What follows belongs to an exercise in optimizing a design on an open flow for small area, a short achievable clock period and few clock cycles; a production flow would make more cautious choices. In this exercise RTL edits were held to simulation tests only and were not proved equivalent to the original. Some runs may be left out. An edit can pass the tests and still lose a function that they never use. The clock port is modelled as an ideal driver; clocking choices that lean on that would not hold on a real chip. Power and IR drop assume default switching activity.

==> flow/design.v <==
`timescale 1ns/1ps
module text_matrix (
    input  wire [63:0] text,
    input  wire [63:0] RKey,
    output wire [63:0] txt_matrix,
    output wire [63:0] key_matrix
);
genvar n;
generate
    for (n = 0; n < 16; n = n + 1) begin : g_cell
        assign txt_matrix[4*n +: 4] = text[4*(15-n) +: 4];
        assign key_matrix[4*n +: 4] = RKey[4*(15-n) +: 4];
    end
endgenerate
endmodule
`timescale 1ns/1ps
module round_const (
    input  wire [5:0]  j,
    output wire [63:0] round_cnst
);
reg [7:0] rc;
always @(*) begin
    case (j)
        6'd0:  rc = 8'h01;
        6'd1:  rc = 8'h03;
        6'd2:  rc = 8'h07;
        6'd3:  rc = 8'h0F;
        6'd4:  rc = 8'h1F;
        6'd5:  rc = 8'h3E;
        6'd6:  rc = 8'h3D;
        6'd7:  rc = 8'h3B;
        6'd8:  rc = 8'h37;
        6'd9:  rc = 8'h2F;
        6'd10: rc = 8'h1E;
        6'd11: rc = 8'h3C;
        6'd12: rc = 8'h39;
        6'd13: rc = 8'h33;
        6'd14: rc = 8'h27;
        6'd15: rc = 8'h0E;
        6'd16: rc = 8'h1D;
        6'd17: rc = 8'h3A;
        6'd18: rc = 8'h35;
        6'd19: rc = 8'h2B;
        6'd20: rc = 8'h16;
        6'd21: rc = 8'h2C;
        6'd22: rc = 8'h18;
        6'd23: rc = 8'h30;
        6'd24: rc = 8'h21;
        6'd25: rc = 8'h02;
        6'd26: rc = 8'h05;
        6'd27: rc = 8'h0B;
        6'd28: rc = 8'h17;
        6'd29: rc = 8'h2E;
        6'd30: rc = 8'h1C;
        6'd31: rc = 8'h38;
        6'd32: rc = 8'h31;
        default: rc = 8'h00;
    endcase
end
wire [3:0] hi = {1'b0, rc[5:3]};
wire [3:0] lo = {1'b0, rc[2:0]};
assign round_cnst = { lo, 4'd4, 4'd0, 4'd0, hi, 4'd2, 4'd0, 4'd0, lo, 4'd1, 4'd0, 4'd0, hi, 4'd0, 4'd0, 4'd0 };
endmodule
`timescale 1ns/1ps
module subcells (
    input  wire [63:0] in_matrix,
    output wire [63:0] out_matrix
);
function [3:0] s_box;
    input [3:0] x;
    begin
        case (x)
            4'h0: s_box = 4'hC;
            4'h1: s_box = 4'hA;
            4'h2: s_box = 4'hD;
            4'h3: s_box = 4'h3;
            4'h4: s_box = 4'hE;
            4'h5: s_box = 4'hB;
            4'h6: s_box = 4'hF;
            4'h7: s_box = 4'h7;
            4'h8: s_box = 4'h9;
            4'h9: s_box = 4'h8;
            4'hA: s_box = 4'h1;
            4'hB: s_box = 4'h5;
            4'hC: s_box = 4'h0;
            4'hD: s_box = 4'h2;
            4'hE: s_box = 4'h4;
            default: s_box = 4'h6;
        endcase
    end
endfunction
genvar m;
generate
    for (m = 0; m < 16; m = m + 1) begin : g_cell
        assign out_matrix[4*m +: 4] = s_box(in_matrix[4*m +: 4]);
    end
endgenerate
endmodule
`timescale 1ns/1ps
module Mixrow (
    input  wire [63:0] st_mixrow,
    output reg  [63:0] mixr_state
);
reg [3:0] mixrow_matrix [0:3][0:3];
reg [3:0] temp;
integer j, k, l;
function [3:0] galiosmultiplication;
    input [3:0] a, b;
    reg [3:0] ans;
    reg [3:0] temp_a;
    integer i;
    begin
        ans = 4'b0000;
        temp_a = a;
        for (i = 0; i < 4; i = i + 1) begin
            if (b[i] == 1'b1) begin
                ans = ans ^ temp_a;
            end
            if (temp_a[3] == 1'b1) begin
                temp_a = (temp_a << 1) ^ 4'h3;  
            end else begin
                temp_a = temp_a << 1;
            end
        end
        galiosmultiplication = ans;
    end
endfunction
always @(*) begin
    mixrow_matrix[0][0] = 4'd1;  mixrow_matrix[0][1] = 4'd4;  mixrow_matrix[0][2] = 4'd9;  mixrow_matrix[0][3] = 4'd13;
    mixrow_matrix[1][0] = 4'd4;  mixrow_matrix[1][1] = 4'd1;  mixrow_matrix[1][2] = 4'd13; mixrow_matrix[1][3] = 4'd9;
    mixrow_matrix[2][0] = 4'd9;  mixrow_matrix[2][1] = 4'd13; mixrow_matrix[2][2] = 4'd1;  mixrow_matrix[2][3] = 4'd4;
    mixrow_matrix[3][0] = 4'd13; mixrow_matrix[3][1] = 4'd9;  mixrow_matrix[3][2] = 4'd4;  mixrow_matrix[3][3] = 4'd1;
    mixr_state = 64'd0;
    for (j = 0; j < 4; j = j + 1) begin
        for (k = 0; k < 4; k = k + 1) begin
            temp = 4'b0000;
            for (l = 0; l < 4; l = l + 1) begin
                temp = temp ^ galiosmultiplication(st_mixrow[4*(4*j+l) +: 4], mixrow_matrix[l][k]);
            end
            mixr_state[4*(4*j+k) +: 4] = temp;
        end
    end
end
endmodule
`timescale 1ns/1ps
module Mixcoloumn (
    input  wire [63:0] st_mixcoloumn,
    output reg  [63:0] mixc_state
);
reg [3:0] mixcoloumn_matrix [0:3][0:3];
reg [3:0] temp;
integer j, k, l;
function [3:0] galiosmultiplication;
    input [3:0] a, b;
    reg [3:0] ans;
    reg [3:0] temp_a;
    integer i;
    begin
        ans = 4'b0000;
        temp_a = a;
        for (i = 0; i < 4; i = i + 1) begin
            if (b[i] == 1'b1) begin
                ans = ans ^ temp_a;
            end
            if (temp_a[3] == 1'b1) begin
                temp_a = (temp_a << 1) ^ 4'h3;  
            end else begin
                temp_a = temp_a << 1;
            end
        end
        galiosmultiplication = ans;
    end
endfunction
always @(*) begin
    mixcoloumn_matrix[0][0] = 4'd13; mixcoloumn_matrix[0][1] = 4'd9;  mixcoloumn_matrix[0][2] = 4'd4;  mixcoloumn_matrix[0][3] = 4'd1;
    mixcoloumn_matrix[1][0] = 4'd9;  mixcoloumn_matrix[1][1] = 4'd13; mixcoloumn_matrix[1][2] = 4'd1;  mixcoloumn_matrix[1][3] = 4'd4;
    mixcoloumn_matrix[2][0] = 4'd4;  mixcoloumn_matrix[2][1] = 4'd1;  mixcoloumn_matrix[2][2] = 4'd13; mixcoloumn_matrix[2][3] = 4'd9;
    mixcoloumn_matrix[3][0] = 4'd1;  mixcoloumn_matrix[3][1] = 4'd4;  mixcoloumn_matrix[3][2] = 4'd9;  mixcoloumn_matrix[3][3] = 4'd13;
    mixc_state = 64'd0;
    for (j = 0; j < 4; j = j + 1) begin
        for (k = 0; k < 4; k = k + 1) begin
            temp = 4'b0000;
            for (l = 0; l < 4; l = l + 1) begin
                temp = temp ^ galiosmultiplication(mixcoloumn_matrix[l][k], st_mixcoloumn[4*(4*j+l) +: 4]);
            end
            mixc_state[4*(4*j+k) +: 4] = temp;
        end
    end
end
endmodule
`timescale 1ns/1ps
module LOONG_ENC (
    input  wire        clk,
    input  wire        reset,         
    input  wire        start,
    input  wire [63:0] plaintext,
    input  wire [63:0] roundKey,
    output reg  [63:0] ciphertext,
    output reg         done
);
localparam [63:0] CIPHER_CONST = 64'h6407_1204_6107_1004;
wire [63:0] txt_m;
wire [63:0] key_m;
text_matrix matirx_form (
    .text(plaintext),
    .RKey(roundKey),
    .txt_matrix(txt_m),
    .key_matrix(key_m)
);
always @(posedge clk or negedge reset) begin
    if (~reset) done <= 1'b0;
    else        done <= start;
end
always @(posedge clk) begin
    ciphertext <= txt_m ^ key_m ^ CIPHER_CONST;
end
endmodule
==> flow/run.sh <==
#!/bin/bash
# synth_recipe.tcl (not shown) runs the flow's synth.tcl, then flattens the netlist and writes it again
# the make line also repeats each setting of config.mk as NAME=value (left out here)
make -C /OpenROAD-flow-scripts/flow DESIGN_CONFIG=/design/flow/config.mk WORK_HOME=/design/flow/orfs CLKGATE_MAP_FILE= SYNTH_SCRIPT=/design/flow/synth_recipe.tcl finish
==> flow/config.mk <==
export PLATFORM = sky130hd
export DESIGN_NAME = LOONG_ENC
export DESIGN_NICKNAME = LOONG_ENC
export VERILOG_FILES = /design/flow/design.v
export SDC_FILE = /design/flow/constraint.sdc
export NUM_CORES = 4
export LEC_CHECK = 0
export CAP_MARGIN = 20
export CORE_MARGIN = 2
export CORE_UTILIZATION = 40
export SLEW_MARGIN = 20
==> flow/constraint.sdc <==
create_clock -name core_clock -period 5.0 [get_ports {clk}]
set_input_delay 1.0000 -clock core_clock [delete_from_list [all_inputs] [get_ports {clk}]]
set_output_delay 1.0000 -clock core_clock [all_outputs]
set_load 0.01 [all_outputs]
Figure 1. Supply network (run 1).
Pins as bars on the die edge. Tap cells in grey.
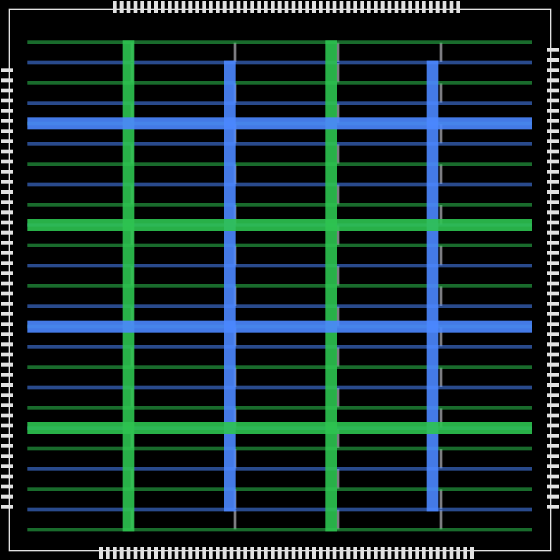
net	colour
VSS	green
VDD	blue
rows	24
met1 rails	25
signal pins	196

Figure 2. Cells coloured by class (run 1).
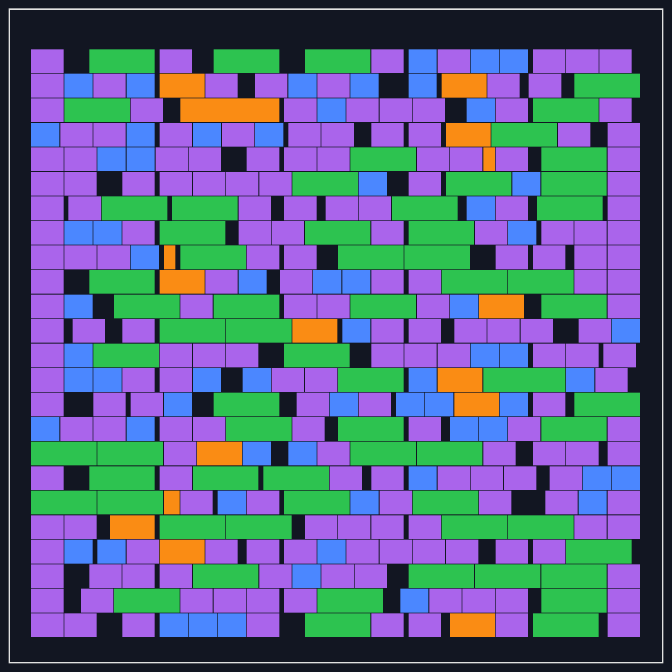
class	colour	cells
clock drivers and dummy loads	orange	16
remaining buffers and delay cells	purple	195
combinational and other logic	blue	64
sequential cells	green	65

Figure 3. Routed clock nets over the placement (run 1).
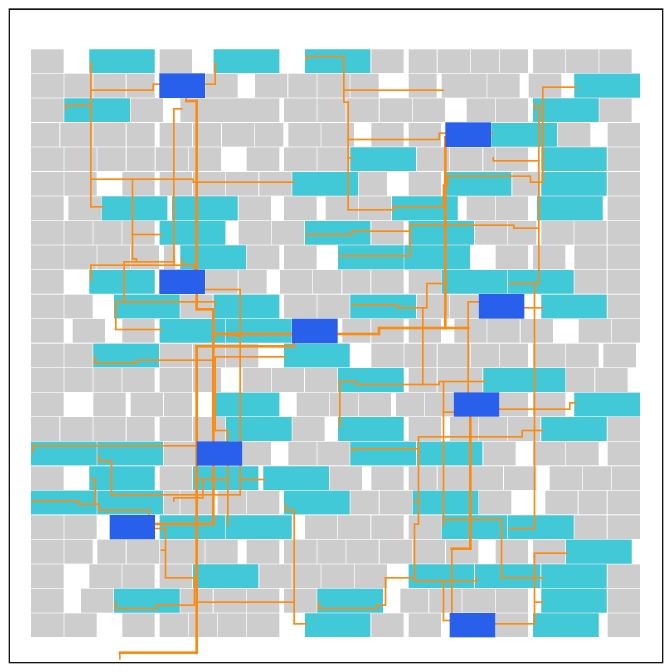
[clock drivers] blue | count: 9
[flip-flops] cyan | count: 65
[clock wires] orange | length: 928 µm
routed clock nets	10

==> run 1: cells by family after synthesis <==
kind of cell,Yosys count,synth area share [%]
XOR/XNOR,64,30.0
flip-flops,65,70.0
==> run 1: layout by cell type (no fill, tap or decap), drive strengths merged <==
| cell type | n |
|---|---|
| clkbuf | 14 |
| bufinv | 1 |
| dfxtp | 64 |
| clkinv | 1 |
| clkdlybuf4s50 | 195 |
| xnor2 | 17 |
| dfrtp | 1 |
| xor2 | 47 |
==> run 1: worst min-delay path by stage <==
stage	startpoint	end
floorplan	reset	done$_DFF_PN0_
global placement	reset	done$_DFF_PN0_
detailed placement	reset	done$_DFF_PN0_
CTS	reset	done$_DFF_PN0_
global route	reset	done$_DFF_PN0_
finish	reset	done$_DFF_PN0_
==> run 1: metrics by stage <==
| step | setup slack, ns | total power, mW | utilization, % | std cells |
|---|---|---|---|---|
| final | 2.76 | 1.38 | 92.7 | 392 |
| after CTS | 2.73 | 1.38 | 92.7 | 392 |
| after detailed placement | 3.13 | 0.892 | 88.0 | 376 |
| after global placement | 3.15 | 0.880 | 88.0 | 376 |
| after floorplan | 3.62 | 0.660 | - | 129 |
| after global routing | 2.73 | 1.41 | 92.7 | 392 |
==> run 1: synth_stat cells <==
cell / number / area, µm²
xor2_1: 47 / 412
dfxtp_1: 64 / 1280
dfrtp_1: 1 / 25.0
xnor2_1: 17 / 149
==> run 1: layer usage <==
metal	up-vias	share of wire, %	global-route usage (%)
li1	802	-	-
met1	862	28	28.2
met3	37	9.0	11.8
met2	149	57	67.9
met4	0	5.4	24.3
met5	-	0	0
==> run 1: registers in the layout, summed over array words and instances (netlist names) <==
signal      cells
ciphertext     64
done            1
==> run 1: power by group <==
group          total, mW  switching [mW]  internal, mW
Clock              0.485           0.214         0.271
Sequential         0.592          0.0188         0.573
Combinational      0.304           0.103         0.201
==> run 1: cell type report <==
cell class / count / area, µm²
timing repair buffer: 195 / 1950
tap: 52 / 65.1
clock buffer: 14 / 173
fill: 119 / 323
clock inverter: 2 / 35.0
sequential: 65 / 1310
multi-input combinational: 64 / 561
==> impl_metrics.tcl, run 1 <==
set metrics [dict create \
    status "no timing/DRC/antenna violations" \
    syn_area_um2 1870 \
    ys_ff_latch 65 \
    critPathLaunch "ciphertext[19]$_DFF_P_" \
    die_w_um 72.3 \
    hold_viol 0 \
    core_area_um2 4410 \
    final_layout_size_suffix_gt1_share_pct 4.12 \
    drc 0 \
    postCtsSetupRepairBufs 0 \
    cp_cell_sequence "clkdlybuf4s50_1" \
    overflow 0 \
    post-route-period-util_pct 44.9 \
    ir_drop_uv 295 \
    grt_pass1_vias 2207 \
    p_per_area_nw_per_um2 338 \
    drv_slew 0 \
    cts_resized 0 \
    rsz0062_at_grt "false" \
    finalSetupViolations 0 \
    cts.sinks 65 \
    synth_seq_area_share_pct 70.0 \
    fin_area_um2 4090 \
    fin_crit_ns 2.24 \
    htreeDepth 3 \
    tns_ns 0 \
    postRouteAntennaNets 0 \
    fp.dieH_um 72.3 \
    crit_fanout 1 \
    synth-warning-count 1 \
    grt_pass1_wl_um 12600 \
    cts_tree "built" \
    ios 196 \
    fmax_ghz 0.446 \
    grt_max_degree 11 \
    cts_hold_buf 0 \
    syn_inst 129 \
]
Testbench counts for the RTL of run 1, summed over its fixed seeds: cycles 960.
==> run 2: changes to the inputs <==
==> flow/flow/run.sh (new file) <==
#!/bin/bash
# Layout flow: the standard flow, with small port buffers and a one-level
# clock tree without dummy loads. Each tool's output goes to its own log here.
set -euo pipefail
W=$(pwd)
bash standard.sh synth > "$W/synth.log" 2>&1
bash standard.sh \
  BUFFER_PORTS_ARGS="-buffer_cell sky130_fd_sc_hd__buf_1" \
  CTS_ARGS="-sink_clustering_enable -sink_clustering_size 100 -sink_clustering_max_diameter 500 -root_buf sky130_fd_sc_hd__clkbuf_16 -buf_list sky130_fd_sc_hd__clkbuf_16 -dont_use_dummy_load -repair_clock_nets" \
  finish > "$W/layout.log" 2>&1
==> flow/standard.sh (new file) <==
#!/bin/bash
# synth_recipe.tcl (not shown) runs the flow's synth.tcl, then flattens the netlist and writes it again
# the make line also repeats each setting of config.mk as NAME=value (left out here)
make -C /OpenROAD-flow-scripts/flow DESIGN_CONFIG=/design/flow/config.mk WORK_HOME=/design/flow/orfs CLKGATE_MAP_FILE= SYNTH_SCRIPT=/design/flow/synth_recipe.tcl "${@:-finish}"
removed: flow/run.sh
Figure 4. The whole layout, all layers (run 2).
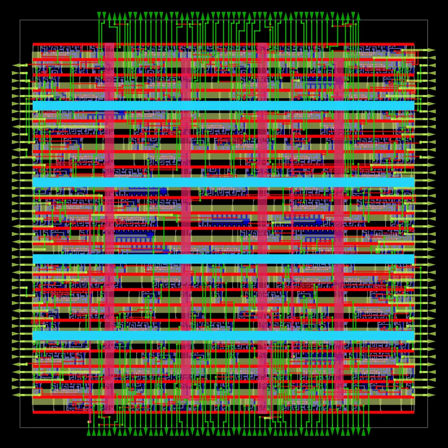
IO Count: 196
Total Wirelength: 4350 µm

Figure 5. Routed clock nets over the placement (run 2).
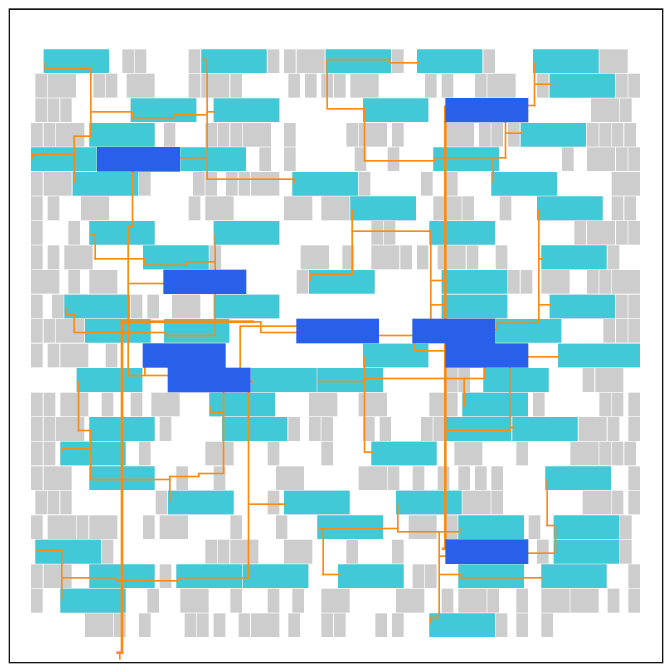
[flip-flops] cyan | count: 65
[clock wires] orange | length: 655 µm
[clock drivers] blue | count: 9
routed clock nets	10

==> impl_metrics.tcl, run 2 <==
set metrics [dict create \
    drc 0 \
    fmax_ghz 0.559 \
    ir_drop_uv 280 \
    tightest_slew_ns 0.176 \
    ys_ff_latch 65 \
    netlist_top_cells_count "dfxtp_1, xor2_1, xnor2_1" \
    yosys-top-cells-area "dfxtp_1, xor2_1, xnor2_1, dfrtp_1" \
    syn_inst 129 \
    seq_power_share_pct 48.1 \
    core_area_um2 4410 \
    largest-register "ciphertext" \
    synth_edf_count 0 \
    fp.dieH_um 72.3 \
    finalSetupViolations 0 \
    cts_tree "built" \
    postRouteAntennaNets 0 \
    grt_max_degree 11 \
    tns_ns 0 \
    synthFlopType "dfxtp_1" \
    switching_share_pct 21.8 \
    cp_cell_sequence "buf_1" \
    drtIter0Drc 32 \
    fin_crit_ns 1.79 \
    postCtsSetupRepairBufs 0 \
    crit_fanout 1 \
    cts_resized 0 \
    post-route-period-util_pct 35.8 \
    p_per_area_nw_per_um2 423 \
    synth_top_area_cell "dfxtp_1" \
    power_frac_comb_pct 12.3 \
    top_regs "ciphertext x64, done x1" \
    grt_pass1_wl_um 5930 \
    syn_area_um2 1870 \
    status "no timing/DRC/antenna violations" \
    largest_reg_flops 64 \
    final_layout_size_suffix_gt1_share_pct 2.70 \
    htreeDepth 3 \
    cts.sinks 65 \
    place_ws_ns 3.53 \
    internal-power_mw 0.955 \
    p_switching_mw 0.266 \
    dp.cells 376 \
    drv_slew 0 \
    ys_async_sr_fraction_pct 1.54 \
    grt_pass1_vias 1332 \
    overflow 0 \
    synth.top_cell.area_share_pct 68.6 \
    layout_common_cells "buf_1, dfxtp_1, xor2_1" \
    pwr-share-clk_pct 39.6 \
    fin_area_um2 2890 \
    hold_viol 0 \
    die_w_um 72.3 \
    yosysMostFrequentCell "dfxtp_1" \
    synth_seq_area_share_pct 70.0 \
    cts_hold_buf 0 \
]
Figure 6. Cells coloured by class (run 2).
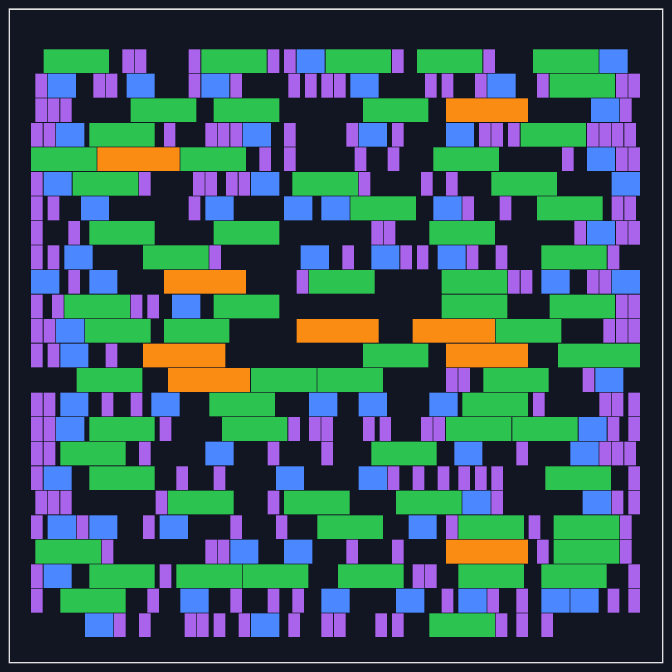
class	colour	cells
sequential cells	green	65
combinational and other logic	blue	64
remaining buffers and delay cells	purple	195
clock drivers	orange	9

## run 2: cell counts after synthesis
Identical to the previous run, type by type.
## run 2: layer usage
metal  GRT usage (%)  part of all wire, %  up-vias
met3            5.42                  9.8        7
met4            10.7                  2.4        0
li1                -                    -      800
met1            14.3                   32      628
met2            29.3                   56       97
met5               0                    0        -
## run 2: power by group through the flow
stage	Combinational, mW	Sequential (mW)	Clock [mW]
finish	0.150	0.588	0.484
global route	0.165	0.592	0.524
global placement	0.152	0.596	0
floorplan	0.0320	0.628	0
detailed placement	0.152	0.597	0
CTS	0.153	0.588	0.502
## run 2: area by class of cell
cell class	instances	share of cell area, %
timing repair buffer	195	25.3
tap	52	2.25
sequential	65	45.2
multi-input combinational	64	19.4
clock buffer	9	7.80
## run 2: cells by family (layout without fill, tap and decap cells)
logic type | after synthesis | count (layout) | synth area share, %
buffers and inverters | 0 | 204 | 0
XOR/XNOR | 64 | 64 | 30.0
flip-flops | 65 | 65 | 70.0
## run 2: worst max-delay path by stage
| stage | start | endpoint | depth (start not counted) |
|---|---|---|---|
| 2_1_floorplan | done$_DFF_PN0_ | done | 0 |
| 3_3_place_gp | ciphertext[29]$_DFF_P_ | ciphertext[29] | 1 |
| 3_5_place_dp | ciphertext[30]$_DFF_P_ | ciphertext[30] | 1 |
| 4_1_cts | ciphertext[30]$_DFF_P_ | ciphertext[30] | 1 |
| 5_1_grt | ciphertext[13]$_DFF_P_ | ciphertext[13] | 1 |
| 6_report | ciphertext[30]$_DFF_P_ | ciphertext[30] | 1 |
==> run 3: changes to the inputs <==
==> flow/flow/run.sh (replaced) <==
#!/bin/bash
# Layout flow: the standard synthesis and flow, with small port buffers and
# a one-level clock distribution (flow/clk.tcl) in place of the CTS tree.
# Each tool's output goes to its own log in the work folder.
set -euo pipefail
W=$(pwd)
bash standard.sh synth > "$W/synth.log" 2>&1
bash standard.sh \
  BUFFER_PORTS_ARGS="-buffer_cell sky130_fd_sc_hd__buf_1" \
  PRE_CTS_TCL="$W/flow/pre_cts.tcl" \
  finish > "$W/layout.log" 2>&1
==> flow/flow/clk.tcl (new file) <==
# Clock distribution: the clock port drives NCLK buffers, each at the centre
# of the registers of one sector of the die around the registers' centre.
proc my_clock_buffers { ncl cell } {
  set block [ord::get_db_block]
  set dbu [$block getDbUnitsPerMicron]
  set pins {}
  set xs 0.0; set ys 0.0
  foreach p [get_pins -of_objects [get_nets clk] -filter "direction==input"] {
    set inst [[sta::sta_to_db_pin $p] getInst]
    set bb [$inst getBBox]
    set x [expr {([$bb xMin] + [$bb xMax]) / 2.0 / $dbu}]
    set y [expr {([$bb yMin] + [$bb yMax]) / 2.0 / $dbu}]
    lappend pins [list $p $x $y]
    set xs [expr {$xs + $x}]; set ys [expr {$ys + $y}]
  }
  set n [llength $pins]
  set cx [expr {$xs / $n}]; set cy [expr {$ys / $n}]
  set pi 3.14159265358979
  set groups {}
  for {set g 0} {$g < $ncl} {incr g} { dict set groups $g {} }
  foreach e $pins {
    lassign $e p x y
    set a [expr {atan2($y - $cy, $x - $cx) + $pi}]
    set g [expr {int($a / (2 * $pi) * $ncl) % $ncl}]
    dict lappend groups $g $e
  }
  set k 0
  dict for {g es} $groups {
    if {[llength $es] == 0} continue
    set gx 0.0; set gy 0.0; set lp {}
    foreach e $es { lassign $e p x y; set gx [expr {$gx + $x}]; set gy [expr {$gy + $y}]; lappend lp $p }
    set m [llength $es]
    insert_buffer -buffer_cell $cell -net clk -load_pins $lp \
      -location [list [expr {$gx / $m}] [expr {$gy / $m}]] \
      -buffer_name clkbuf_$k -net_name clknet_$k
    puts "clock buffer clkbuf_$k: $m registers"
    incr k
  }
  foreach net [$block getNets] {
    if {[string match clknet_* [$net getName]] || [$net getName] eq "clk"} { $net setSigType CLOCK }
  }
}
==> flow/flow/pre_cts.tcl (new file) <==
# Runs before ORFS's CTS step: build the clock distribution here (the clock
# port drives four buffers, each feeding the registers of one sector), after
# which clock_tree_synthesis finds the clock net already buffered and skips it.
source [file join [file dirname [info script]] clk.tcl]
my_clock_buffers 4 sky130_fd_sc_hd__buf_6
Figure 7. Routed clock nets over the placement (run 3).
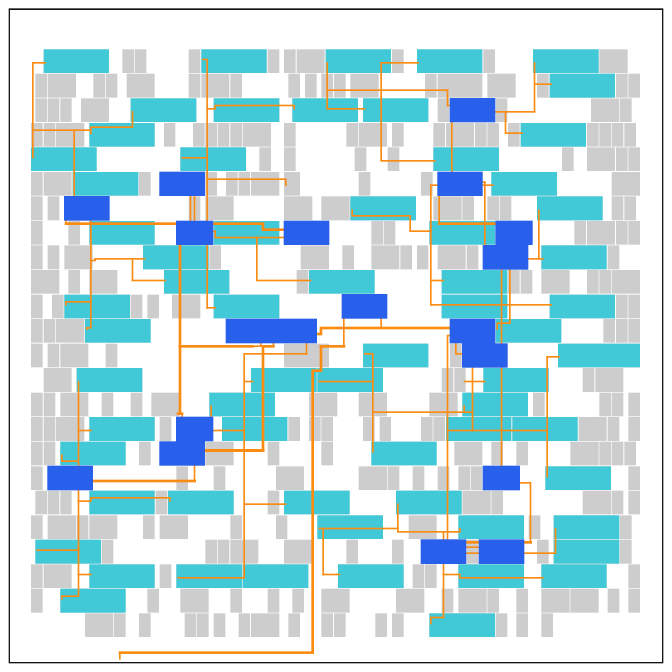
[clock wires] orange | length: 832 µm
[flip-flops] cyan | count: 65
[clock drivers] blue | count: 19
routed clock nets	20
flops lie	spread over the die

Figure 8. Signal wires by layer (run 3).
Only two layers are drawn.
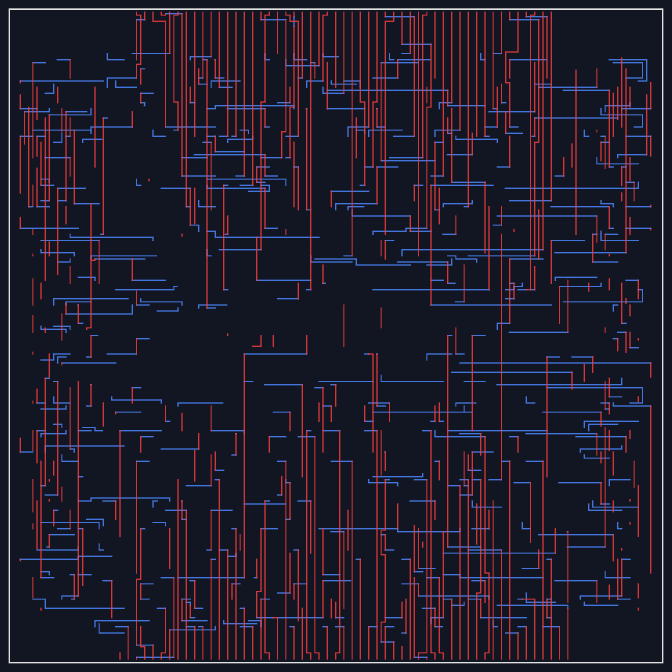
layer	colour	wire length
metal 2	red	2610 µm
metal 1	blue	1390 µm

==> impl_metrics.tcl, run 3 <==
set metrics [dict create \
    syn_inst 129 \
    netlist_top_cells_count "dfxtp_1, xor2_1, xnor2_1" \
    hpwl_um 3670 \
    layout_common_cells "buf_1, dfxtp_1, xor2_1" \
    synth-warning-count 1 \
    top_regs "ciphertext x64, done x1" \
    ys_async_sr_fraction_pct 1.54 \
    mostFrequentLayoutCell "buf_1" \
    largest_reg_flops 64 \
    core_area_um2 4410 \
    cp.arrival_ns 1.06 \
    postCtsSetupRepairBufs 0 \
    grt_max_degree 11 \
    yosys-top-cells-area "dfxtp_1, xor2_1, xnor2_1, dfrtp_1" \
    use_met3_pct 7.78 \
    synth_top_area_cell "dfxtp_1" \
    drtIter0Drc 30 \
    finalSetupViolations 0 \
    cts_tree "built" \
    grt_util_met1_pct 13.6 \
    slew_headroom_pct 88.3 \
    fillers 376 \
    fmax_ghz 0.485 \
    ys_ff_latch 65 \
    ir_drop_uv 296 \
    hold_viol 0 \
    drc 0 \
    status "no timing/DRC/antenna violations" \
    fin_crit_ns 2.06 \
    tns_ns 0 \
    cts_hold_buf 0 \
    worstSetupPathType "reg2out" \
    grt_usage_pct 16.8 \
    synth_top_family_by_area "XOR/XNOR gates" \
    yosysMostFrequentCell "dfxtp_1" \
    largest-register "ciphertext" \
    post-route-period-util_pct 41.2 \
    synth_simple_gate_area_share_pct 0 \
    grt_pass1_wl_um 6400 \
    yosys.area_share.adder_pct 0 \
    grt_most_used_layer "met2" \
    synth.top_cell.area_share_pct 68.6 \
    synth_edf_count 0 \
    ios 196 \
    rsz0062_at_grt "false" \
    tightest_slew_ns 0.177 \
    crit_fanout 1 \
    synth-xor-area-share_pct 30.0 \
    synth_seq_area_share_pct 70.0 \
    drv_slew 0 \
    cp_cell_sequence "buf_1" \
    synthMuxAreaShare_pct 0 \
    syn_area_um2 1870 \
    grt_pass1_vias 1494 \
    p_per_area_nw_per_um2 442 \
    synthFlopType "dfxtp_1" \
    final_layout_size_suffix_gt1_share_pct 6.34 \
    overflow 0 \
    dp.cells 376 \
    postRouteAntennaNets 0 \
]
Figure 9. The whole layout, all layers (run 3).
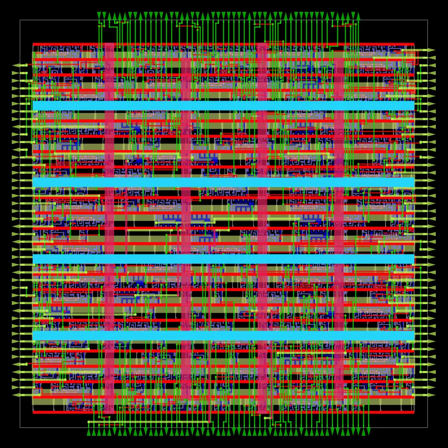
Total Wirelength: 4600 µm
total die area: 5230 µm²
Non-Filler Instances: 399
chip width: 72.3 µm

-- run 3: cell families after synthesis --
logic type and Yosys count:
flops 65, xor+xnor 64
-- run 3: final cells by class, clock buffers not listed --
cell class / count / area (µm²) / area share, %
Clock inverter: 1 / 5.00 / 0.170
Timing Repair Buffer: 195 / 732 / 24.8
Sequential cell: 65 / 1310 / 44.3
Tap cell: 52 / 65.1 / 2.20
Multi-Input combinational cell: 64 / 561 / 19.0
-- run 3: report_power, final --
group	internal [mW]	switching (mW)	leakage (nW)	total (mW)
registers	0.574	0.0123	0.552	0.586
logic	0.0674	0.0828	0.466	0.150
clock network	0.361	0.207	0.152	0.568
total	1.00	0.302	1.17	1.30
-- run 3: worst paths after layout --
kind | start | to | slack [ns] | cells after the start
max in group asynchronous | reset | done$_DFF_PN0_ | 4.72 | 1
min | reset | done$_DFF_PN0_ | 0.18 | 1
max | ciphertext[30]$_DFF_P_ | ciphertext[30] | 2.94 | 1
min in group core_clock | start | done$_DFF_PN0_ | 0.53 | 1
-- run 3: metrics by stage --
stage                     setup slack, ns  total power, mW  utilization (%)  cell area [µm²]
after global placement               3.53            0.749             60.3             2660
after detailed placement             3.53            0.750             60.3             2660
after floorplan                      3.62            0.660                -             1870
after CTS                            2.92             1.33             66.9             2950
after global routing                 2.86             1.38             66.9             2950
final                                2.94             1.30             66.9             2950
-- run 3: layer usage --
layer	wire, µm	part of all wire (%)
met1	1390	30
met2	2610	57
met3	521	11
met4	85	1.8
met5	0	0
==> run 4: changes to the inputs <==
--- a/flow/flow/run.sh
+++ b/flow/flow/run.sh
@@ -8,4 +8,5 @@
 bash standard.sh \
   BUFFER_PORTS_ARGS="-buffer_cell sky130_fd_sc_hd__buf_1" \
   PRE_CTS_TCL="$W/flow/pre_cts.tcl" \
+  CTS_ARGS="-buf_list sky130_fd_sc_hd__buf_6 -root_buf sky130_fd_sc_hd__buf_6 -dont_use_dummy_load" \
   finish > "$W/layout.log" 2>&1
Figure 10. The whole layout, all layers (run 4).
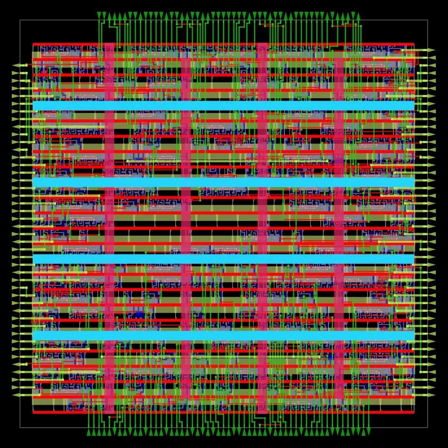
die height: 72.3 µm
Non-Filler Instances: 380
final core occ: 61.4%
Site Rows: 24

Figure 11. Signal wires by layer (run 4).
Only two layers are drawn.
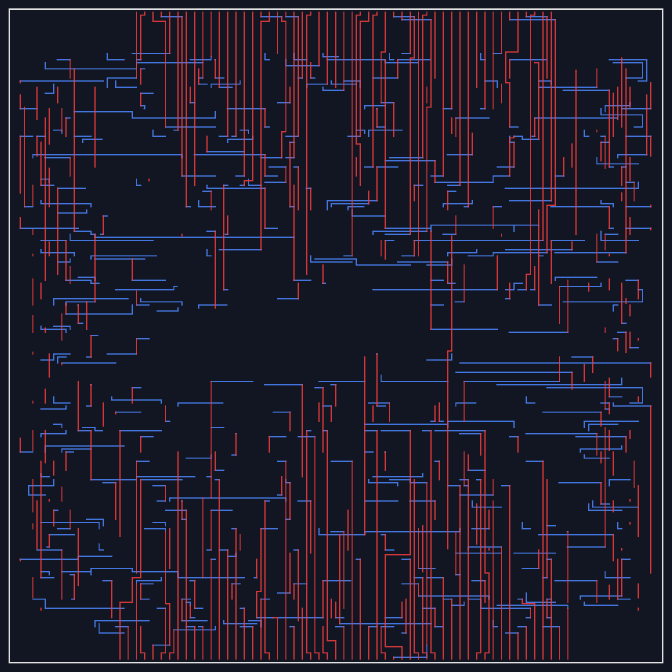
layer	colour	wire length
metal 1	blue	1400 µm
metal 2	red	2450 µm

==> impl_metrics.tcl, run 4 <==
set metrics [dict create \
    fin_crit_ns 1.64 \
    crit_fanout 1 \
    die_w_um 72.3 \
    post-route-period-util_pct 32.9 \
    top_regs "ciphertext x64, done x1" \
    synth_top_family_by_area "XOR/XNOR gates" \
    ir_drop_uv 197 \
    grt_util_met1_pct 13.6 \
    yosysMostFrequentCell "dfxtp_1" \
    p_per_area_nw_per_um2 340 \
    wirelength_um 4320 \
    layout_common_cells "buf_1, dfxtp_1, xor2_1" \
    grt_pass1_wl_um 5840 \
    synth-warning-count 1 \
    syn_area_um2 1870 \
    grt_most_used_layer "met2" \
    worstSetupPathType "reg2out" \
    largest-register "ciphertext" \
    dp.cells 376 \
    cts_resized 0 \
    hold_viol 0 \
    tns_ns 0 \
    slew_headroom_pct 88.5 \
    overflow 0 \
    cts_hold_buf 0 \
    die_area_um2 5230 \
    grt_max_degree 19 \
    syn_inst 129 \
    rsz0062_at_grt "false" \
    synth.top_cell.area_share_pct 68.6 \
    postCtsSetupRepairBufs 0 \
    status "no timing/DRC/antenna violations" \
    largest_reg_flops 64 \
    fmax_ghz 0.609 \
    ys_ff_latch 65 \
    postRouteAntennaNets 0 \
    grt_pass1_vias 1288 \
    synthMuxAreaShare_pct 0 \
    ios 196 \
    synth-xor-area-share_pct 30.0 \
    synth_seq_area_share_pct 70.0 \
    synth_top_area_cell "dfxtp_1" \
    drc 0 \
    synthFlopType "dfxtp_1" \
    use_met3_pct 3.06 \
]
Figure 12. Routed clock nets over the placement (run 4).
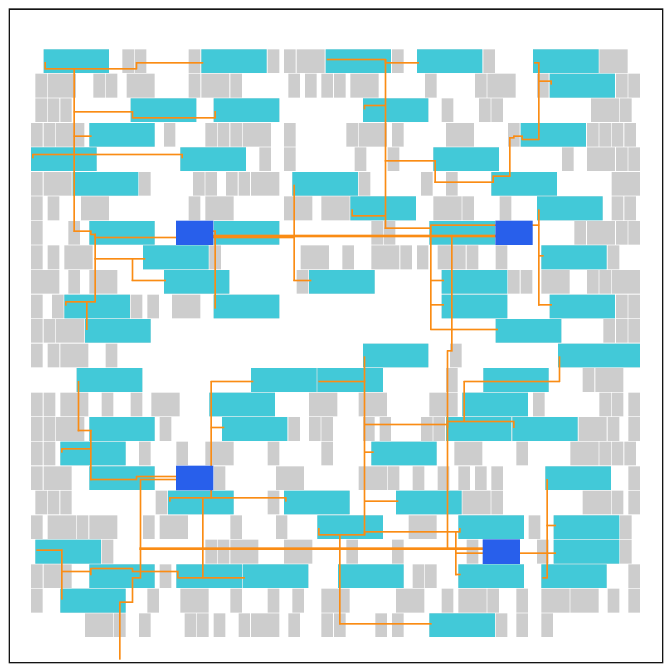
[clock wires] orange | length: 634 µm
[clock drivers] blue | count: 4
[flip-flops] cyan | count: 65
routed clock nets	5

## run 4: cell type report, clock buffers not listed
type	count	area, µm²
Fill cell	400	1710
Sequential cell	65	1310
Multi-Input combinational cell	64	561
Timing Repair Buffer	195	732
Tap cell	52	65.1
## run 4: kinds of logic after synthesis
kind of cell  Yosys count
XOR/XNOR               64
flip-flops             65
## run 4: report_power, final
group          switching (mW)  internal, mW
Combinational          0.0823        0.0674
Sequential             0.0123         0.573
Clock                   0.123        0.0646
## run 4: metrics by stage
stage | area (µm²) | utilization [%] | power [mW]
finish | 2710 | 61.4 | 0.922
global route | 2710 | 61.4 | 0.967
CTS | 2710 | 61.4 | 0.893
detailed placement | 2660 | 60.3 | 0.750
global placement | 2660 | 60.3 | 0.749
floorplan | 1870 | - | 0.660
## run 4: layer usage
layer  share of wire, %  up-vias
li1                   -      788
met2                 57       96
met1                 32      607
met4                  0        0
met3                 11        0
met5                  0        -
## run 4: worst max-delay path by stage
stage,from,end,cells past startpoint
4_1_cts,ciphertext[29]$_DFF_P_,ciphertext[29],1
3_3_place_gp,ciphertext[29]$_DFF_P_,ciphertext[29],1
5_1_grt,ciphertext[30]$_DFF_P_,ciphertext[30],1
2_1_floorplan,done$_DFF_PN0_,done,0
3_5_place_dp,ciphertext[30]$_DFF_P_,ciphertext[30],1
6_report,ciphertext[30]$_DFF_P_,ciphertext[30],1
==> run 5: changes to the inputs <==
--- a/flow/flow/run.sh
+++ b/flow/flow/run.sh
@@ -8,5 +8,5 @@
 bash standard.sh \
   BUFFER_PORTS_ARGS="-buffer_cell sky130_fd_sc_hd__buf_1" \
   PRE_CTS_TCL="$W/flow/pre_cts.tcl" \
-  CTS_ARGS="-buf_list sky130_fd_sc_hd__buf_6 -root_buf sky130_fd_sc_hd__buf_6 -dont_use_dummy_load" \
+  CTS_ARGS="-buf_list sky130_fd_sc_hd__clkbuf_8 -root_buf sky130_fd_sc_hd__clkbuf_8 -dont_use_dummy_load" \
   finish > "$W/layout.log" 2>&1
==> flow/flow/pre_cts.tcl (replaced) <==
# Runs before ORFS's CTS step: build the clock distribution here (the clock
# port drives four buffers, each feeding the registers of one sector), after
# which clock_tree_synthesis finds the clock net already buffered and skips it.
source [file join [file dirname [info script]] clk.tcl]
my_clock_buffers 4 sky130_fd_sc_hd__clkbuf_8
--- a/flow/config.mk
+++ b/flow/config.mk
@@ -7,5 +7,5 @@
 export LEC_CHECK = 0
 export CAP_MARGIN = 20
 export CORE_MARGIN = 2
-export CORE_UTILIZATION = 40
+export CORE_UTILIZATION = 60
 export SLEW_MARGIN = 20
Figure 13. Cells coloured by class (run 5).
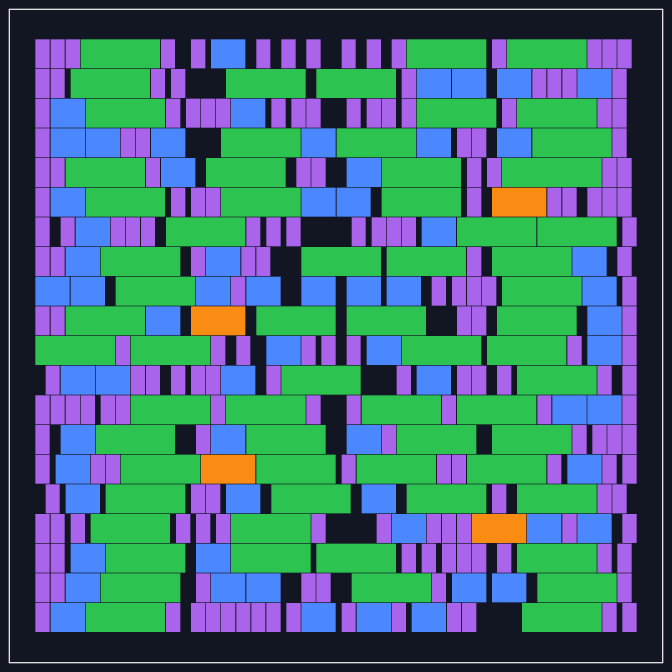
class	colour	cells
remaining buffers and delay cells	purple	195
clock drivers	orange	4
combinational and other logic	blue	64
sequential cells	green	65

Figure 14. Routed clock nets over the placement (run 5).
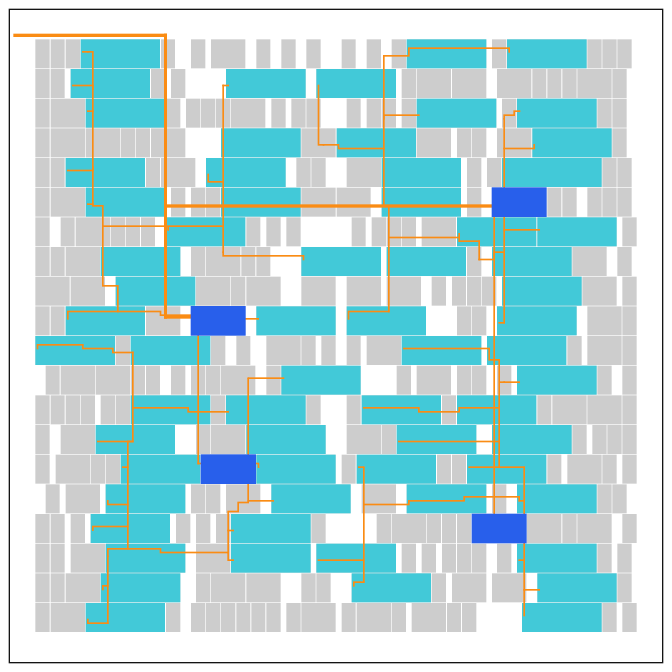
[clock drivers] blue | count: 4
[clock wires] orange | length: 498 µm
[flip-flops] cyan | count: 65
routed clock nets	5
flops lie	spread over the die

==> impl_metrics.tcl, run 5 <==
set metrics [dict create \
    status "no timing/DRC/antenna violations" \
    final_util_pct 89.8 \
    synth.top_cell.area_share_pct 68.6 \
    ys_async_sr_fraction_pct 1.54 \
    finalSetupViolations 0 \
    layout_common_cells "buf_1, dfxtp_1, xor2_1" \
    pwr-share-clk_pct 20.4 \
    drv_slew 0 \
    syn_area_um2 1870 \
    synth_compound_area_share_pct 0 \
    worstSetupPathType "reg2out" \
    cts_resized 0 \
    post-route-period-util_pct 33.9 \
    synthMuxAreaShare_pct 0 \
    postCtsSetupRepairBufs 0 \
    synth_top_area_cell "dfxtp_1" \
    p_switching_mw 0.215 \
    tightest_slew_ns 0.199 \
    top_regs "ciphertext x64, done x1" \
    synth-warning-count 1 \
    fin_ws_ns 3.31 \
    synth_seq_area_share_pct 70.0 \
    cp.arrival_ns 0.69 \
    ir_drop_uv 279 \
    power_frac_comb_pct 16.6 \
    synth_top_family_by_area "XOR/XNOR gates" \
    cp_cell_sequence "buf_1" \
    ios 196 \
    place_area_um2 2640 \
    internal-power_mw 0.714 \
    fin_crit_ns 1.69 \
    synthFlopType "dfxtp_1" \
    total_power_mw 0.929 \
    yosysMostFrequentCell "dfxtp_1" \
    seq_power_share_pct 63.0 \
    rows 20 \
    switching_share_pct 23.1 \
    grt_max_degree 18 \
    final_layout_size_suffix_gt1_share_pct 1.22 \
    core_area_um2 3000 \
    synth-xor-area-share_pct 30.0 \
    yosys-top-cells-area "dfxtp_1, xor2_1, xnor2_1, dfrtp_1" \
    overflow 0 \
    grt_pass1_vias 1523 \
    grt_usage_pct 25.5 \
    wirelength_um 4860 \
    ys_ff_latch 65 \
    crit_fanout 1 \
]
Figure 15. The whole layout, all layers (run 5).
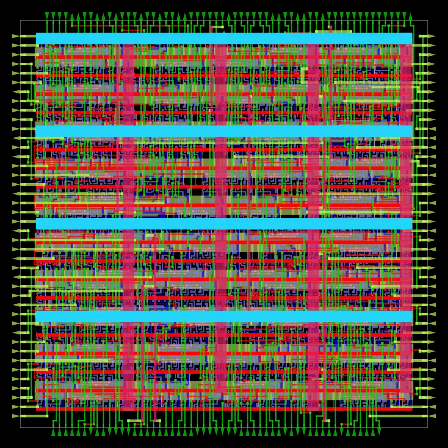
Final Cell Area: 2700 µm²
Non-Filler Instances: 361

## run 5: cell counts after synthesis
Identical to the previous run, type by type.
## run 5: how the worst max path moves through the flow
stage                     cells past startpoint              to                   start
after global routing                          1  ciphertext[52]  ciphertext[52]$_DFF_P_
final                                         1  ciphertext[12]  ciphertext[12]$_DFF_P_
after floorplan                               0            done          done$_DFF_PN0_
after global placement                        1  ciphertext[14]  ciphertext[14]$_DFF_P_
after detailed placement                      1  ciphertext[15]  ciphertext[15]$_DFF_P_
after CTS                                     1  ciphertext[12]  ciphertext[12]$_DFF_P_
## run 5: power by group through the flow
stage	sequential, mW	combinational (mW)	clock, mW
2_1_floorplan	0.628	0.0320	0
3_3_place_gp	0.596	0.150	0
3_5_place_dp	0.598	0.155	0
4_1_cts	0.598	0.156	0.152
5_1_grt	0.592	0.170	0.211
6_report	0.586	0.154	0.189
## run 5: metal layers
layer	track usage (%)	routed length, µm	vias to the layer above
met5	0	0	-
met4	8.89	178	0
met3	6.71	492	17
met2	52.6	2800	105
met1	22.7	1390	685
li1	-	-	785
## run 5: kinds of logic after synthesis
logic type,after synthesis
flops,65
xor+xnor,64
## run 5: layout make-up, clock buffers not listed
class	instances	area, µm²
flip-flops and latches	65	1310
well taps	33	41.3
repair buffers	195	732
multi-input cells	64	561
fillers	157	308
==> run 6: changes to the inputs <==
--- a/flow/config.mk
+++ b/flow/config.mk
@@ -7,5 +7,5 @@
 export LEC_CHECK = 0
 export CAP_MARGIN = 20
 export CORE_MARGIN = 2
-export CORE_UTILIZATION = 60
+export CORE_UTILIZATION = 40
 export SLEW_MARGIN = 20
Figure 16. Cells coloured by class (run 6).
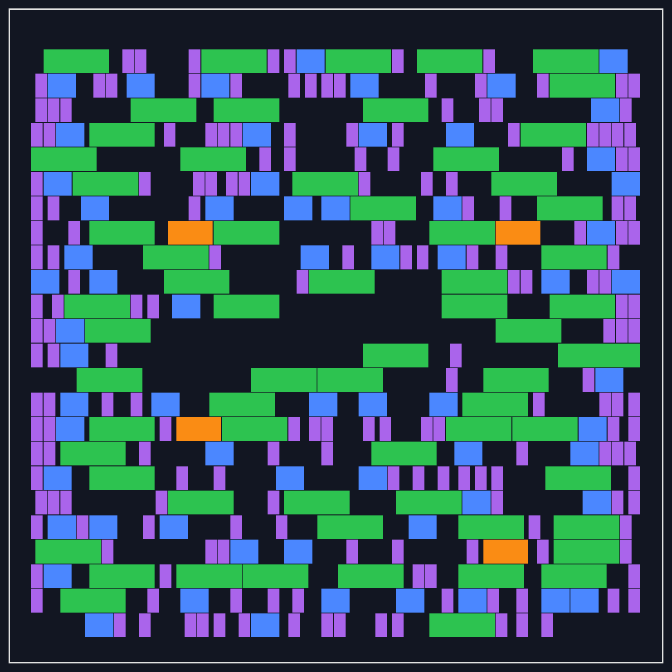
class	colour	cells
remaining buffers and delay cells	purple	195
sequential cells	green	65
combinational and other logic	blue	64
clock drivers	orange	4

Figure 17. Signal wires by layer (run 6).
Only two layers are drawn.
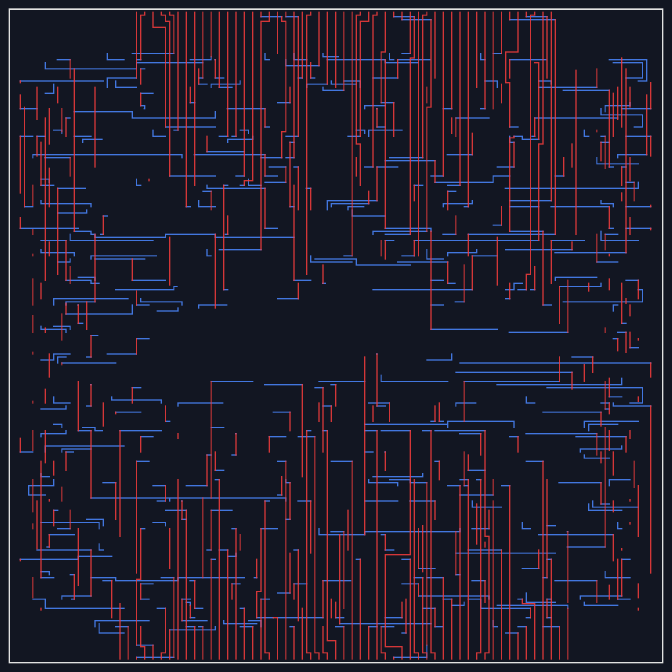
layer	colour	wire length
metal 1	blue	1390 µm
metal 2	red	2420 µm

==> impl_metrics.tcl, run 6 <==
set metrics [dict create \
    status "no timing/DRC/antenna violations" \
    grt_usage_pct 14.0 \
    largest_reg_flops 64 \
    synth_simple_gate_area_share_pct 0 \
    synth-warning-count 1 \
    place_area_um2 2660 \
    grt_pass1_vias 1287 \
    finalSetupViolations 0 \
    synth-xor-area-share_pct 30.0 \
    netlist_top_cells_count "dfxtp_1, xor2_1, xnor2_1" \
    cp_cell_sequence "buf_1" \
    yosysMostFrequentCell "dfxtp_1" \
    postRouteAntennaNets 0 \
    synth_top_area_cell "dfxtp_1" \
    synth_seq_area_share_pct 70.0 \
    place_ws_ns 3.53 \
    yosys.area_share.adder_pct 0 \
    final_cells 380 \
    fp.dieH_um 72.3 \
    ir_drop_uv 204 \
    synth_compound_area_share_pct 0 \
    layout_common_cells "buf_1, dfxtp_1, xor2_1" \
    ys_ff_latch 65 \
    overflow 0 \
    slew_headroom_pct 89.2 \
    rsz0062_at_grt "false" \
    synth_top_family_by_area "XOR/XNOR gates" \
]
Figure 18. The whole layout, all layers (run 6).
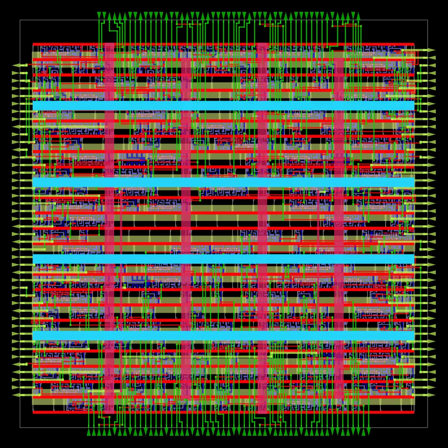
Total Wirelength: 4310 µm
Final Cell Area: 2720 µm²

==> run 6: layout make-up, clock buffers not listed <==
class,instances,area (µm²),share of cell area [%]
Sequential cell,65,1310,48.0
Timing Repair Buffer,195,732,26.9
Multi-Input combinational cell,64,561,20.6
Tap cell,52,65.1,2.39
==> run 6: logic make-up (layout without fill, tap and decap cells) <==
kind of cell / Yosys count / count (layout)
xor+xnor: 64 / 64
buf+inv: 0 / 199
flops: 65 / 65
==> run 6: where the power goes <==
part	switching (mW)	internal, mW
logic	0.0822	0.0674
registers	0.0123	0.573
clock network	0.122	0.0741
==> run 6: routing by layer <==
metal	share of wire (%)	routed length, µm	up-vias	track usage [%]
met4	1.5	63	0	2.31
met2	56	2420	95	30.2
met3	10	438	6	2.36
met5	0	0	-	0
li1	-	-	785	-
met1	32	1390	612	13.7
==> run 6: worst max path at each step <==
stage                                      start             end  slack (ns)
after floorplan                   done$_DFF_PN0_            done        3.62
final                     ciphertext[30]$_DFF_P_  ciphertext[30]        3.34
after detailed placement  ciphertext[30]$_DFF_P_  ciphertext[30]        3.53
after global routing      ciphertext[30]$_DFF_P_  ciphertext[30]        3.30
after global placement    ciphertext[29]$_DFF_P_  ciphertext[29]        3.53
after CTS                 ciphertext[29]$_DFF_P_  ciphertext[29]        3.53
==> run 7: changes to the inputs <==
--- a/flow/flow/run.sh
+++ b/flow/flow/run.sh
@@ -8,5 +8,5 @@
 bash standard.sh \
   BUFFER_PORTS_ARGS="-buffer_cell sky130_fd_sc_hd__buf_1" \
   PRE_CTS_TCL="$W/flow/pre_cts.tcl" \
-  CTS_ARGS="-buf_list sky130_fd_sc_hd__clkbuf_8 -root_buf sky130_fd_sc_hd__clkbuf_8 -dont_use_dummy_load" \
+  CTS_ARGS="-buf_list sky130_fd_sc_hd__buf_8 -root_buf sky130_fd_sc_hd__buf_8 -dont_use_dummy_load" \
   finish > "$W/layout.log" 2>&1
==> flow/flow/pre_cts.tcl (replaced) <==
# Runs before ORFS's CTS step: build the clock distribution here (the clock
# port drives four buffers, each feeding the registers of one sector), after
# which clock_tree_synthesis finds the clock net already buffered and skips it.
source [file join [file dirname [info script]] clk.tcl]
my_clock_buffers 4 sky130_fd_sc_hd__buf_8
Figure 19. Routed clock nets over the placement (run 7).
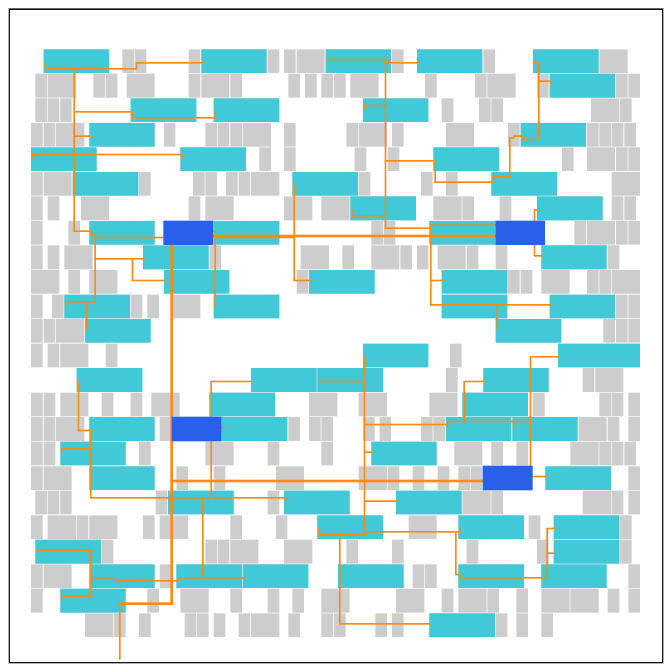
[clock wires] orange | length: 622 µm
[flip-flops] cyan | count: 65
[clock drivers] blue | count: 4
routed clock nets	5

Figure 20. The whole layout, all layers (run 7).
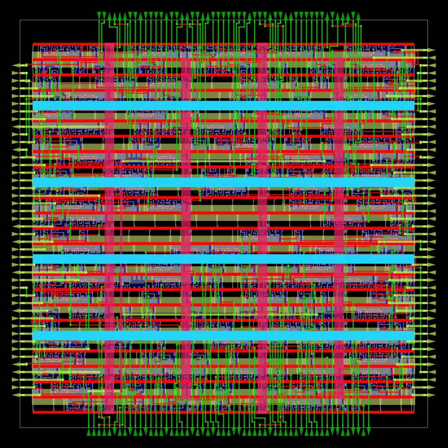
final core occ: 61.7%
Final Cell Area: 2720 µm²
Total Wirelength: 4310 µm
Non-Filler Instances: 380

==> impl_metrics.tcl, run 7 <==
set metrics [dict create \
    status "no timing/DRC/antenna violations" \
    fin_ws_ns 3.38 \
    grt_usage_pct 14.1 \
    synth_seq_area_share_pct 70.0 \
    ys_ff_latch 65 \
    yosysMostFrequentCell "dfxtp_1" \
    post-route-period-util_pct 32.4 \
    postCtsSetupRepairBufs 0 \
    multi_input_area_um2 561 \
    postRouteAntennaNets 0 \
    drv_slew 0 \
    tightest_slew_ns 0.173 \
    hold_viol 0 \
    hpwl_um 3670 \
    top_regs "ciphertext x64, done x1" \
    firstDrtPassIters 2 \
    synth_top_area_cell "dfxtp_1" \
    slew_headroom_pct 88.5 \
    total_power_mw 0.949 \
    final_layout_size_suffix_gt1_share_pct 1.22 \
    grt_max_degree 19 \
    drc 0 \
    antennaDiodeCount 0 \
    netlist_top_cells_count "dfxtp_1, xor2_1, xnor2_1" \
    seqCellArea_um2 1310 \
    layout_common_cells "buf_1, dfxtp_1, xor2_1" \
    ios 196 \
    cts_resized 0 \
    dp.cells 376 \
    core_area_um2 4410 \
    p_per_area_nw_per_um2 348 \
    tns_ns 0 \
    synthFlopType "dfxtp_1" \
    wire_per_inst_um 11.4 \
    die_area_um2 5230 \
    place_ws_ns 3.53 \
    fillers 401 \
    rows 24 \
    syn_area_um2 1870 \
    largest_reg_flops 64 \
    overflow 0 \
    fp.dieH_um 72.3 \
    yosys-top-cells-area "dfxtp_1, xor2_1, xnor2_1, dfrtp_1" \
    finalSetupViolations 0 \
    cts_hold_buf 0 \
    fmax_ghz 0.617 \
    synth_edf_count 0 \
    cp.arrival_ns 0.62 \
    crit_fanout 1 \
    mostFrequentLayoutCell "buf_1" \
    synth-warning-count 1 \
    ys_async_sr_fraction_pct 1.54 \
    rsz0062_at_grt "false" \
    die_w_um 72.3 \
    fin_crit_ns 1.62 \
    grt_pass1_vias 1293 \
]
Figure 21. Cells coloured by class (run 7).
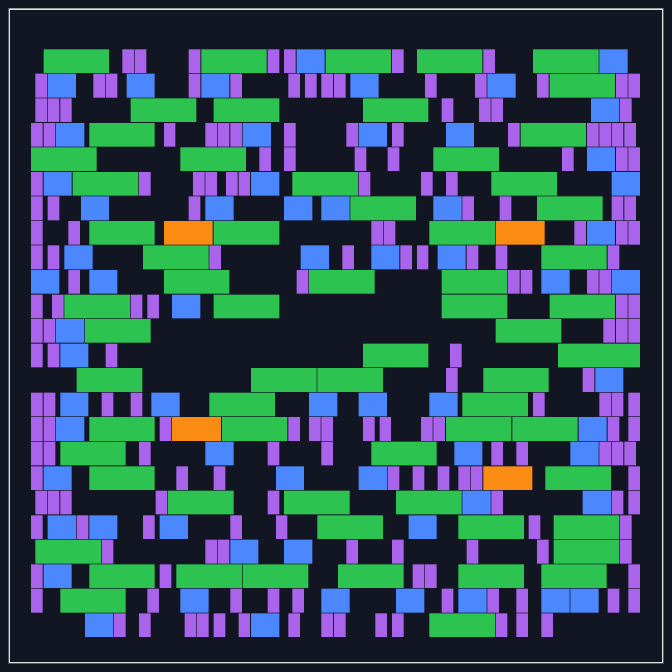
class	colour	cells
remaining buffers and delay cells	purple	195
combinational and other logic	blue	64
clock drivers	orange	4
sequential cells	green	65

-- run 7: cell counts after synthesis --
No cell type changed its count.
-- run 7: cell families (layout without fill, tap and decap cells) --
family | after synthesis | count (layout) | share of synthesized area [%]
xor gates and xnor gates | 64 | 64 | 30.0
buffers and inverters | 0 | 199 | 0
DFF | 65 | 65 | 70.0
-- run 7: area by class of cell, clock buffers not listed --
type	instances	share of cell area (%)
sequential	65	48.0
timing repair buffer	195	26.9
multi-input combinational	64	20.6
tap	52	2.39
-- run 7: power breakdown --
group	total (mW)	leakage (nW)	internal, mW	switching (mW)
logic	0.150	0.466	0.0674	0.0822
registers	0.585	0.552	0.573	0.0123
clock network	0.214	0.0297	0.0913	0.122
total	0.949	1.05	0.732	0.217
-- run 7: per-layer routing --
layer	vias to the layer above	GRT usage (%)	routed length [µm]
met5	-	0	0
met4	0	1.26	40
met3	4	3.06	472
met2	95	30.4	2410
met1	611	13.7	1390
li1	787	-	-
-- run 7: path summary, 6_finish.rpt --
check,depth (start not counted),from,slack [ns],endpoint
max in group asynchronous,1,reset,4.29,done$_DFF_PN0_
worst min-delay path,1,reset,0.62,done$_DFF_PN0_
min in group core_clock,1,start,0.97,done$_DFF_PN0_
worst max-delay path,1,ciphertext[30]$_DFF_P_,3.38,ciphertext[30]
-- run 7: metrics by stage --
stage / area [µm²] / util (%)
floorplan: 1870 / -
global placement: 2660 / 60.3
detailed placement: 2660 / 60.3
CTS: 2720 / 61.7
global route: 2720 / 61.7
finish: 2720 / 61.7
==> run 8: changes to the inputs <==
--- a/flow/flow/run.sh
+++ b/flow/flow/run.sh
@@ -8,5 +8,5 @@
 bash standard.sh \
   BUFFER_PORTS_ARGS="-buffer_cell sky130_fd_sc_hd__buf_1" \
   PRE_CTS_TCL="$W/flow/pre_cts.tcl" \
-  CTS_ARGS="-buf_list sky130_fd_sc_hd__buf_8 -root_buf sky130_fd_sc_hd__buf_8 -dont_use_dummy_load" \
+  CTS_ARGS="-buf_list sky130_fd_sc_hd__clkbuf_16 -root_buf sky130_fd_sc_hd__clkbuf_16 -dont_use_dummy_load" \
   finish > "$W/layout.log" 2>&1
==> flow/flow/pre_cts.tcl (replaced) <==
# Runs before ORFS's CTS step: build the clock distribution here (the clock
# port drives four buffers, each feeding the registers of one sector), after
# which clock_tree_synthesis finds the clock net already buffered and skips it.
source [file join [file dirname [info script]] clk.tcl]
my_clock_buffers 2 sky130_fd_sc_hd__clkbuf_16
Figure 22. Cells coloured by class (run 8).
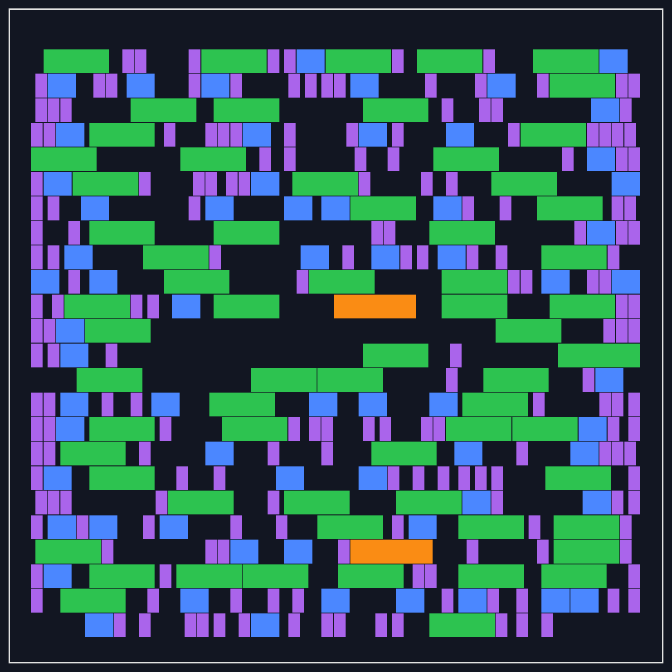
class	colour	cells
remaining buffers and delay cells	purple	195
sequential cells	green	65
clock drivers	orange	2
combinational and other logic	blue	64

Figure 23. Routed clock nets over the placement (run 8).
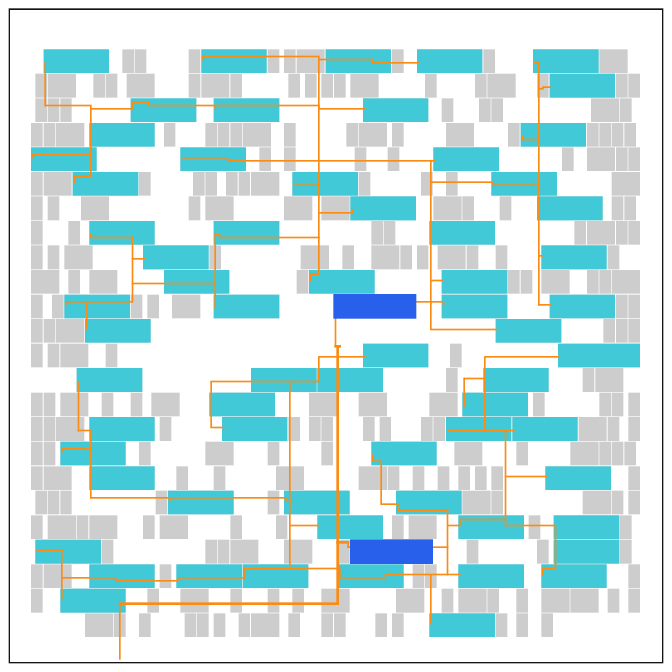
[clock wires] orange | length: 579 µm
[flip-flops] cyan | count: 65
[clock drivers] blue | count: 2
flops lie	spread over the die
routed clock nets	3

==> impl_metrics.tcl, run 8 <==
set metrics [dict create \
    postRouteAntennaNets 0 \
    layout_common_cells "buf_1, dfxtp_1, xor2_1" \
    hpwl_um 3670 \
    post-route-period-util_pct 33.6 \
    worstSetupPathType "reg2out" \
    finalSetupViolations 0 \
    largest-register "ciphertext" \
    rows 24 \
    status "no timing/DRC/antenna violations" \
    rsz0062_at_grt "false" \
    largest_reg_flops 64 \
    syn_inst 129 \
    grt_pass1_vias 1274 \
    synth_seq_area_share_pct 70.0 \
    drc 0 \
    grt_pass1_wl_um 5780 \
    drv_slew 0 \
    postCtsSetupRepairBufs 0 \
    grt_max_degree 34 \
    synth_edf_count 0 \
    seqCellArea_um2 1310 \
    firstDrtPassIters 2 \
    overflow 0 \
    fp.dieH_um 72.3 \
    synth.top_cell.area_share_pct 68.6 \
    drtIter0Drc 27 \
    hold_viol 0 \
    cp_cell_sequence "buf_1" \
    cp.arrival_ns 0.68 \
    synth_top_area_cell "dfxtp_1" \
    fillers 400 \
    ys_ff_latch 65 \
    tns_ns 0 \
    crit_fanout 1 \
    slew_headroom_pct 89.2 \
    ys_async_sr_fraction_pct 1.54 \
    final_layout_size_suffix_gt1_share_pct 0.613 \
    ios 196 \
    syn_area_um2 1870 \
    grt_usage_pct 13.8 \
    total_power_mw 0.933 \
    core_area_um2 4410 \
    netlist_top_cells_count "dfxtp_1, xor2_1, xnor2_1" \
    synth-warning-count 1 \
    synthFlopType "dfxtp_1" \
    cts_resized 0 \
    cts_hold_buf 0 \
    wire_per_inst_um 11.3 \
]
Figure 24. The whole layout, all layers (run 8).
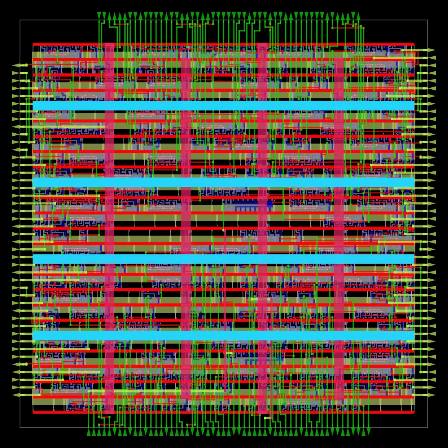
Final Cell Area: 2710 µm²
final core occ: 61.5%

run 8: cell counts after synthesis:
No cell type changed its count.
run 8: final timing paths:
check | from | end | slack [ns] | cells past startpoint
max in group asynchronous | reset | done$_DFF_PN0_ | 4.34 | 1
max | ciphertext[30]$_DFF_P_ | ciphertext[30] | 3.32 | 1
min in group core_clock | start | done$_DFF_PN0_ | 0.92 | 1
min | reset | done$_DFF_PN0_ | 0.57 | 1
run 8: cells by family (layout without fill, tap and decap cells):
| logic type | Yosys count | in the layout | synth area share [%] |
|---|---|---|---|
| DFF | 65 | 65 | 70.0 |
| buffers and inverters | 0 | 197 | 0 |
| xor gates and xnor gates | 64 | 64 | 30.0 |
run 8: stage by stage:
step | instance area (µm²) | worst slack [ns] | std cells
3_3_place_gp | 2660 | 3.53 | 376
3_5_place_dp | 2660 | 3.53 | 376
2_1_floorplan | 1870 | 3.62 | 129
5_1_grt | 2710 | 3.27 | 378
6_report | 2710 | 3.32 | 378
4_1_cts | 2710 | 3.53 | 378
run 8: area by class of cell, clock buffers not listed:
class                      instances  share of cell area, %
sequential                        65                   48.1
timing repair buffer             195                   27.0
tap                               52                   2.40
multi-input combinational         64                   20.7
run 8: power breakdown:
group	total, mW	internal, mW	switching [mW]
Combinational	0.150	0.0674	0.0822
Clock	0.198	0.0747	0.123
Sequential	0.585	0.573	0.0123
run 8: per-layer routing:
metal | global-route usage [%] | vias up | part of all wire [%]
met5 | 0 | - | 0
met3 | 2.22 | 5 | 10
li1 | - | 781 | -
met1 | 14.0 | 607 | 33
met4 | 1.68 | 0 | 1.2
met2 | 29.5 | 95 | 56
==> run 9: changes to the inputs <==
==> flow/flow/pre_cts.tcl (replaced) <==
# Runs before ORFS's CTS step: build the clock distribution here (the clock
# port drives four buffers, each feeding the registers of one sector), after
# which clock_tree_synthesis finds the clock net already buffered and skips it.
source [file join [file dirname [info script]] clk.tcl]
my_clock_buffers 3 sky130_fd_sc_hd__clkbuf_16
Figure 25. Routed clock nets over the placement (run 9).
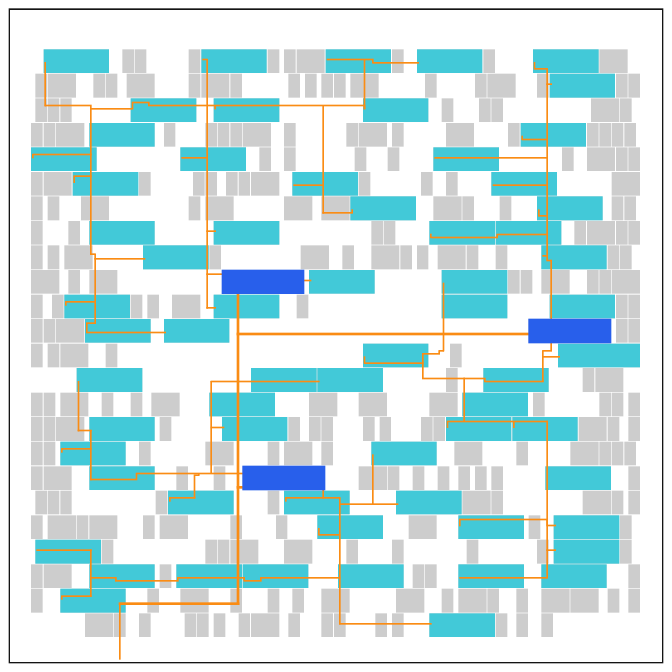
[clock drivers] blue | count: 3
[clock wires] orange | length: 597 µm
[flip-flops] cyan | count: 65
routed clock nets	4
flops lie	spread over the die

Figure 26. Cells coloured by class (run 9).
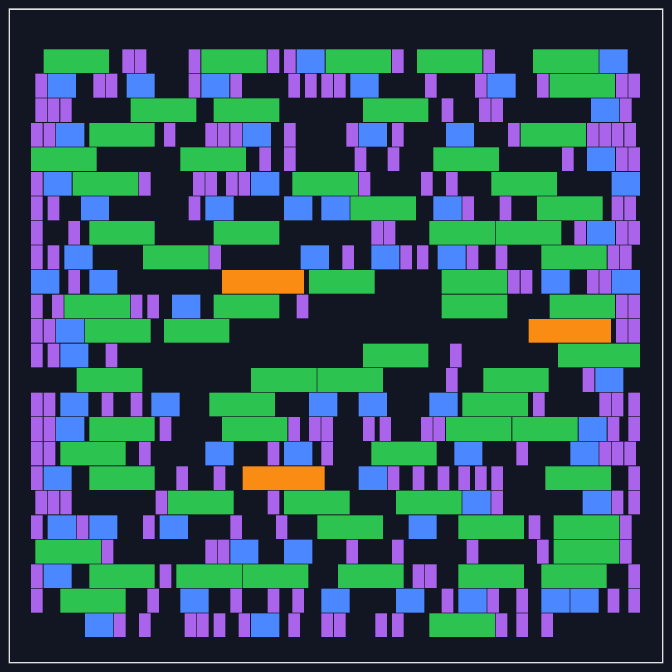
class	colour	cells
clock drivers	orange	3
remaining buffers and delay cells	purple	195
combinational and other logic	blue	64
sequential cells	green	65

==> impl_metrics.tcl, run 9 <==
set metrics [dict create \
    wirelength_um 4310 \
    synth_top_area_cell "dfxtp_1" \
    p_per_area_nw_per_um2 354 \
    cp_cell_sequence "buf_1" \
    tns_ns 0 \
    grt_usage_pct 14.0 \
    cts_resized 0 \
    synth.top_cell.area_share_pct 68.6 \
    synth_seq_area_share_pct 70.0 \
    ys_async_sr_fraction_pct 1.54 \
    die_w_um 72.3 \
    drv_slew 0 \
    final_layout_size_suffix_gt1_share_pct 0.917 \
    grt_pass1_vias 1297 \
    fillers 399 \
    tightest_slew_ns 0.176 \
    ios 196 \
    post-route-period-util_pct 32.8 \
    final_util_pct 62.0 \
    die_area_um2 5230 \
    cp.depth 1 \
    ys_ff_latch 65 \
    fp.dieH_um 72.3 \
    wire_per_inst_um 11.4 \
    synth_edf_count 0 \
    p_switching_mw 0.219 \
    grt_pass1_wl_um 5860 \
    overflow 0 \
    firstDrtPassIters 4 \
    wl_met1_um 1410 \
    ir_drop_uv 190 \
    largest-register "ciphertext" \
    core_area_um2 4410 \
    critPathLaunch "ciphertext[30]$_DFF_P_" \
    drtIter0Drc 21 \
    synth-warning-count 1 \
    pwr-share-clk_pct 24.1 \
    seq_power_share_pct 60.4 \
    rows 24 \
    top_regs "ciphertext x64, done x1" \
    postCtsSetupRepairBufs 0 \
    fmax_ghz 0.610 \
    synthFlopType "dfxtp_1" \
    status "no timing/DRC/antenna violations" \
    wl_met2_um 2400 \
    rsz0062_at_grt "false" \
    drc 0 \
    layout_common_cells "buf_1, dfxtp_1, xor2_1" \
    mostFrequentLayoutCell "buf_1" \
    yosysMostFrequentCell "dfxtp_1" \
    netlist_top_cells_count "dfxtp_1, xor2_1, xnor2_1" \
]
Figure 27. Signal wires by layer (run 9).
Only two layers are drawn.
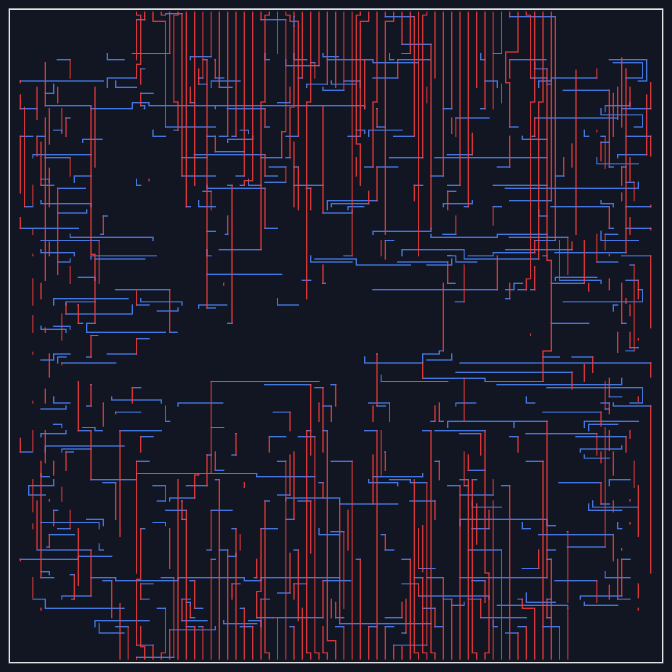
layer	colour	wire length
metal 1	blue	1410 µm
metal 2	red	2400 µm

## run 9: area by class of cell, clock buffers not listed
cell class / instances / area [µm²] / area share (%)
multi-input cells: 64 / 561 / 20.5
flip-flops and latches: 65 / 1310 / 47.7
well taps: 52 / 65.1 / 2.38
repair buffers: 195 / 732 / 26.7
## run 9: kinds of logic (layout without fill, tap and decap cells)
| family | count (synthesis) | count (layout) | share of synthesized area (%) |
|---|---|---|---|
| xor gates and xnor gates | 64 | 64 | 30.0 |
| buffers and inverters | 0 | 198 | 0 |
| DFF | 65 | 65 | 70.0 |
## run 9: worst min-delay path by stage
stage	to	depth (start not counted)	slack, ns	start
after floorplan	done$_DFF_PN0_	0	0.70	reset
after detailed placement	done$_DFF_PN0_	1	0.76	reset
final	done$_DFF_PN0_	1	0.60	reset
after global placement	done$_DFF_PN0_	1	0.76	reset
after CTS	done$_DFF_PN0_	1	0.77	reset
after global routing	done$_DFF_PN0_	1	0.59	reset
## run 9: power by group through the flow
stage	sequential [mW]	clock, mW	combinational, mW
floorplan	0.628	0	0.0320
global placement	0.596	0	0.152
detailed placement	0.597	0	0.152
CTS	0.598	0.186	0.153
global route	0.591	0.261	0.165
finish	0.585	0.233	0.150
## run 9: layer usage
layer	global-route usage, %	vias up
met3	2.64	6
met5	0	-
li1	-	785
met1	14.2	602
met2	29.6	96
met4	1.89	0
## run 9: metrics by stage
step / setup WS [ns] / instances / power, mW / area (µm²)
6_report: 3.36 / 379 / 0.968 / 2740
5_1_grt: 3.31 / 379 / 1.02 / 2740
4_1_cts: 3.53 / 379 / 0.937 / 2740
3_5_place_dp: 3.53 / 376 / 0.750 / 2660
3_3_place_gp: 3.53 / 376 / 0.749 / 2660
2_1_floorplan: 3.62 / 129 / 0.660 / 1870
==> run 10: changes to the inputs <==
==> flow/flow/pre_cts.tcl (replaced) <==
# Runs before ORFS's CTS step: build the clock distribution here (the clock
# port drives four buffers, each feeding the registers of one sector), after
# which clock_tree_synthesis finds the clock net already buffered and skips it.
source [file join [file dirname [info script]] clk.tcl]
my_clock_buffers 4 sky130_fd_sc_hd__clkbuf_16
Figure 28. Signal wires by layer (run 10).
Only two layers are drawn.
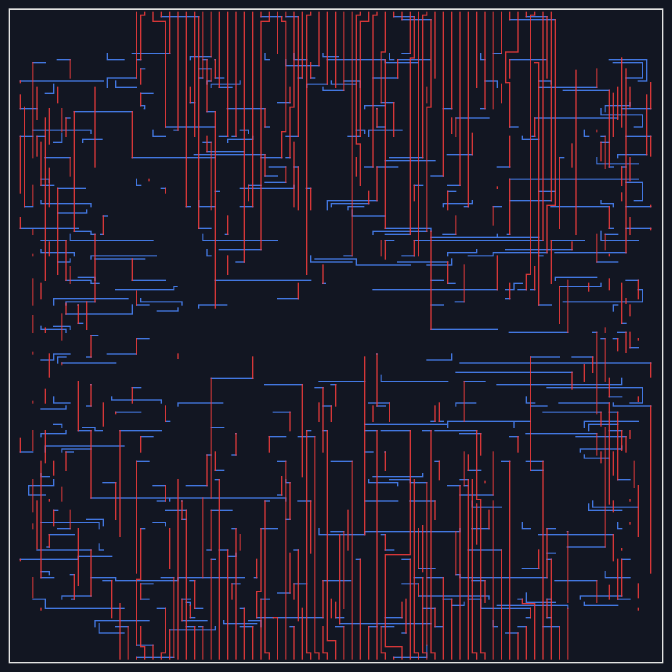
layer	colour	wire length
metal 1	blue	1350 µm
metal 2	red	2480 µm

Figure 29. Routed clock nets over the placement (run 10).
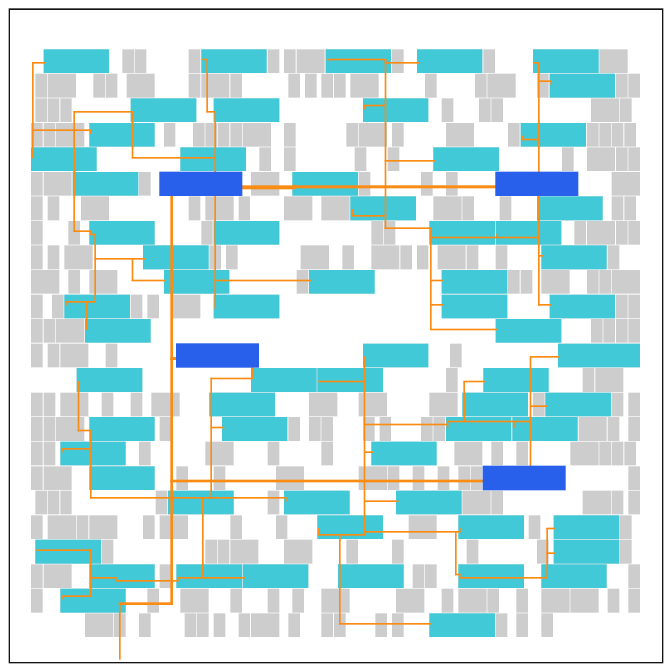
[clock drivers] blue | count: 4
[clock wires] orange | length: 612 µm
[flip-flops] cyan | count: 65
routed clock nets	5
flops lie	spread over the die

==> impl_metrics.tcl, run 10 <==
set metrics [dict create \
    firstDrtPassIters 2 \
    largest_reg_flops 64 \
    rsz0062_at_grt "false" \
    num_vias 1504 \
    ir_drop_uv 243 \
    grt_max_degree 19 \
    synth.top_cell.area_share_pct 68.6 \
    syn_area_um2 1870 \
    final_util_pct 62.6 \
    synth_top_area_cell "dfxtp_1" \
    largest-register "ciphertext" \
    overflow 0 \
    die_w_um 72.3 \
    hold_viol 0 \
    worstSetupPathType "reg2out" \
    post-route-period-util_pct 32.5 \
    yosys-top-cells-area "dfxtp_1, xor2_1, xnor2_1, dfrtp_1" \
    ys_async_sr_fraction_pct 1.54 \
    cp.arrival_ns 0.63 \
    yosysMostFrequentCell "dfxtp_1" \
    fp.dieH_um 72.3 \
    grt_pass1_vias 1320 \
    seqCellArea_um2 1310 \
    postRouteAntennaNets 0 \
    hpwl_um 3670 \
    drc 0 \
    grt_usage_pct 14.3 \
    rows 24 \
    synth_edf_count 0 \
    status "no timing/DRC/antenna violations" \
    layout_common_cells "buf_1, dfxtp_1, xor2_1" \
    drtIter0Drc 15 \
    synth-warning-count 1 \
    synthFlopType "dfxtp_1" \
    p_per_area_nw_per_um2 362 \
    ys_ff_latch 65 \
    netlist_top_cells_count "dfxtp_1, xor2_1, xnor2_1" \
    tns_ns 0 \
    wire_per_inst_um 11.4 \
    syn_inst 129 \
    multi_input_area_um2 561 \
    cts_hold_buf 0 \
    grt_pass1_wl_um 5950 \
    fillers 397 \
    postCtsSetupRepairBufs 0 \
    ios 196 \
    tightest_slew_ns 0.173 \
    wirelength_um 4350 \
    fmax_ghz 0.615 \
    cts_resized 0 \
    finalSetupViolations 0 \
    crit_fanout 1 \
]
Figure 30. Cells coloured by class (run 10).
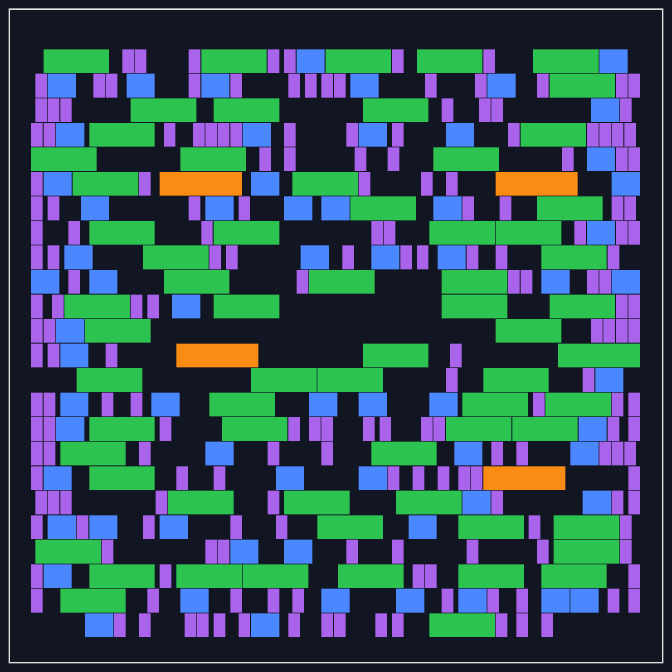
class	colour	cells
sequential cells	green	65
remaining buffers and delay cells	purple	195
clock drivers	orange	4
combinational and other logic	blue	64

run 10: final cells by class, clock buffers not listed:
class / instances / area share, %
flip-flops and latches: 65 / 47.3
repair buffers: 195 / 26.5
multi-input cells: 64 / 20.3
well taps: 52 / 2.35
run 10: where the power goes:
group          internal (mW)  total (mW)  leakage [nW]  switching, mW
registers              0.573       0.585         0.552         0.0122
clock network          0.144       0.264        0.0493          0.121
logic                 0.0674       0.150         0.466         0.0825
run 10: stage by stage:
step	instances	power (mW)	setup WS [ns]	instance area, µm²
after floorplan	129	0.660	3.62	1870
after global placement	376	0.749	3.53	2660
after detailed placement	376	0.750	3.53	2660
after CTS	380	0.972	3.53	2760
after global routing	380	1.05	3.34	2760
final	380	0.999	3.37	2760
run 10: cell families (layout without fill, tap and decap cells):
logic type,Yosys count,after routing,share of synthesized area (%)
flip-flops,65,65,70.0
buffers and inverters,0,199,0
XOR/XNOR,64,64,30.0
run 10: layer usage:
metal	GRT usage, %	share of wire, %	vias up
li1	-	-	786
met1	13.3	31	619
met2	31.4	57	95
met3	3.06	11	4
met4	1.47	1.0	0
met5	0	0	-
run 10: path summary, 6_finish.rpt:
path / start / endpoint / depth (start not counted)
setup / recovery: ciphertext[30]$_DFF_P_ / ciphertext[30] / 1
hold / removal: reset / done$_DFF_PN0_ / 1
max in group asynchronous: reset / done$_DFF_PN0_ / 1
min in group core_clock: start / done$_DFF_PN0_ / 1
==> run 11: changes to the inputs <==
--- a/flow/config.mk
+++ b/flow/config.mk
@@ -8,4 +8,5 @@
 export CAP_MARGIN = 20
 export CORE_MARGIN = 2
 export CORE_UTILIZATION = 40
+export PLACE_DENSITY = 0.9
 export SLEW_MARGIN = 20
Figure 31. Routed clock nets over the placement (run 11).
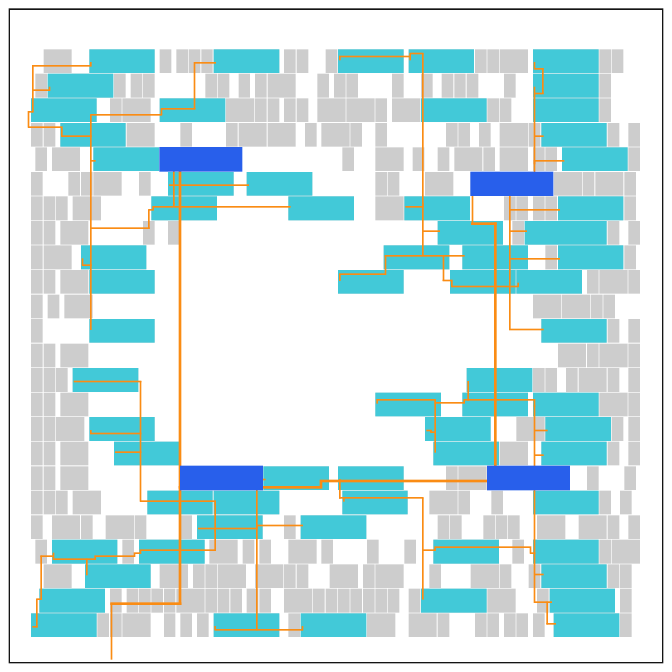
[clock wires] orange | length: 578 µm
[flip-flops] cyan | count: 65
[clock drivers] blue | count: 4
routed clock nets	5

Figure 32. Cells coloured by class (run 11).
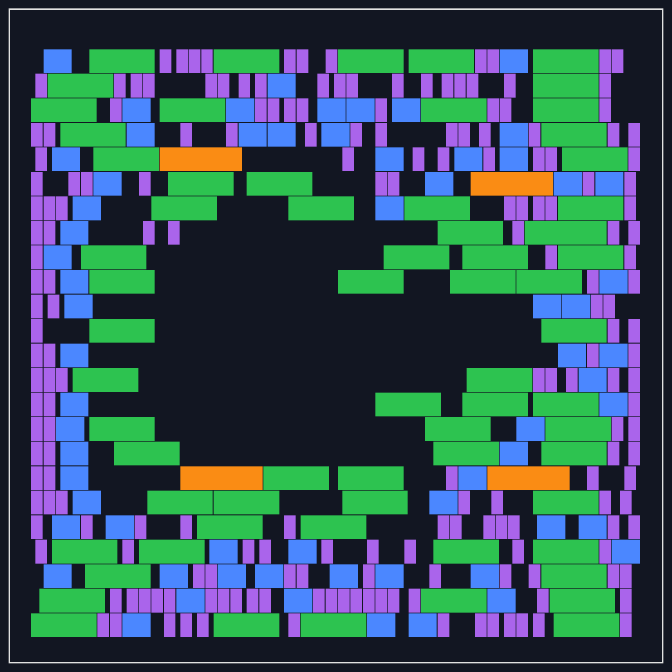
class	colour	cells
sequential cells	green	65
combinational and other logic	blue	64
remaining buffers and delay cells	purple	195
clock drivers	orange	4

==> impl_metrics.tcl, run 11 <==
set metrics [dict create \
    grt_util_met1_pct 10.6 \
    layout_common_cells "buf_1, dfxtp_1, xor2_1" \
    ys_async_sr_fraction_pct 1.54 \
    synthFlopType "dfxtp_1" \
    fin_crit_ns 1.65 \
    rsz0062_at_grt "false" \
    drc 0 \
    hpwl_um 3860 \
    cts_resized 0 \
    p_switching_mw 0.219 \
    grt_pass1_vias 1573 \
    grt_usage_pct 14.9 \
    rows 24 \
    yosys.area_share.adder_pct 0 \
    wire_per_inst_um 11.7 \
    cts_hold_buf 0 \
    place_area_um2 2660 \
    yosysMostFrequentCell "dfxtp_1" \
    largest-register "ciphertext" \
    fmax_ghz 0.607 \
    hold_viol 0 \
    num_vias 1604 \
    drtIter0Drc 13 \
    netlist_top_cells_count "dfxtp_1, xor2_1, xnor2_1" \
    synthMuxAreaShare_pct 0 \
    overflow 0 \
    ys_ff_latch 65 \
    fp.dieH_um 72.3 \
    status "no timing/DRC/antenna violations" \
    synth_top_family_by_area "XOR/XNOR gates" \
    final_layout_size_suffix_gt1_share_pct 1.22 \
    yosys-top-cells-area "dfxtp_1, xor2_1, xnor2_1, dfrtp_1" \
    tightest_slew_ns 0.198 \
    worstSetupPathType "reg2out" \
    place_ws_ns 3.52 \
    fin_ws_ns 3.35 \
    syn_area_um2 1870 \
    slew_headroom_pct 86.7 \
    synth_compound_area_share_pct 0 \
    mostFrequentLayoutCell "buf_1" \
    power_frac_comb_pct 15.2 \
    ir_drop_uv 212 \
    syn_inst 129 \
]
Figure 33. The whole layout, all layers (run 11).
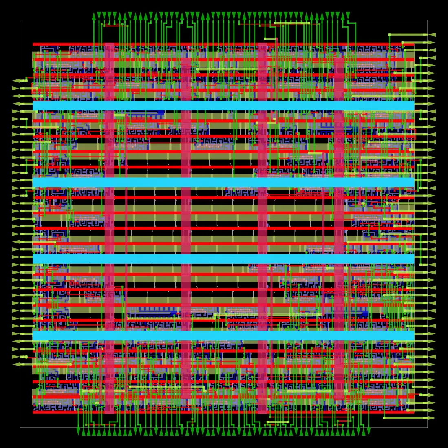
Total Wirelength: 4450 µm
final core occ: 62.6%
Final Cell Area: 2760 µm²

==> run 11: worst max path at each step <==
stage | startpoint | endpoint | slack [ns]
final | ciphertext[9]$_DFF_P_ | ciphertext[9] | 3.35
after global placement | ciphertext[37]$_DFF_P_ | ciphertext[37] | 3.52
after global routing | ciphertext[9]$_DFF_P_ | ciphertext[9] | 3.33
after detailed placement | ciphertext[9]$_DFF_P_ | ciphertext[9] | 3.52
after floorplan | done$_DFF_PN0_ | done | 3.62
after CTS | ciphertext[9]$_DFF_P_ | ciphertext[9] | 3.52
==> run 11: cell type report, clock buffers not listed <==
type	count	area [µm²]	area share (%)
Timing Repair Buffer	195	732	26.5
Multi-Input combinational cell	64	561	20.3
Sequential cell	65	1310	47.3
Tap cell	52	65.1	2.35
==> run 11: metal layers <==
layer | wire length (µm) | up-vias
met5 | 0 | -
met4 | 171 | 0
met3 | 491 | 17
met2 | 2570 | 114
met1 | 1220 | 686
li1 | - | 787
==> run 11: logic make-up after synthesis <==
| logic type | count (synthesis) |
|---|---|
| xor+xnor | 64 |
| flops | 65 |
==> run 11: stage by stage <==
step                      hold slack [ns]  power, mW  cells
final                               0.608       1.00    380
after global routing                0.618       1.04    380
after CTS                           0.768      0.976    380
after detailed placement            0.767      0.754    376
after global placement              0.765      0.748    376
after floorplan                     0.704      0.660    129
==> run 11: power groups by stage <==
stage	clock, mW	combinational [mW]	sequential [mW]
final	0.263	0.153	0.587
after global routing	0.281	0.167	0.590
after CTS	0.221	0.156	0.599
after detailed placement	0	0.155	0.599
after global placement	0	0.151	0.597
after floorplan	0	0.0320	0.628
==> run 12: changes to the inputs <==
--- a/flow/config.mk
+++ b/flow/config.mk
@@ -8,5 +8,5 @@
 export CAP_MARGIN = 20
 export CORE_MARGIN = 2
 export CORE_UTILIZATION = 40
-export PLACE_DENSITY = 0.9
+export PLACE_DENSITY = 0.75
 export SLEW_MARGIN = 20
Figure 34. Supply network (run 12).
Pins as bars on the die edge. Tap cells in grey.
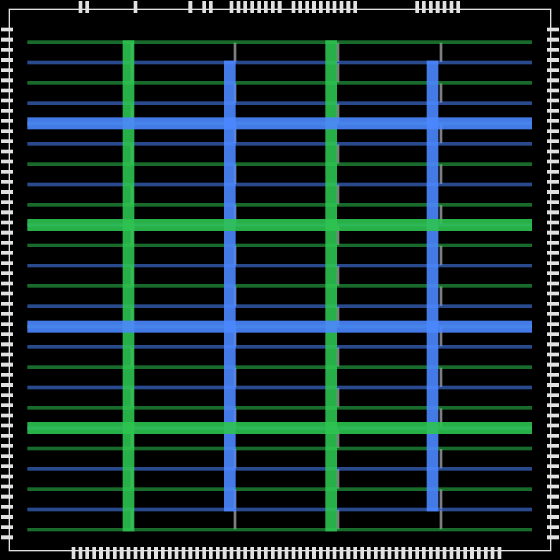
net	colour
VSS	green
VDD	blue
tap cells	52
met5 straps	4
met1 rails	25
rows	24
met4 straps	4

Figure 35. Cells coloured by class (run 12).
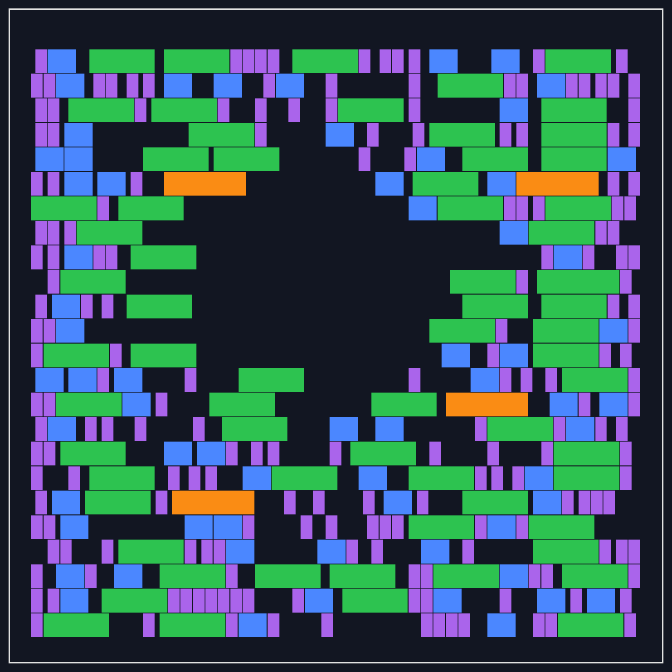
class	colour	cells
combinational and other logic	blue	64
clock drivers	orange	4
sequential cells	green	65
remaining buffers and delay cells	purple	195

==> impl_metrics.tcl, run 12 <==
set metrics [dict create \
    status "no timing/DRC/antenna violations" \
    tns_ns 0 \
    total_power_mw 1.00 \
    ios 196 \
    hold_viol 0 \
    cts_hold_buf 0 \
    grt_util_met1_pct 13.5 \
    ir_drop_uv 223 \
    overflow 0 \
    post-route-period-util_pct 32.4 \
    yosys-top-cells-area "dfxtp_1, xor2_1, xnor2_1, dfrtp_1" \
    ys_async_sr_fraction_pct 1.54 \
    synth_edf_count 0 \
    fmax_ghz 0.617 \
    grt_pass1_vias 1479 \
    synthFlopType "dfxtp_1" \
    p_per_area_nw_per_um2 362 \
    mostFrequentLayoutCell "buf_1" \
    use_met3_pct 4.58 \
    drv_slew 0 \
    syn_area_um2 1870 \
    postCtsSetupRepairBufs 0 \
    fin_area_um2 2760 \
    top_regs "ciphertext x64, done x1" \
    fin_hold_ws_ns 0.609 \
    fin_crit_ns 1.62 \
    drc 0 \
    core_area_um2 4410 \
    synth_top_area_cell "dfxtp_1" \
    final_cells 380 \
    cts_resized 0 \
    place_area_um2 2660 \
    cp.arrival_ns 0.62 \
    crit_fanout 1 \
    final_layout_size_suffix_gt1_share_pct 1.22 \
    met2_usage_pct 31.3 \
    grt_max_degree 19 \
]
Figure 36. Routed clock nets over the placement (run 12).
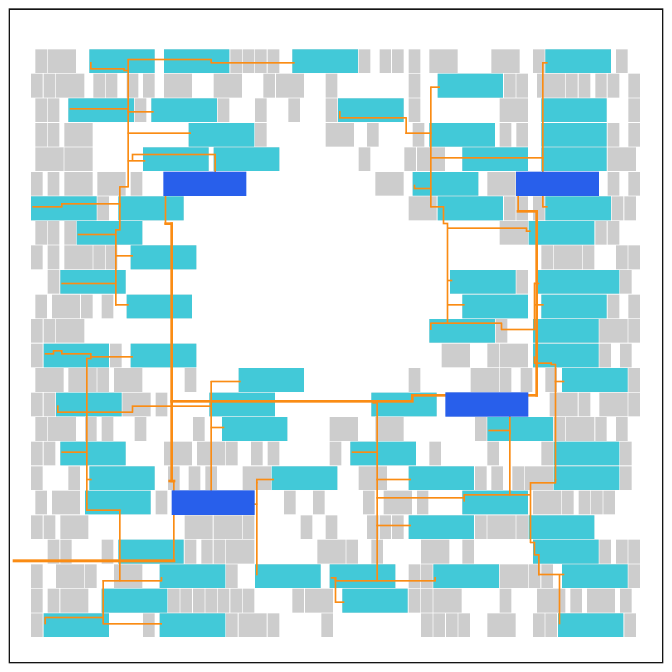
[clock wires] orange | length: 576 µm
[clock drivers] blue | count: 4
[flip-flops] cyan | count: 65
flops lie	spread over the die
routed clock nets	5

-- run 12: cell counts after synthesis --
Identical to the previous run, type by type.
-- run 12: worst paths after layout --
path / startpoint / end / depth (start not counted)
setup / recovery: ciphertext[24]$_DFF_P_ / ciphertext[24] / 1
hold / removal: reset / done$_DFF_PN0_ / 1
max in group asynchronous: reset / done$_DFF_PN0_ / 1
min in group core_clock: start / done$_DFF_PN0_ / 1
-- run 12: per-stage QoR --
| step | setup slack, ns | utilization, % |
|---|---|---|
| 2_1_floorplan | 3.62 | - |
| 6_report | 3.38 | 62.6 |
| 5_1_grt | 3.34 | 62.6 |
| 3_5_place_dp | 3.51 | 60.3 |
| 3_3_place_gp | 3.51 | 60.3 |
| 4_1_cts | 3.51 | 62.6 |
-- run 12: cell type report, clock buffers not listed --
| cell class | count | area, µm² |
|---|---|---|
| fillers | 378 | 1650 |
| multi-input cells | 64 | 561 |
| flip-flops and latches | 65 | 1310 |
| well taps | 52 | 65.1 |
| repair buffers | 195 | 732 |
-- run 12: routing by layer --
layer,wire length (µm),share of wire [%]
met1,1370,30
met2,2430,54
met3,607,14
met4,91,2.0
met5,0,0
-- run 12: logic make-up (layout without fill, tap and decap cells) --
logic type	after synthesis	in the layout	synth area share (%)
flip-flops	65	65	70.0
buffers and inverters	0	199	0
XOR/XNOR	64	64	30.0
-- run 12: report_power, final --
group	switching [mW]	internal [mW]	total [mW]
combinational	0.0827	0.0674	0.150
clock	0.120	0.144	0.264
sequential	0.0128	0.573	0.586
total	0.216	0.784	1.00
==> run 13: changes to the inputs <==
--- a/flow/flow/run.sh
+++ b/flow/flow/run.sh
@@ -7,6 +7,7 @@
 bash standard.sh synth > "$W/synth.log" 2>&1
 bash standard.sh \
   BUFFER_PORTS_ARGS="-buffer_cell sky130_fd_sc_hd__buf_1" \
+  PRE_IO_PLACEMENT_TCL="$W/flow/pins.tcl" \
   PRE_CTS_TCL="$W/flow/pre_cts.tcl" \
   CTS_ARGS="-buf_list sky130_fd_sc_hd__clkbuf_16 -root_buf sky130_fd_sc_hd__clkbuf_16 -dont_use_dummy_load" \
   finish > "$W/layout.log" 2>&1
==> flow/flow/pins.tcl (new file) <==
# Runs before ORFS's pin placement: the pins of each output bit and of the two
# input bits it is computed from sit side by side, so each bit's cells form a
# small slice at the die's edge. The slices go around the four edges.
proc my_slice {i} {
  set j [expr {4 * (15 - $i / 4) + $i % 4}]
  return [list "ciphertext\[$i\]" "plaintext\[$j\]" "roundKey\[$j\]"]
}
set edges {bottom right top left}
set counts {18 14 18 14}
set i 0
foreach e $edges c $counts {
  set names {}
  for {set k 0} {$k < $c} {incr k} { lappend names {*}[my_slice $i]; incr i }
  set_io_pin_constraint -group -order -pin_names $names
  set_io_pin_constraint -pin_names $names -region $e:*
}
--- a/flow/config.mk
+++ b/flow/config.mk
@@ -8,5 +8,4 @@
 export CAP_MARGIN = 20
 export CORE_MARGIN = 2
 export CORE_UTILIZATION = 40
-export PLACE_DENSITY = 0.75
 export SLEW_MARGIN = 20
Figure 37. Routed clock nets over the placement (run 13).
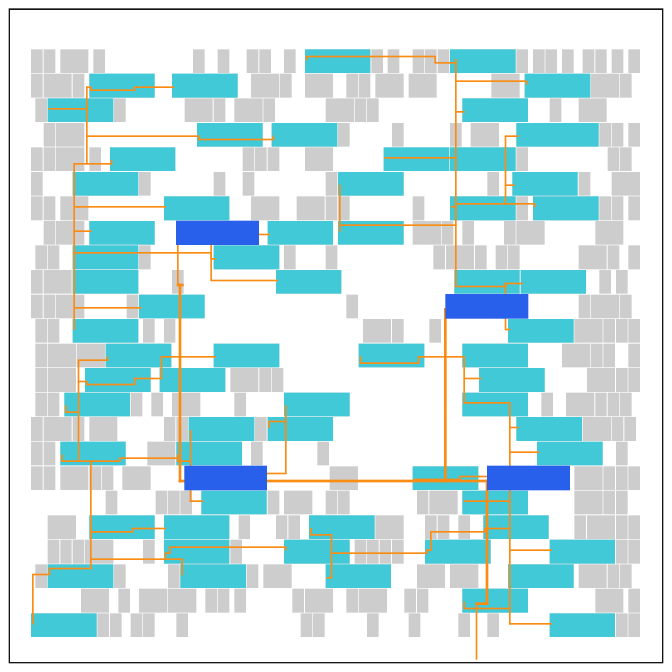
[flip-flops] cyan | count: 65
[clock wires] orange | length: 594 µm
[clock drivers] blue | count: 4
routed clock nets	5

Figure 38. Signal wires by layer (run 13).
Only two layers are drawn.
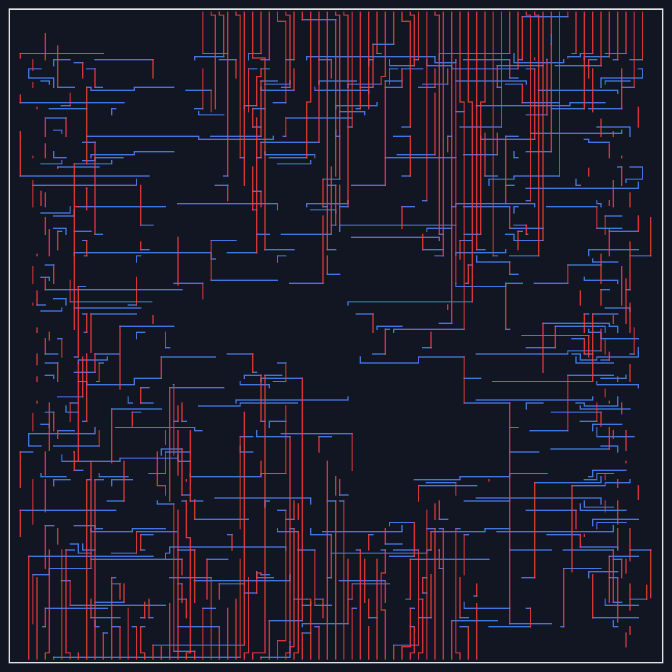
layer	colour	wire length
metal 2	red	2280 µm
metal 1	blue	1680 µm

==> impl_metrics.tcl, run 13 <==
set metrics [dict create \
    status "no timing/DRC/antenna violations" \
    synth_edf_count 0 \
    postRouteAntennaNets 0 \
    synth_simple_gate_area_share_pct 0 \
    core_area_um2 4410 \
    crit_fanout 1 \
    multi_input_area_um2 561 \
    fin_crit_ns 1.65 \
    wire_per_inst_um 11.9 \
    synth.top_cell.area_share_pct 68.6 \
    met2_usage_pct 28.6 \
    postCtsSetupRepairBufs 0 \
    layout_common_cells "buf_1, dfxtp_1, xor2_1" \
    synthMuxAreaShare_pct 0 \
    tightest_slew_ns 0.218 \
    antennaDiodeCount 0 \
    fp.dieH_um 72.3 \
    firstDrtPassIters 4 \
    netlist_top_cells_count "dfxtp_1, xor2_1, xnor2_1" \
    grt_pass1_wl_um 6210 \
    top_regs "ciphertext x64, done x1" \
    cts_resized 0 \
    slew_headroom_pct 85.5 \
    worstSetupPathType "reg2out" \
    use_met3_pct 2.50 \
    synth-xor-area-share_pct 30.0 \
    grt_max_degree 19 \
    drv_slew 0 \
    ios 196 \
    yosys-top-cells-area "dfxtp_1, xor2_1, xnor2_1, dfrtp_1" \
    hold_viol 0 \
    cp.arrival_ns 0.65 \
    tns_ns 0 \
    synth-warning-count 1 \
    final_util_pct 62.6 \
    p_per_area_nw_per_um2 364 \
    rows 24 \
    die_area_um2 5230 \
    final_layout_size_suffix_gt1_share_pct 1.22 \
    grt_usage_pct 14.9 \
    post-route-period-util_pct 32.9 \
]
Figure 39. Supply network (run 13).
Pins as bars on the die edge. Tap cells in grey.
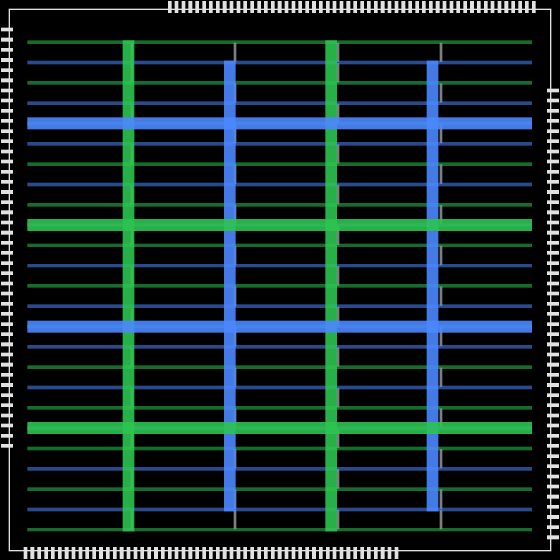
net	colour
VDD	blue
VSS	green
met4 straps	4
tap cells	52
met1 rails	25
signal pins	196

[run 13: power breakdown]
group	switching, mW	internal [mW]	total [mW]
Sequential	0.0126	0.573	0.586
Clock	0.124	0.144	0.268
Combinational	0.0854	0.0674	0.153
[run 13: cell type report, clock buffers not listed]
class                           instances  share of cell area [%]
Sequential cell                        65                    47.3
Tap cell                               52                    2.35
Timing Repair Buffer                  195                    26.5
Multi-Input combinational cell         64                    20.3
[run 13: cells by family (layout without fill, tap and decap cells)]
logic type             count (synthesis)  count (layout)
buffers and inverters                  0             199
XOR/XNOR                              64              64
flip-flops                            65              65
[run 13: final timing paths]
kind / startpoint / endpoint / slack (ns) / cells past startpoint
setup / recovery: ciphertext[2]$_DFF_P_ / ciphertext[2] / 3.35 / 1
hold / removal: reset / done$_DFF_PN0_ / 0.61 / 1
max in group asynchronous: reset / done$_DFF_PN0_ / 4.29 / 1
min in group core_clock: start / done$_DFF_PN0_ / 0.97 / 1
[run 13: through the flow]
| step | area, µm² | setup slack (ns) | std cells | power (mW) |
|---|---|---|---|---|
| finish | 2760 | 3.35 | 380 | 1.01 |
| global route | 2760 | 3.32 | 380 | 1.05 |
| CTS | 2760 | 3.51 | 380 | 0.975 |
| detailed placement | 2660 | 3.52 | 376 | 0.752 |
| global placement | 2660 | 3.52 | 376 | 0.752 |
| floorplan | 1870 | 3.62 | 129 | 0.660 |
[run 13: per-layer routing]
metal,routed length [µm],vias up
li1,-,786
met1,1670,612
met2,2280,100
met3,452,12
met4,110,0
met5,0,-
==> run 14: changes to the inputs <==
==> flow/flow/run.sh (replaced) <==
#!/bin/bash
# Layout flow: the standard synthesis and flow, with small port buffers and
# outputs on one edge (flow/pins.tcl) and a one-level clock distribution
# (flow/clk.tcl) in place of the CTS tree.
# Each tool's output goes to its own log in the work folder.
set -euo pipefail
W=$(pwd)
bash standard.sh synth > "$W/synth.log" 2>&1
bash standard.sh \
  BUFFER_PORTS_ARGS="-buffer_cell sky130_fd_sc_hd__buf_1" \
  PRE_IO_PLACEMENT_TCL="$W/flow/pins.tcl" \
  PRE_CTS_TCL="$W/flow/pre_cts.tcl" \
  CTS_ARGS="-buf_list sky130_fd_sc_hd__clkbuf_8 -root_buf sky130_fd_sc_hd__clkbuf_8 -dont_use_dummy_load" \
  finish > "$W/layout.log" 2>&1
==> flow/flow/clk.tcl (replaced) <==
# Clock distribution: the clock port drives ncl buffers, each at the centre of
# one group of registers; the groups split the registers, sorted along the axis
# on which they spread most, into runs of equal size.
proc my_clock_buffers { ncl cell } {
  set block [ord::get_db_block]
  set dbu [$block getDbUnitsPerMicron]
  set pins {}
  foreach p [get_pins -of_objects [get_nets clk] -filter "direction==input"] {
    set bb [[[sta::sta_to_db_pin $p] getInst] getBBox]
    lappend pins [list $p [expr {([$bb xMin] + [$bb xMax]) / 2.0 / $dbu}] \
                          [expr {([$bb yMin] + [$bb yMax]) / 2.0 / $dbu}]]
  }
  set xs [lmap e $pins {lindex $e 1}]
  set ys [lmap e $pins {lindex $e 2}]
  set dx [expr {[tcl::mathfunc::max {*}$xs] - [tcl::mathfunc::min {*}$xs]}]
  set dy [expr {[tcl::mathfunc::max {*}$ys] - [tcl::mathfunc::min {*}$ys]}]
  set pins [lsort -real -index [expr {$dx >= $dy ? 1 : 2}] $pins]
  set n [llength $pins]
  for {set k 0} {$k < $ncl} {incr k} {
    set es [lrange $pins [expr {$k * $n / $ncl}] [expr {($k + 1) * $n / $ncl - 1}]]
    set m [llength $es]
    if {$m == 0} continue
    set gx 0.0; set gy 0.0; set lp {}
    foreach e $es { lassign $e p x y; set gx [expr {$gx + $x}]; set gy [expr {$gy + $y}]; lappend lp $p }
    insert_buffer -buffer_cell $cell -net clk -load_pins $lp \
      -location [list [expr {$gx / $m}] [expr {$gy / $m}]] \
      -buffer_name clkbuf_$k -net_name clknet_$k
    puts "clock buffer clkbuf_$k: $m registers"
  }
  foreach net [$block getNets] {
    if {[string match clknet_* [$net getName]] || [$net getName] eq "clk"} { $net setSigType CLOCK }
  }
}
==> flow/flow/pins.tcl (replaced) <==
# Runs before ORFS's pin placement: the outputs and the clock go on the bottom
# edge, so the output registers and their clock buffers sit in one band; the
# inputs go on the other edges.
set outs {done clk}
set pt {}
set rk {}
for {set i 0} {$i < 64} {incr i} {
  lappend outs "ciphertext\[$i\]"
  lappend pt "plaintext\[$i\]"
  lappend rk "roundKey\[$i\]"
}
set_io_pin_constraint -pin_names $outs -region bottom:*
set_io_pin_constraint -pin_names $pt -region left:*
set_io_pin_constraint -pin_names $rk -region right:*
set_io_pin_constraint -pin_names {start reset} -region top:*
==> flow/flow/pre_cts.tcl (replaced) <==
# Runs before ORFS's CTS step: build the clock distribution here (the clock
# port drives four buffers, each feeding the registers of one sector), after
# which clock_tree_synthesis finds the clock net already buffered and skips it.
source [file join [file dirname [info script]] clk.tcl]
my_clock_buffers 4 sky130_fd_sc_hd__clkbuf_8
==> impl_metrics.tcl, run 14 <==
set metrics [dict create \
    status "aborted with a tool error" \
    synth_cell_types 4 \
    synth.top_cell.area_share_pct 68.6 \
    syn_area_um2 1870 \
    synth_seq_area_share_pct 70.0 \
    synth_edf_count 0 \
    synth-warning-count 1 \
    netlist_top_cells_count "dfxtp_1, xor2_1, xnor2_1" \
    synth_top_area_cell "dfxtp_1" \
    lastStage "I/O pin placement (3_2_place_iop)" \
    yosys-top-cells-area "dfxtp_1, xor2_1, xnor2_1, dfrtp_1" \
    ys_async_sr_fraction_pct 1.54 \
    die_w_um 72.3 \
    synthFlopType "dfxtp_1" \
    synth_fp_nets 260 \
    yosysMostFrequentCell "dfxtp_1" \
    syn_inst 129 \
    start_util_pct 42.3 \
    stop_error "[ERROR PPL-0111] 2 constraint(s) does not have available slots for the pins." \
    ys_ff_latch 65 \
    rows 24 \
    avgSynthCellArea_um2 14.5 \
    fp.dieH_um 72.3 \
]
-- run 14: cell counts after synthesis --
No cell type changed its count.
-- run 14: logic make-up after synthesis --
logic type and share of synthesized area, %:
XOR/XNOR 30.0, flip-flops 70.0
==> run 15: changes to the inputs <==
==> flow/flow/pins.tcl (replaced) <==
# Runs before ORFS's pin placement: the outputs and the clock go on the bottom
# edge, so the output registers and their clock buffers sit in one band; the
# inputs go on the other edges.
set outs {done clk}
set left {}
set right {}
set top {start reset}
for {set i 0} {$i < 64} {incr i} {
  lappend outs "ciphertext\[$i\]"
  if {$i < 48} {
    lappend left "plaintext\[$i\]"
    lappend right "roundKey\[$i\]"
  } else {
    lappend top "plaintext\[$i\]" "roundKey\[$i\]"
  }
}
set_io_pin_constraint -pin_names $outs -region bottom:*
set_io_pin_constraint -pin_names $left -region left:*
set_io_pin_constraint -pin_names $right -region right:*
set_io_pin_constraint -pin_names $top -region top:*
Figure 40. Routed clock nets over the placement (run 15).
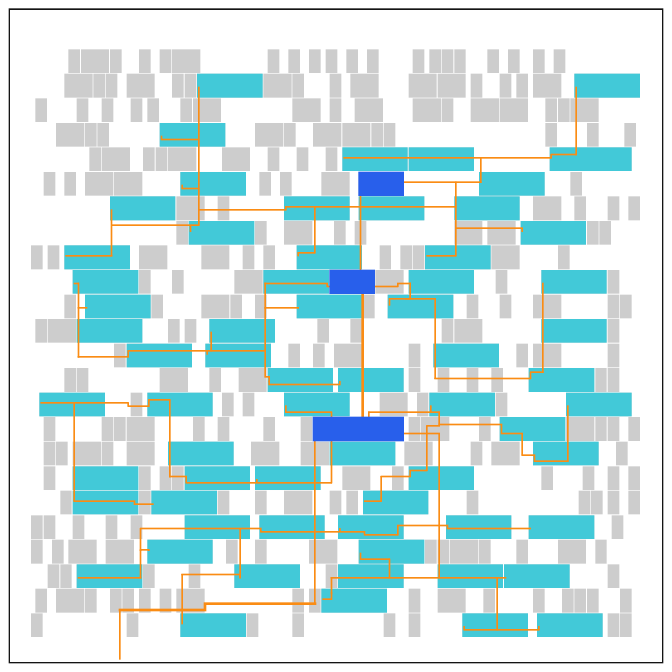
[clock drivers] blue | count: 4
[clock wires] orange | length: 612 µm
[flip-flops] cyan | count: 65
flops lie	spread over the die

Figure 41. Supply network (run 15).
Pins as bars on the die edge. Tap cells in grey.
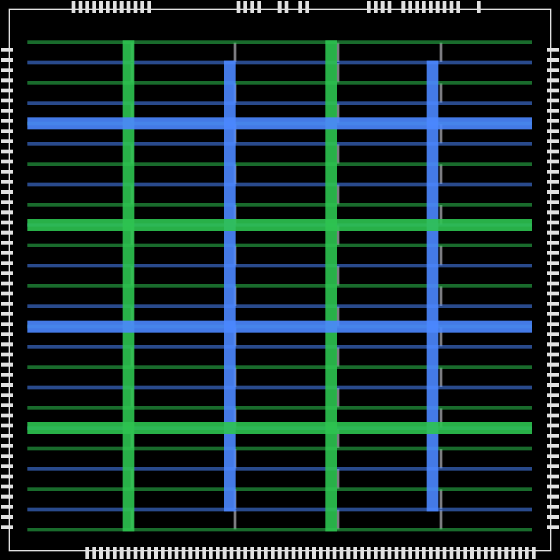
net	colour
VSS	green
VDD	blue
tap cells	52
met5 straps	4

==> impl_metrics.tcl, run 15 <==
set metrics [dict create \
    grt_pass1_vias 1544 \
    netlist_top_cells_count "dfxtp_1, xor2_1, xnor2_1" \
    layout_common_cells "buf_1, dfxtp_1, xor2_1" \
    fin_crit_ns 1.75 \
    ir_drop_uv 185 \
    yosys-top-cells-area "dfxtp_1, xor2_1, xnor2_1, dfrtp_1" \
    wirelength_um 7990 \
    hold_viol 0 \
    yosysMostFrequentCell "dfxtp_1" \
    cp-endpoint "ciphertext[0]" \
    synth.top_cell.area_share_pct 68.6 \
    avgSynthCellArea_um2 14.5 \
    fin_ws_ns 3.25 \
    tightest_slew_ns 0.271 \
    ys_async_sr_fraction_pct 1.54 \
    p_per_area_nw_per_um2 354 \
    syn_area_um2 1870 \
    place_ws_ns 3.47 \
    top_regs "ciphertext x64, done x1" \
    core_area_um2 4410 \
    synth_top_area_cell "dfxtp_1" \
    post-route-period-util_pct 35.1 \
    largest_reg_flops 64 \
    start_util_pct 42.3 \
    status "no timing/DRC/antenna violations" \
    cp.arrival_ns 0.75 \
    num_vias 1615 \
    rsz0062_at_grt "false" \
    largest-register "ciphertext" \
    synth_fp_nets 260 \
    syn_inst 129 \
    wire_per_inst_um 20.9 \
    final_layout_size_suffix_gt1_share_pct 1.22 \
    finalSetupViolations 0 \
    fin_hold_ws_ns 0.574 \
    synth_seq_area_share_pct 70.0 \
    fin_area_um2 2730 \
    mostFrequentLayoutCell "buf_1" \
    grt_max_degree 18 \
    crit_fanout 1 \
    cts_resized 0 \
    drc 0 \
    cp_cell_sequence "buf_1" \
    synthFlopType "dfxtp_1" \
    final_util_pct 61.8 \
    drtIter0Drc 60 \
    worstSetupPathType "reg2out" \
    fmax_ghz 0.570 \
]
Figure 42. Signal wires by layer (run 15).
Only two layers are drawn.
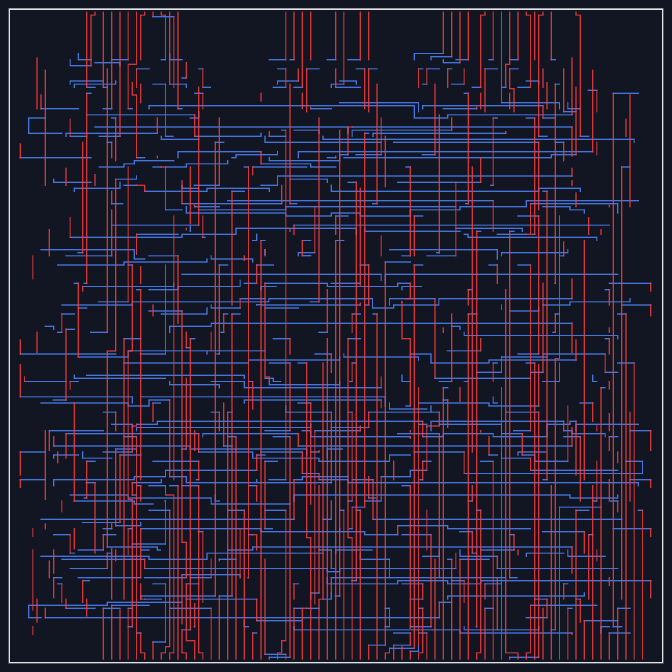
layer	colour	wire length
metal 2	red	3540 µm
metal 1	blue	2810 µm

## run 15: cell families after synthesis
family	share of synthesized area [%]
xor+xnor	30.0
flops	70.0
## run 15: power breakdown
part           leakage, nW  switching [mW]  total, mW  internal [mW]
sequential           0.552          0.0169      0.590          0.573
clock               0.0288           0.133      0.207         0.0743
combinational        0.466           0.100      0.167         0.0672
total                 1.05           0.250      0.965          0.715
## run 15: worst min path at each step
stage | startpoint | endpoint | slack, ns | cells past startpoint
after CTS | reset | done$_DFF_PN0_ | 0.76 | 1
after global routing | reset | done$_DFF_PN0_ | 0.55 | 1
after detailed placement | reset | done$_DFF_PN0_ | 0.76 | 1
final | reset | done$_DFF_PN0_ | 0.57 | 1
after floorplan | reset | done$_DFF_PN0_ | 0.70 | 0
after global placement | reset | done$_DFF_PN0_ | 0.77 | 1
## run 15: layout make-up, clock buffers not listed
cell class	instances	area, µm²
Antenna cell	3	7.51
Multi-Input combinational cell	64	561
Tap cell	52	65.1
Fill cell	446	1690
Sequential cell	65	1310
Timing Repair Buffer	195	732
## run 15: through the flow
step	power, mW	instances
2_1_floorplan	0.660	129
3_3_place_gp	0.771	376
3_5_place_dp	0.773	376
4_1_cts	0.925	380
5_1_grt	1.01	380
6_report	0.965	383
## run 15: routing by layer
layer | global-route usage (%) | routed length [µm] | up-vias
li1 | - | - | 789
met1 | 36.1 | 2810 | 686
met2 | 45.7 | 3540 | 114
met3 | 17.2 | 1450 | 16
met4 | 4.61 | 112 | 10
met5 | 0 | 70 | -

==> gallery <==
Signal wires by layer.
Only two layers are drawn.
Plate I
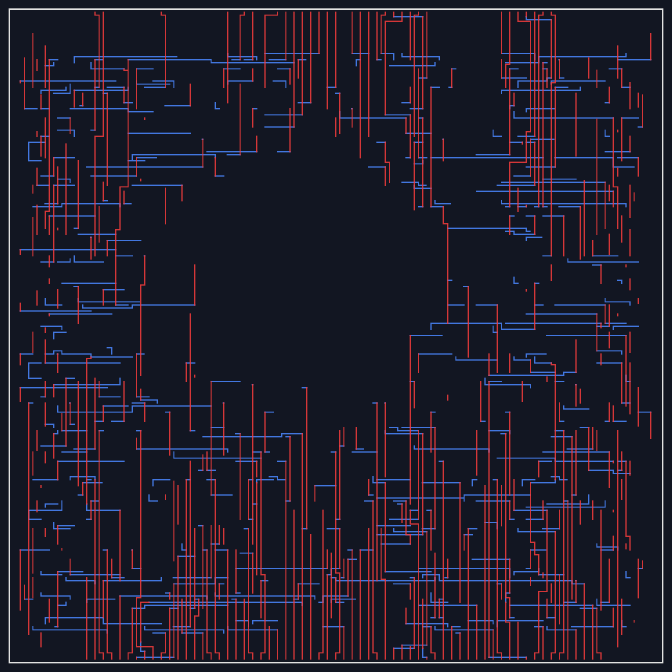
Plate II
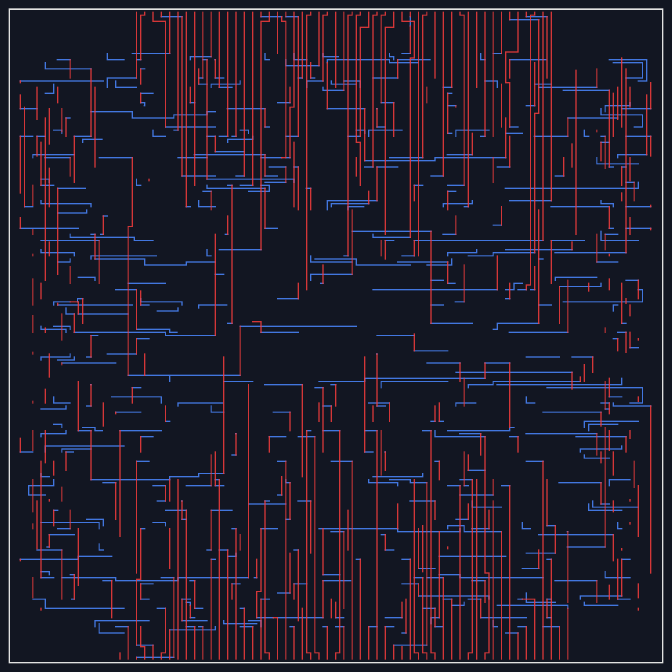
Plate III
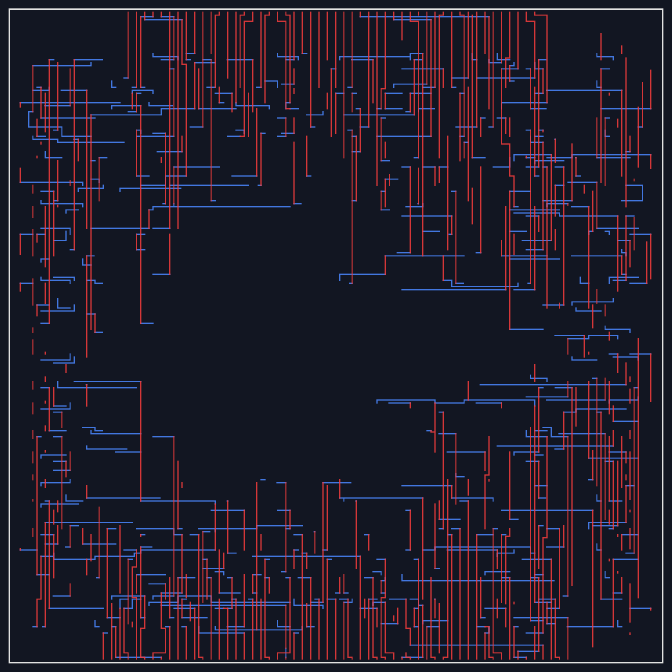
Plate IV
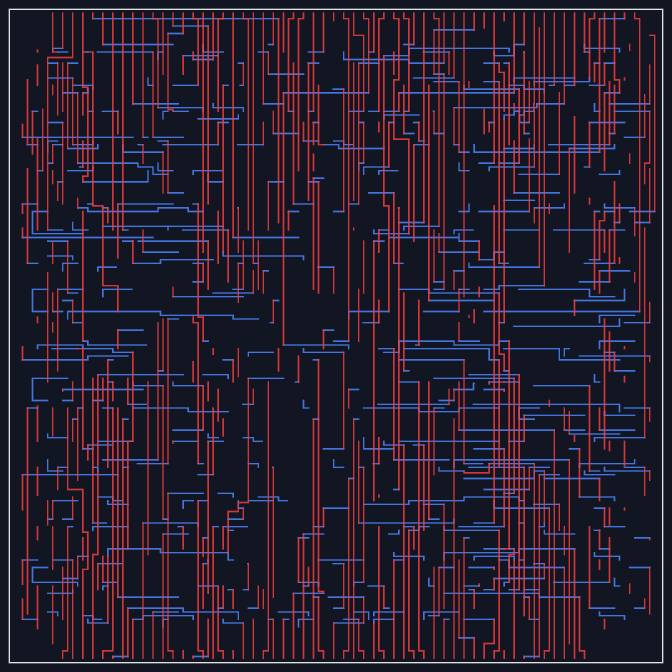
Plate V
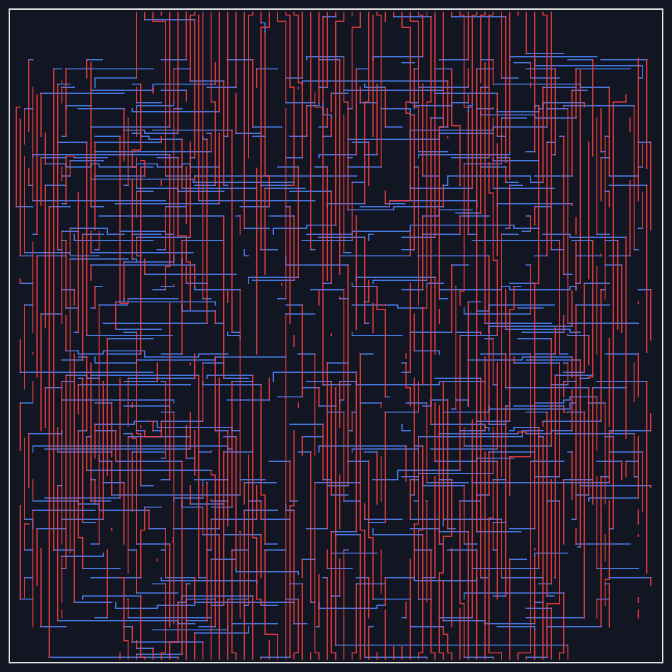
The one with the most wire is Plate V.
- Plate I = run 12
- Plate IV = run 5
- Plate V = run 1
- Plate II = run 2
- Plate III = run 11

## separate check: timing with driven ports
No port has a modelled driver above. Below, the same layouts with a new extraction and two added sets of constraints.
Step 1 (the two cells are an assumption about what drives the block):
set clk [get_ports {clk}]
set_driving_cell -lib_cell sky130_fd_sc_hd__clkbuf_16 $clk
set_driving_cell -lib_cell sky130_fd_sc_hd__buf_2 [delete_from_list [all_inputs] $clk]
Step 2 moves the port delays by t, midway between the first and last clock arrival at a register: inputs arrive t later, outputs are due t later. That takes back most of the time a late clock gives input paths.
Slacks: no drivers / after step 1 / after step 2; pairs: no drivers / after step 1.
| run | shift t [ns] | slack for setup (ns) | slew at the worst register clock pin (ns) |
|---|---|---|---|
| run 1 | 0.368 | 2.756 / 2.729 / 3.097 | 0.08 / 0.08 |
| run 2 | 0.336 | 3.210 / 3.179 / 3.515 | 0.05 / 0.05 |
| run 3 | 0.589 | 2.939 / 2.911 / 3.499 | 0.06 / 0.06 |
| run 4 | 0.182 | 3.357 / 3.302 / 3.484 | 0.11 / 0.11 |
| run 5 | 0.201 | 3.306 / 3.252 / 3.452 | 0.09 / 0.09 |
| run 6 | 0.202 | 3.343 / 3.290 / 3.492 | 0.10 / 0.10 |
| run 7 | 0.180 | 3.379 / 3.313 / 3.493 | 0.09 / 0.09 |
| run 8 | 0.212 | 3.320 / 3.277 / 3.489 | 0.12 / 0.12 |
| run 9 | 0.200 | 3.360 / 3.307 / 3.507 | 0.09 / 0.09 |
| run 10 | 0.202 | 3.374 / 3.305 / 3.507 | 0.07 / 0.07 |
| run 11 | 0.204 | 3.352 / 3.283 / 3.486 | 0.07 / 0.07 |
| run 12 | 0.201 | 3.378 / 3.309 / 3.510 | 0.07 / 0.07 |
| run 13 | 0.200 | 3.353 / 3.289 / 3.488 | 0.07 / 0.07 |
| run 15 | 0.206 | 3.245 / 3.197 / 3.403 | 0.10 / 0.10 |
After both steps every run listed still meets setup and hold.
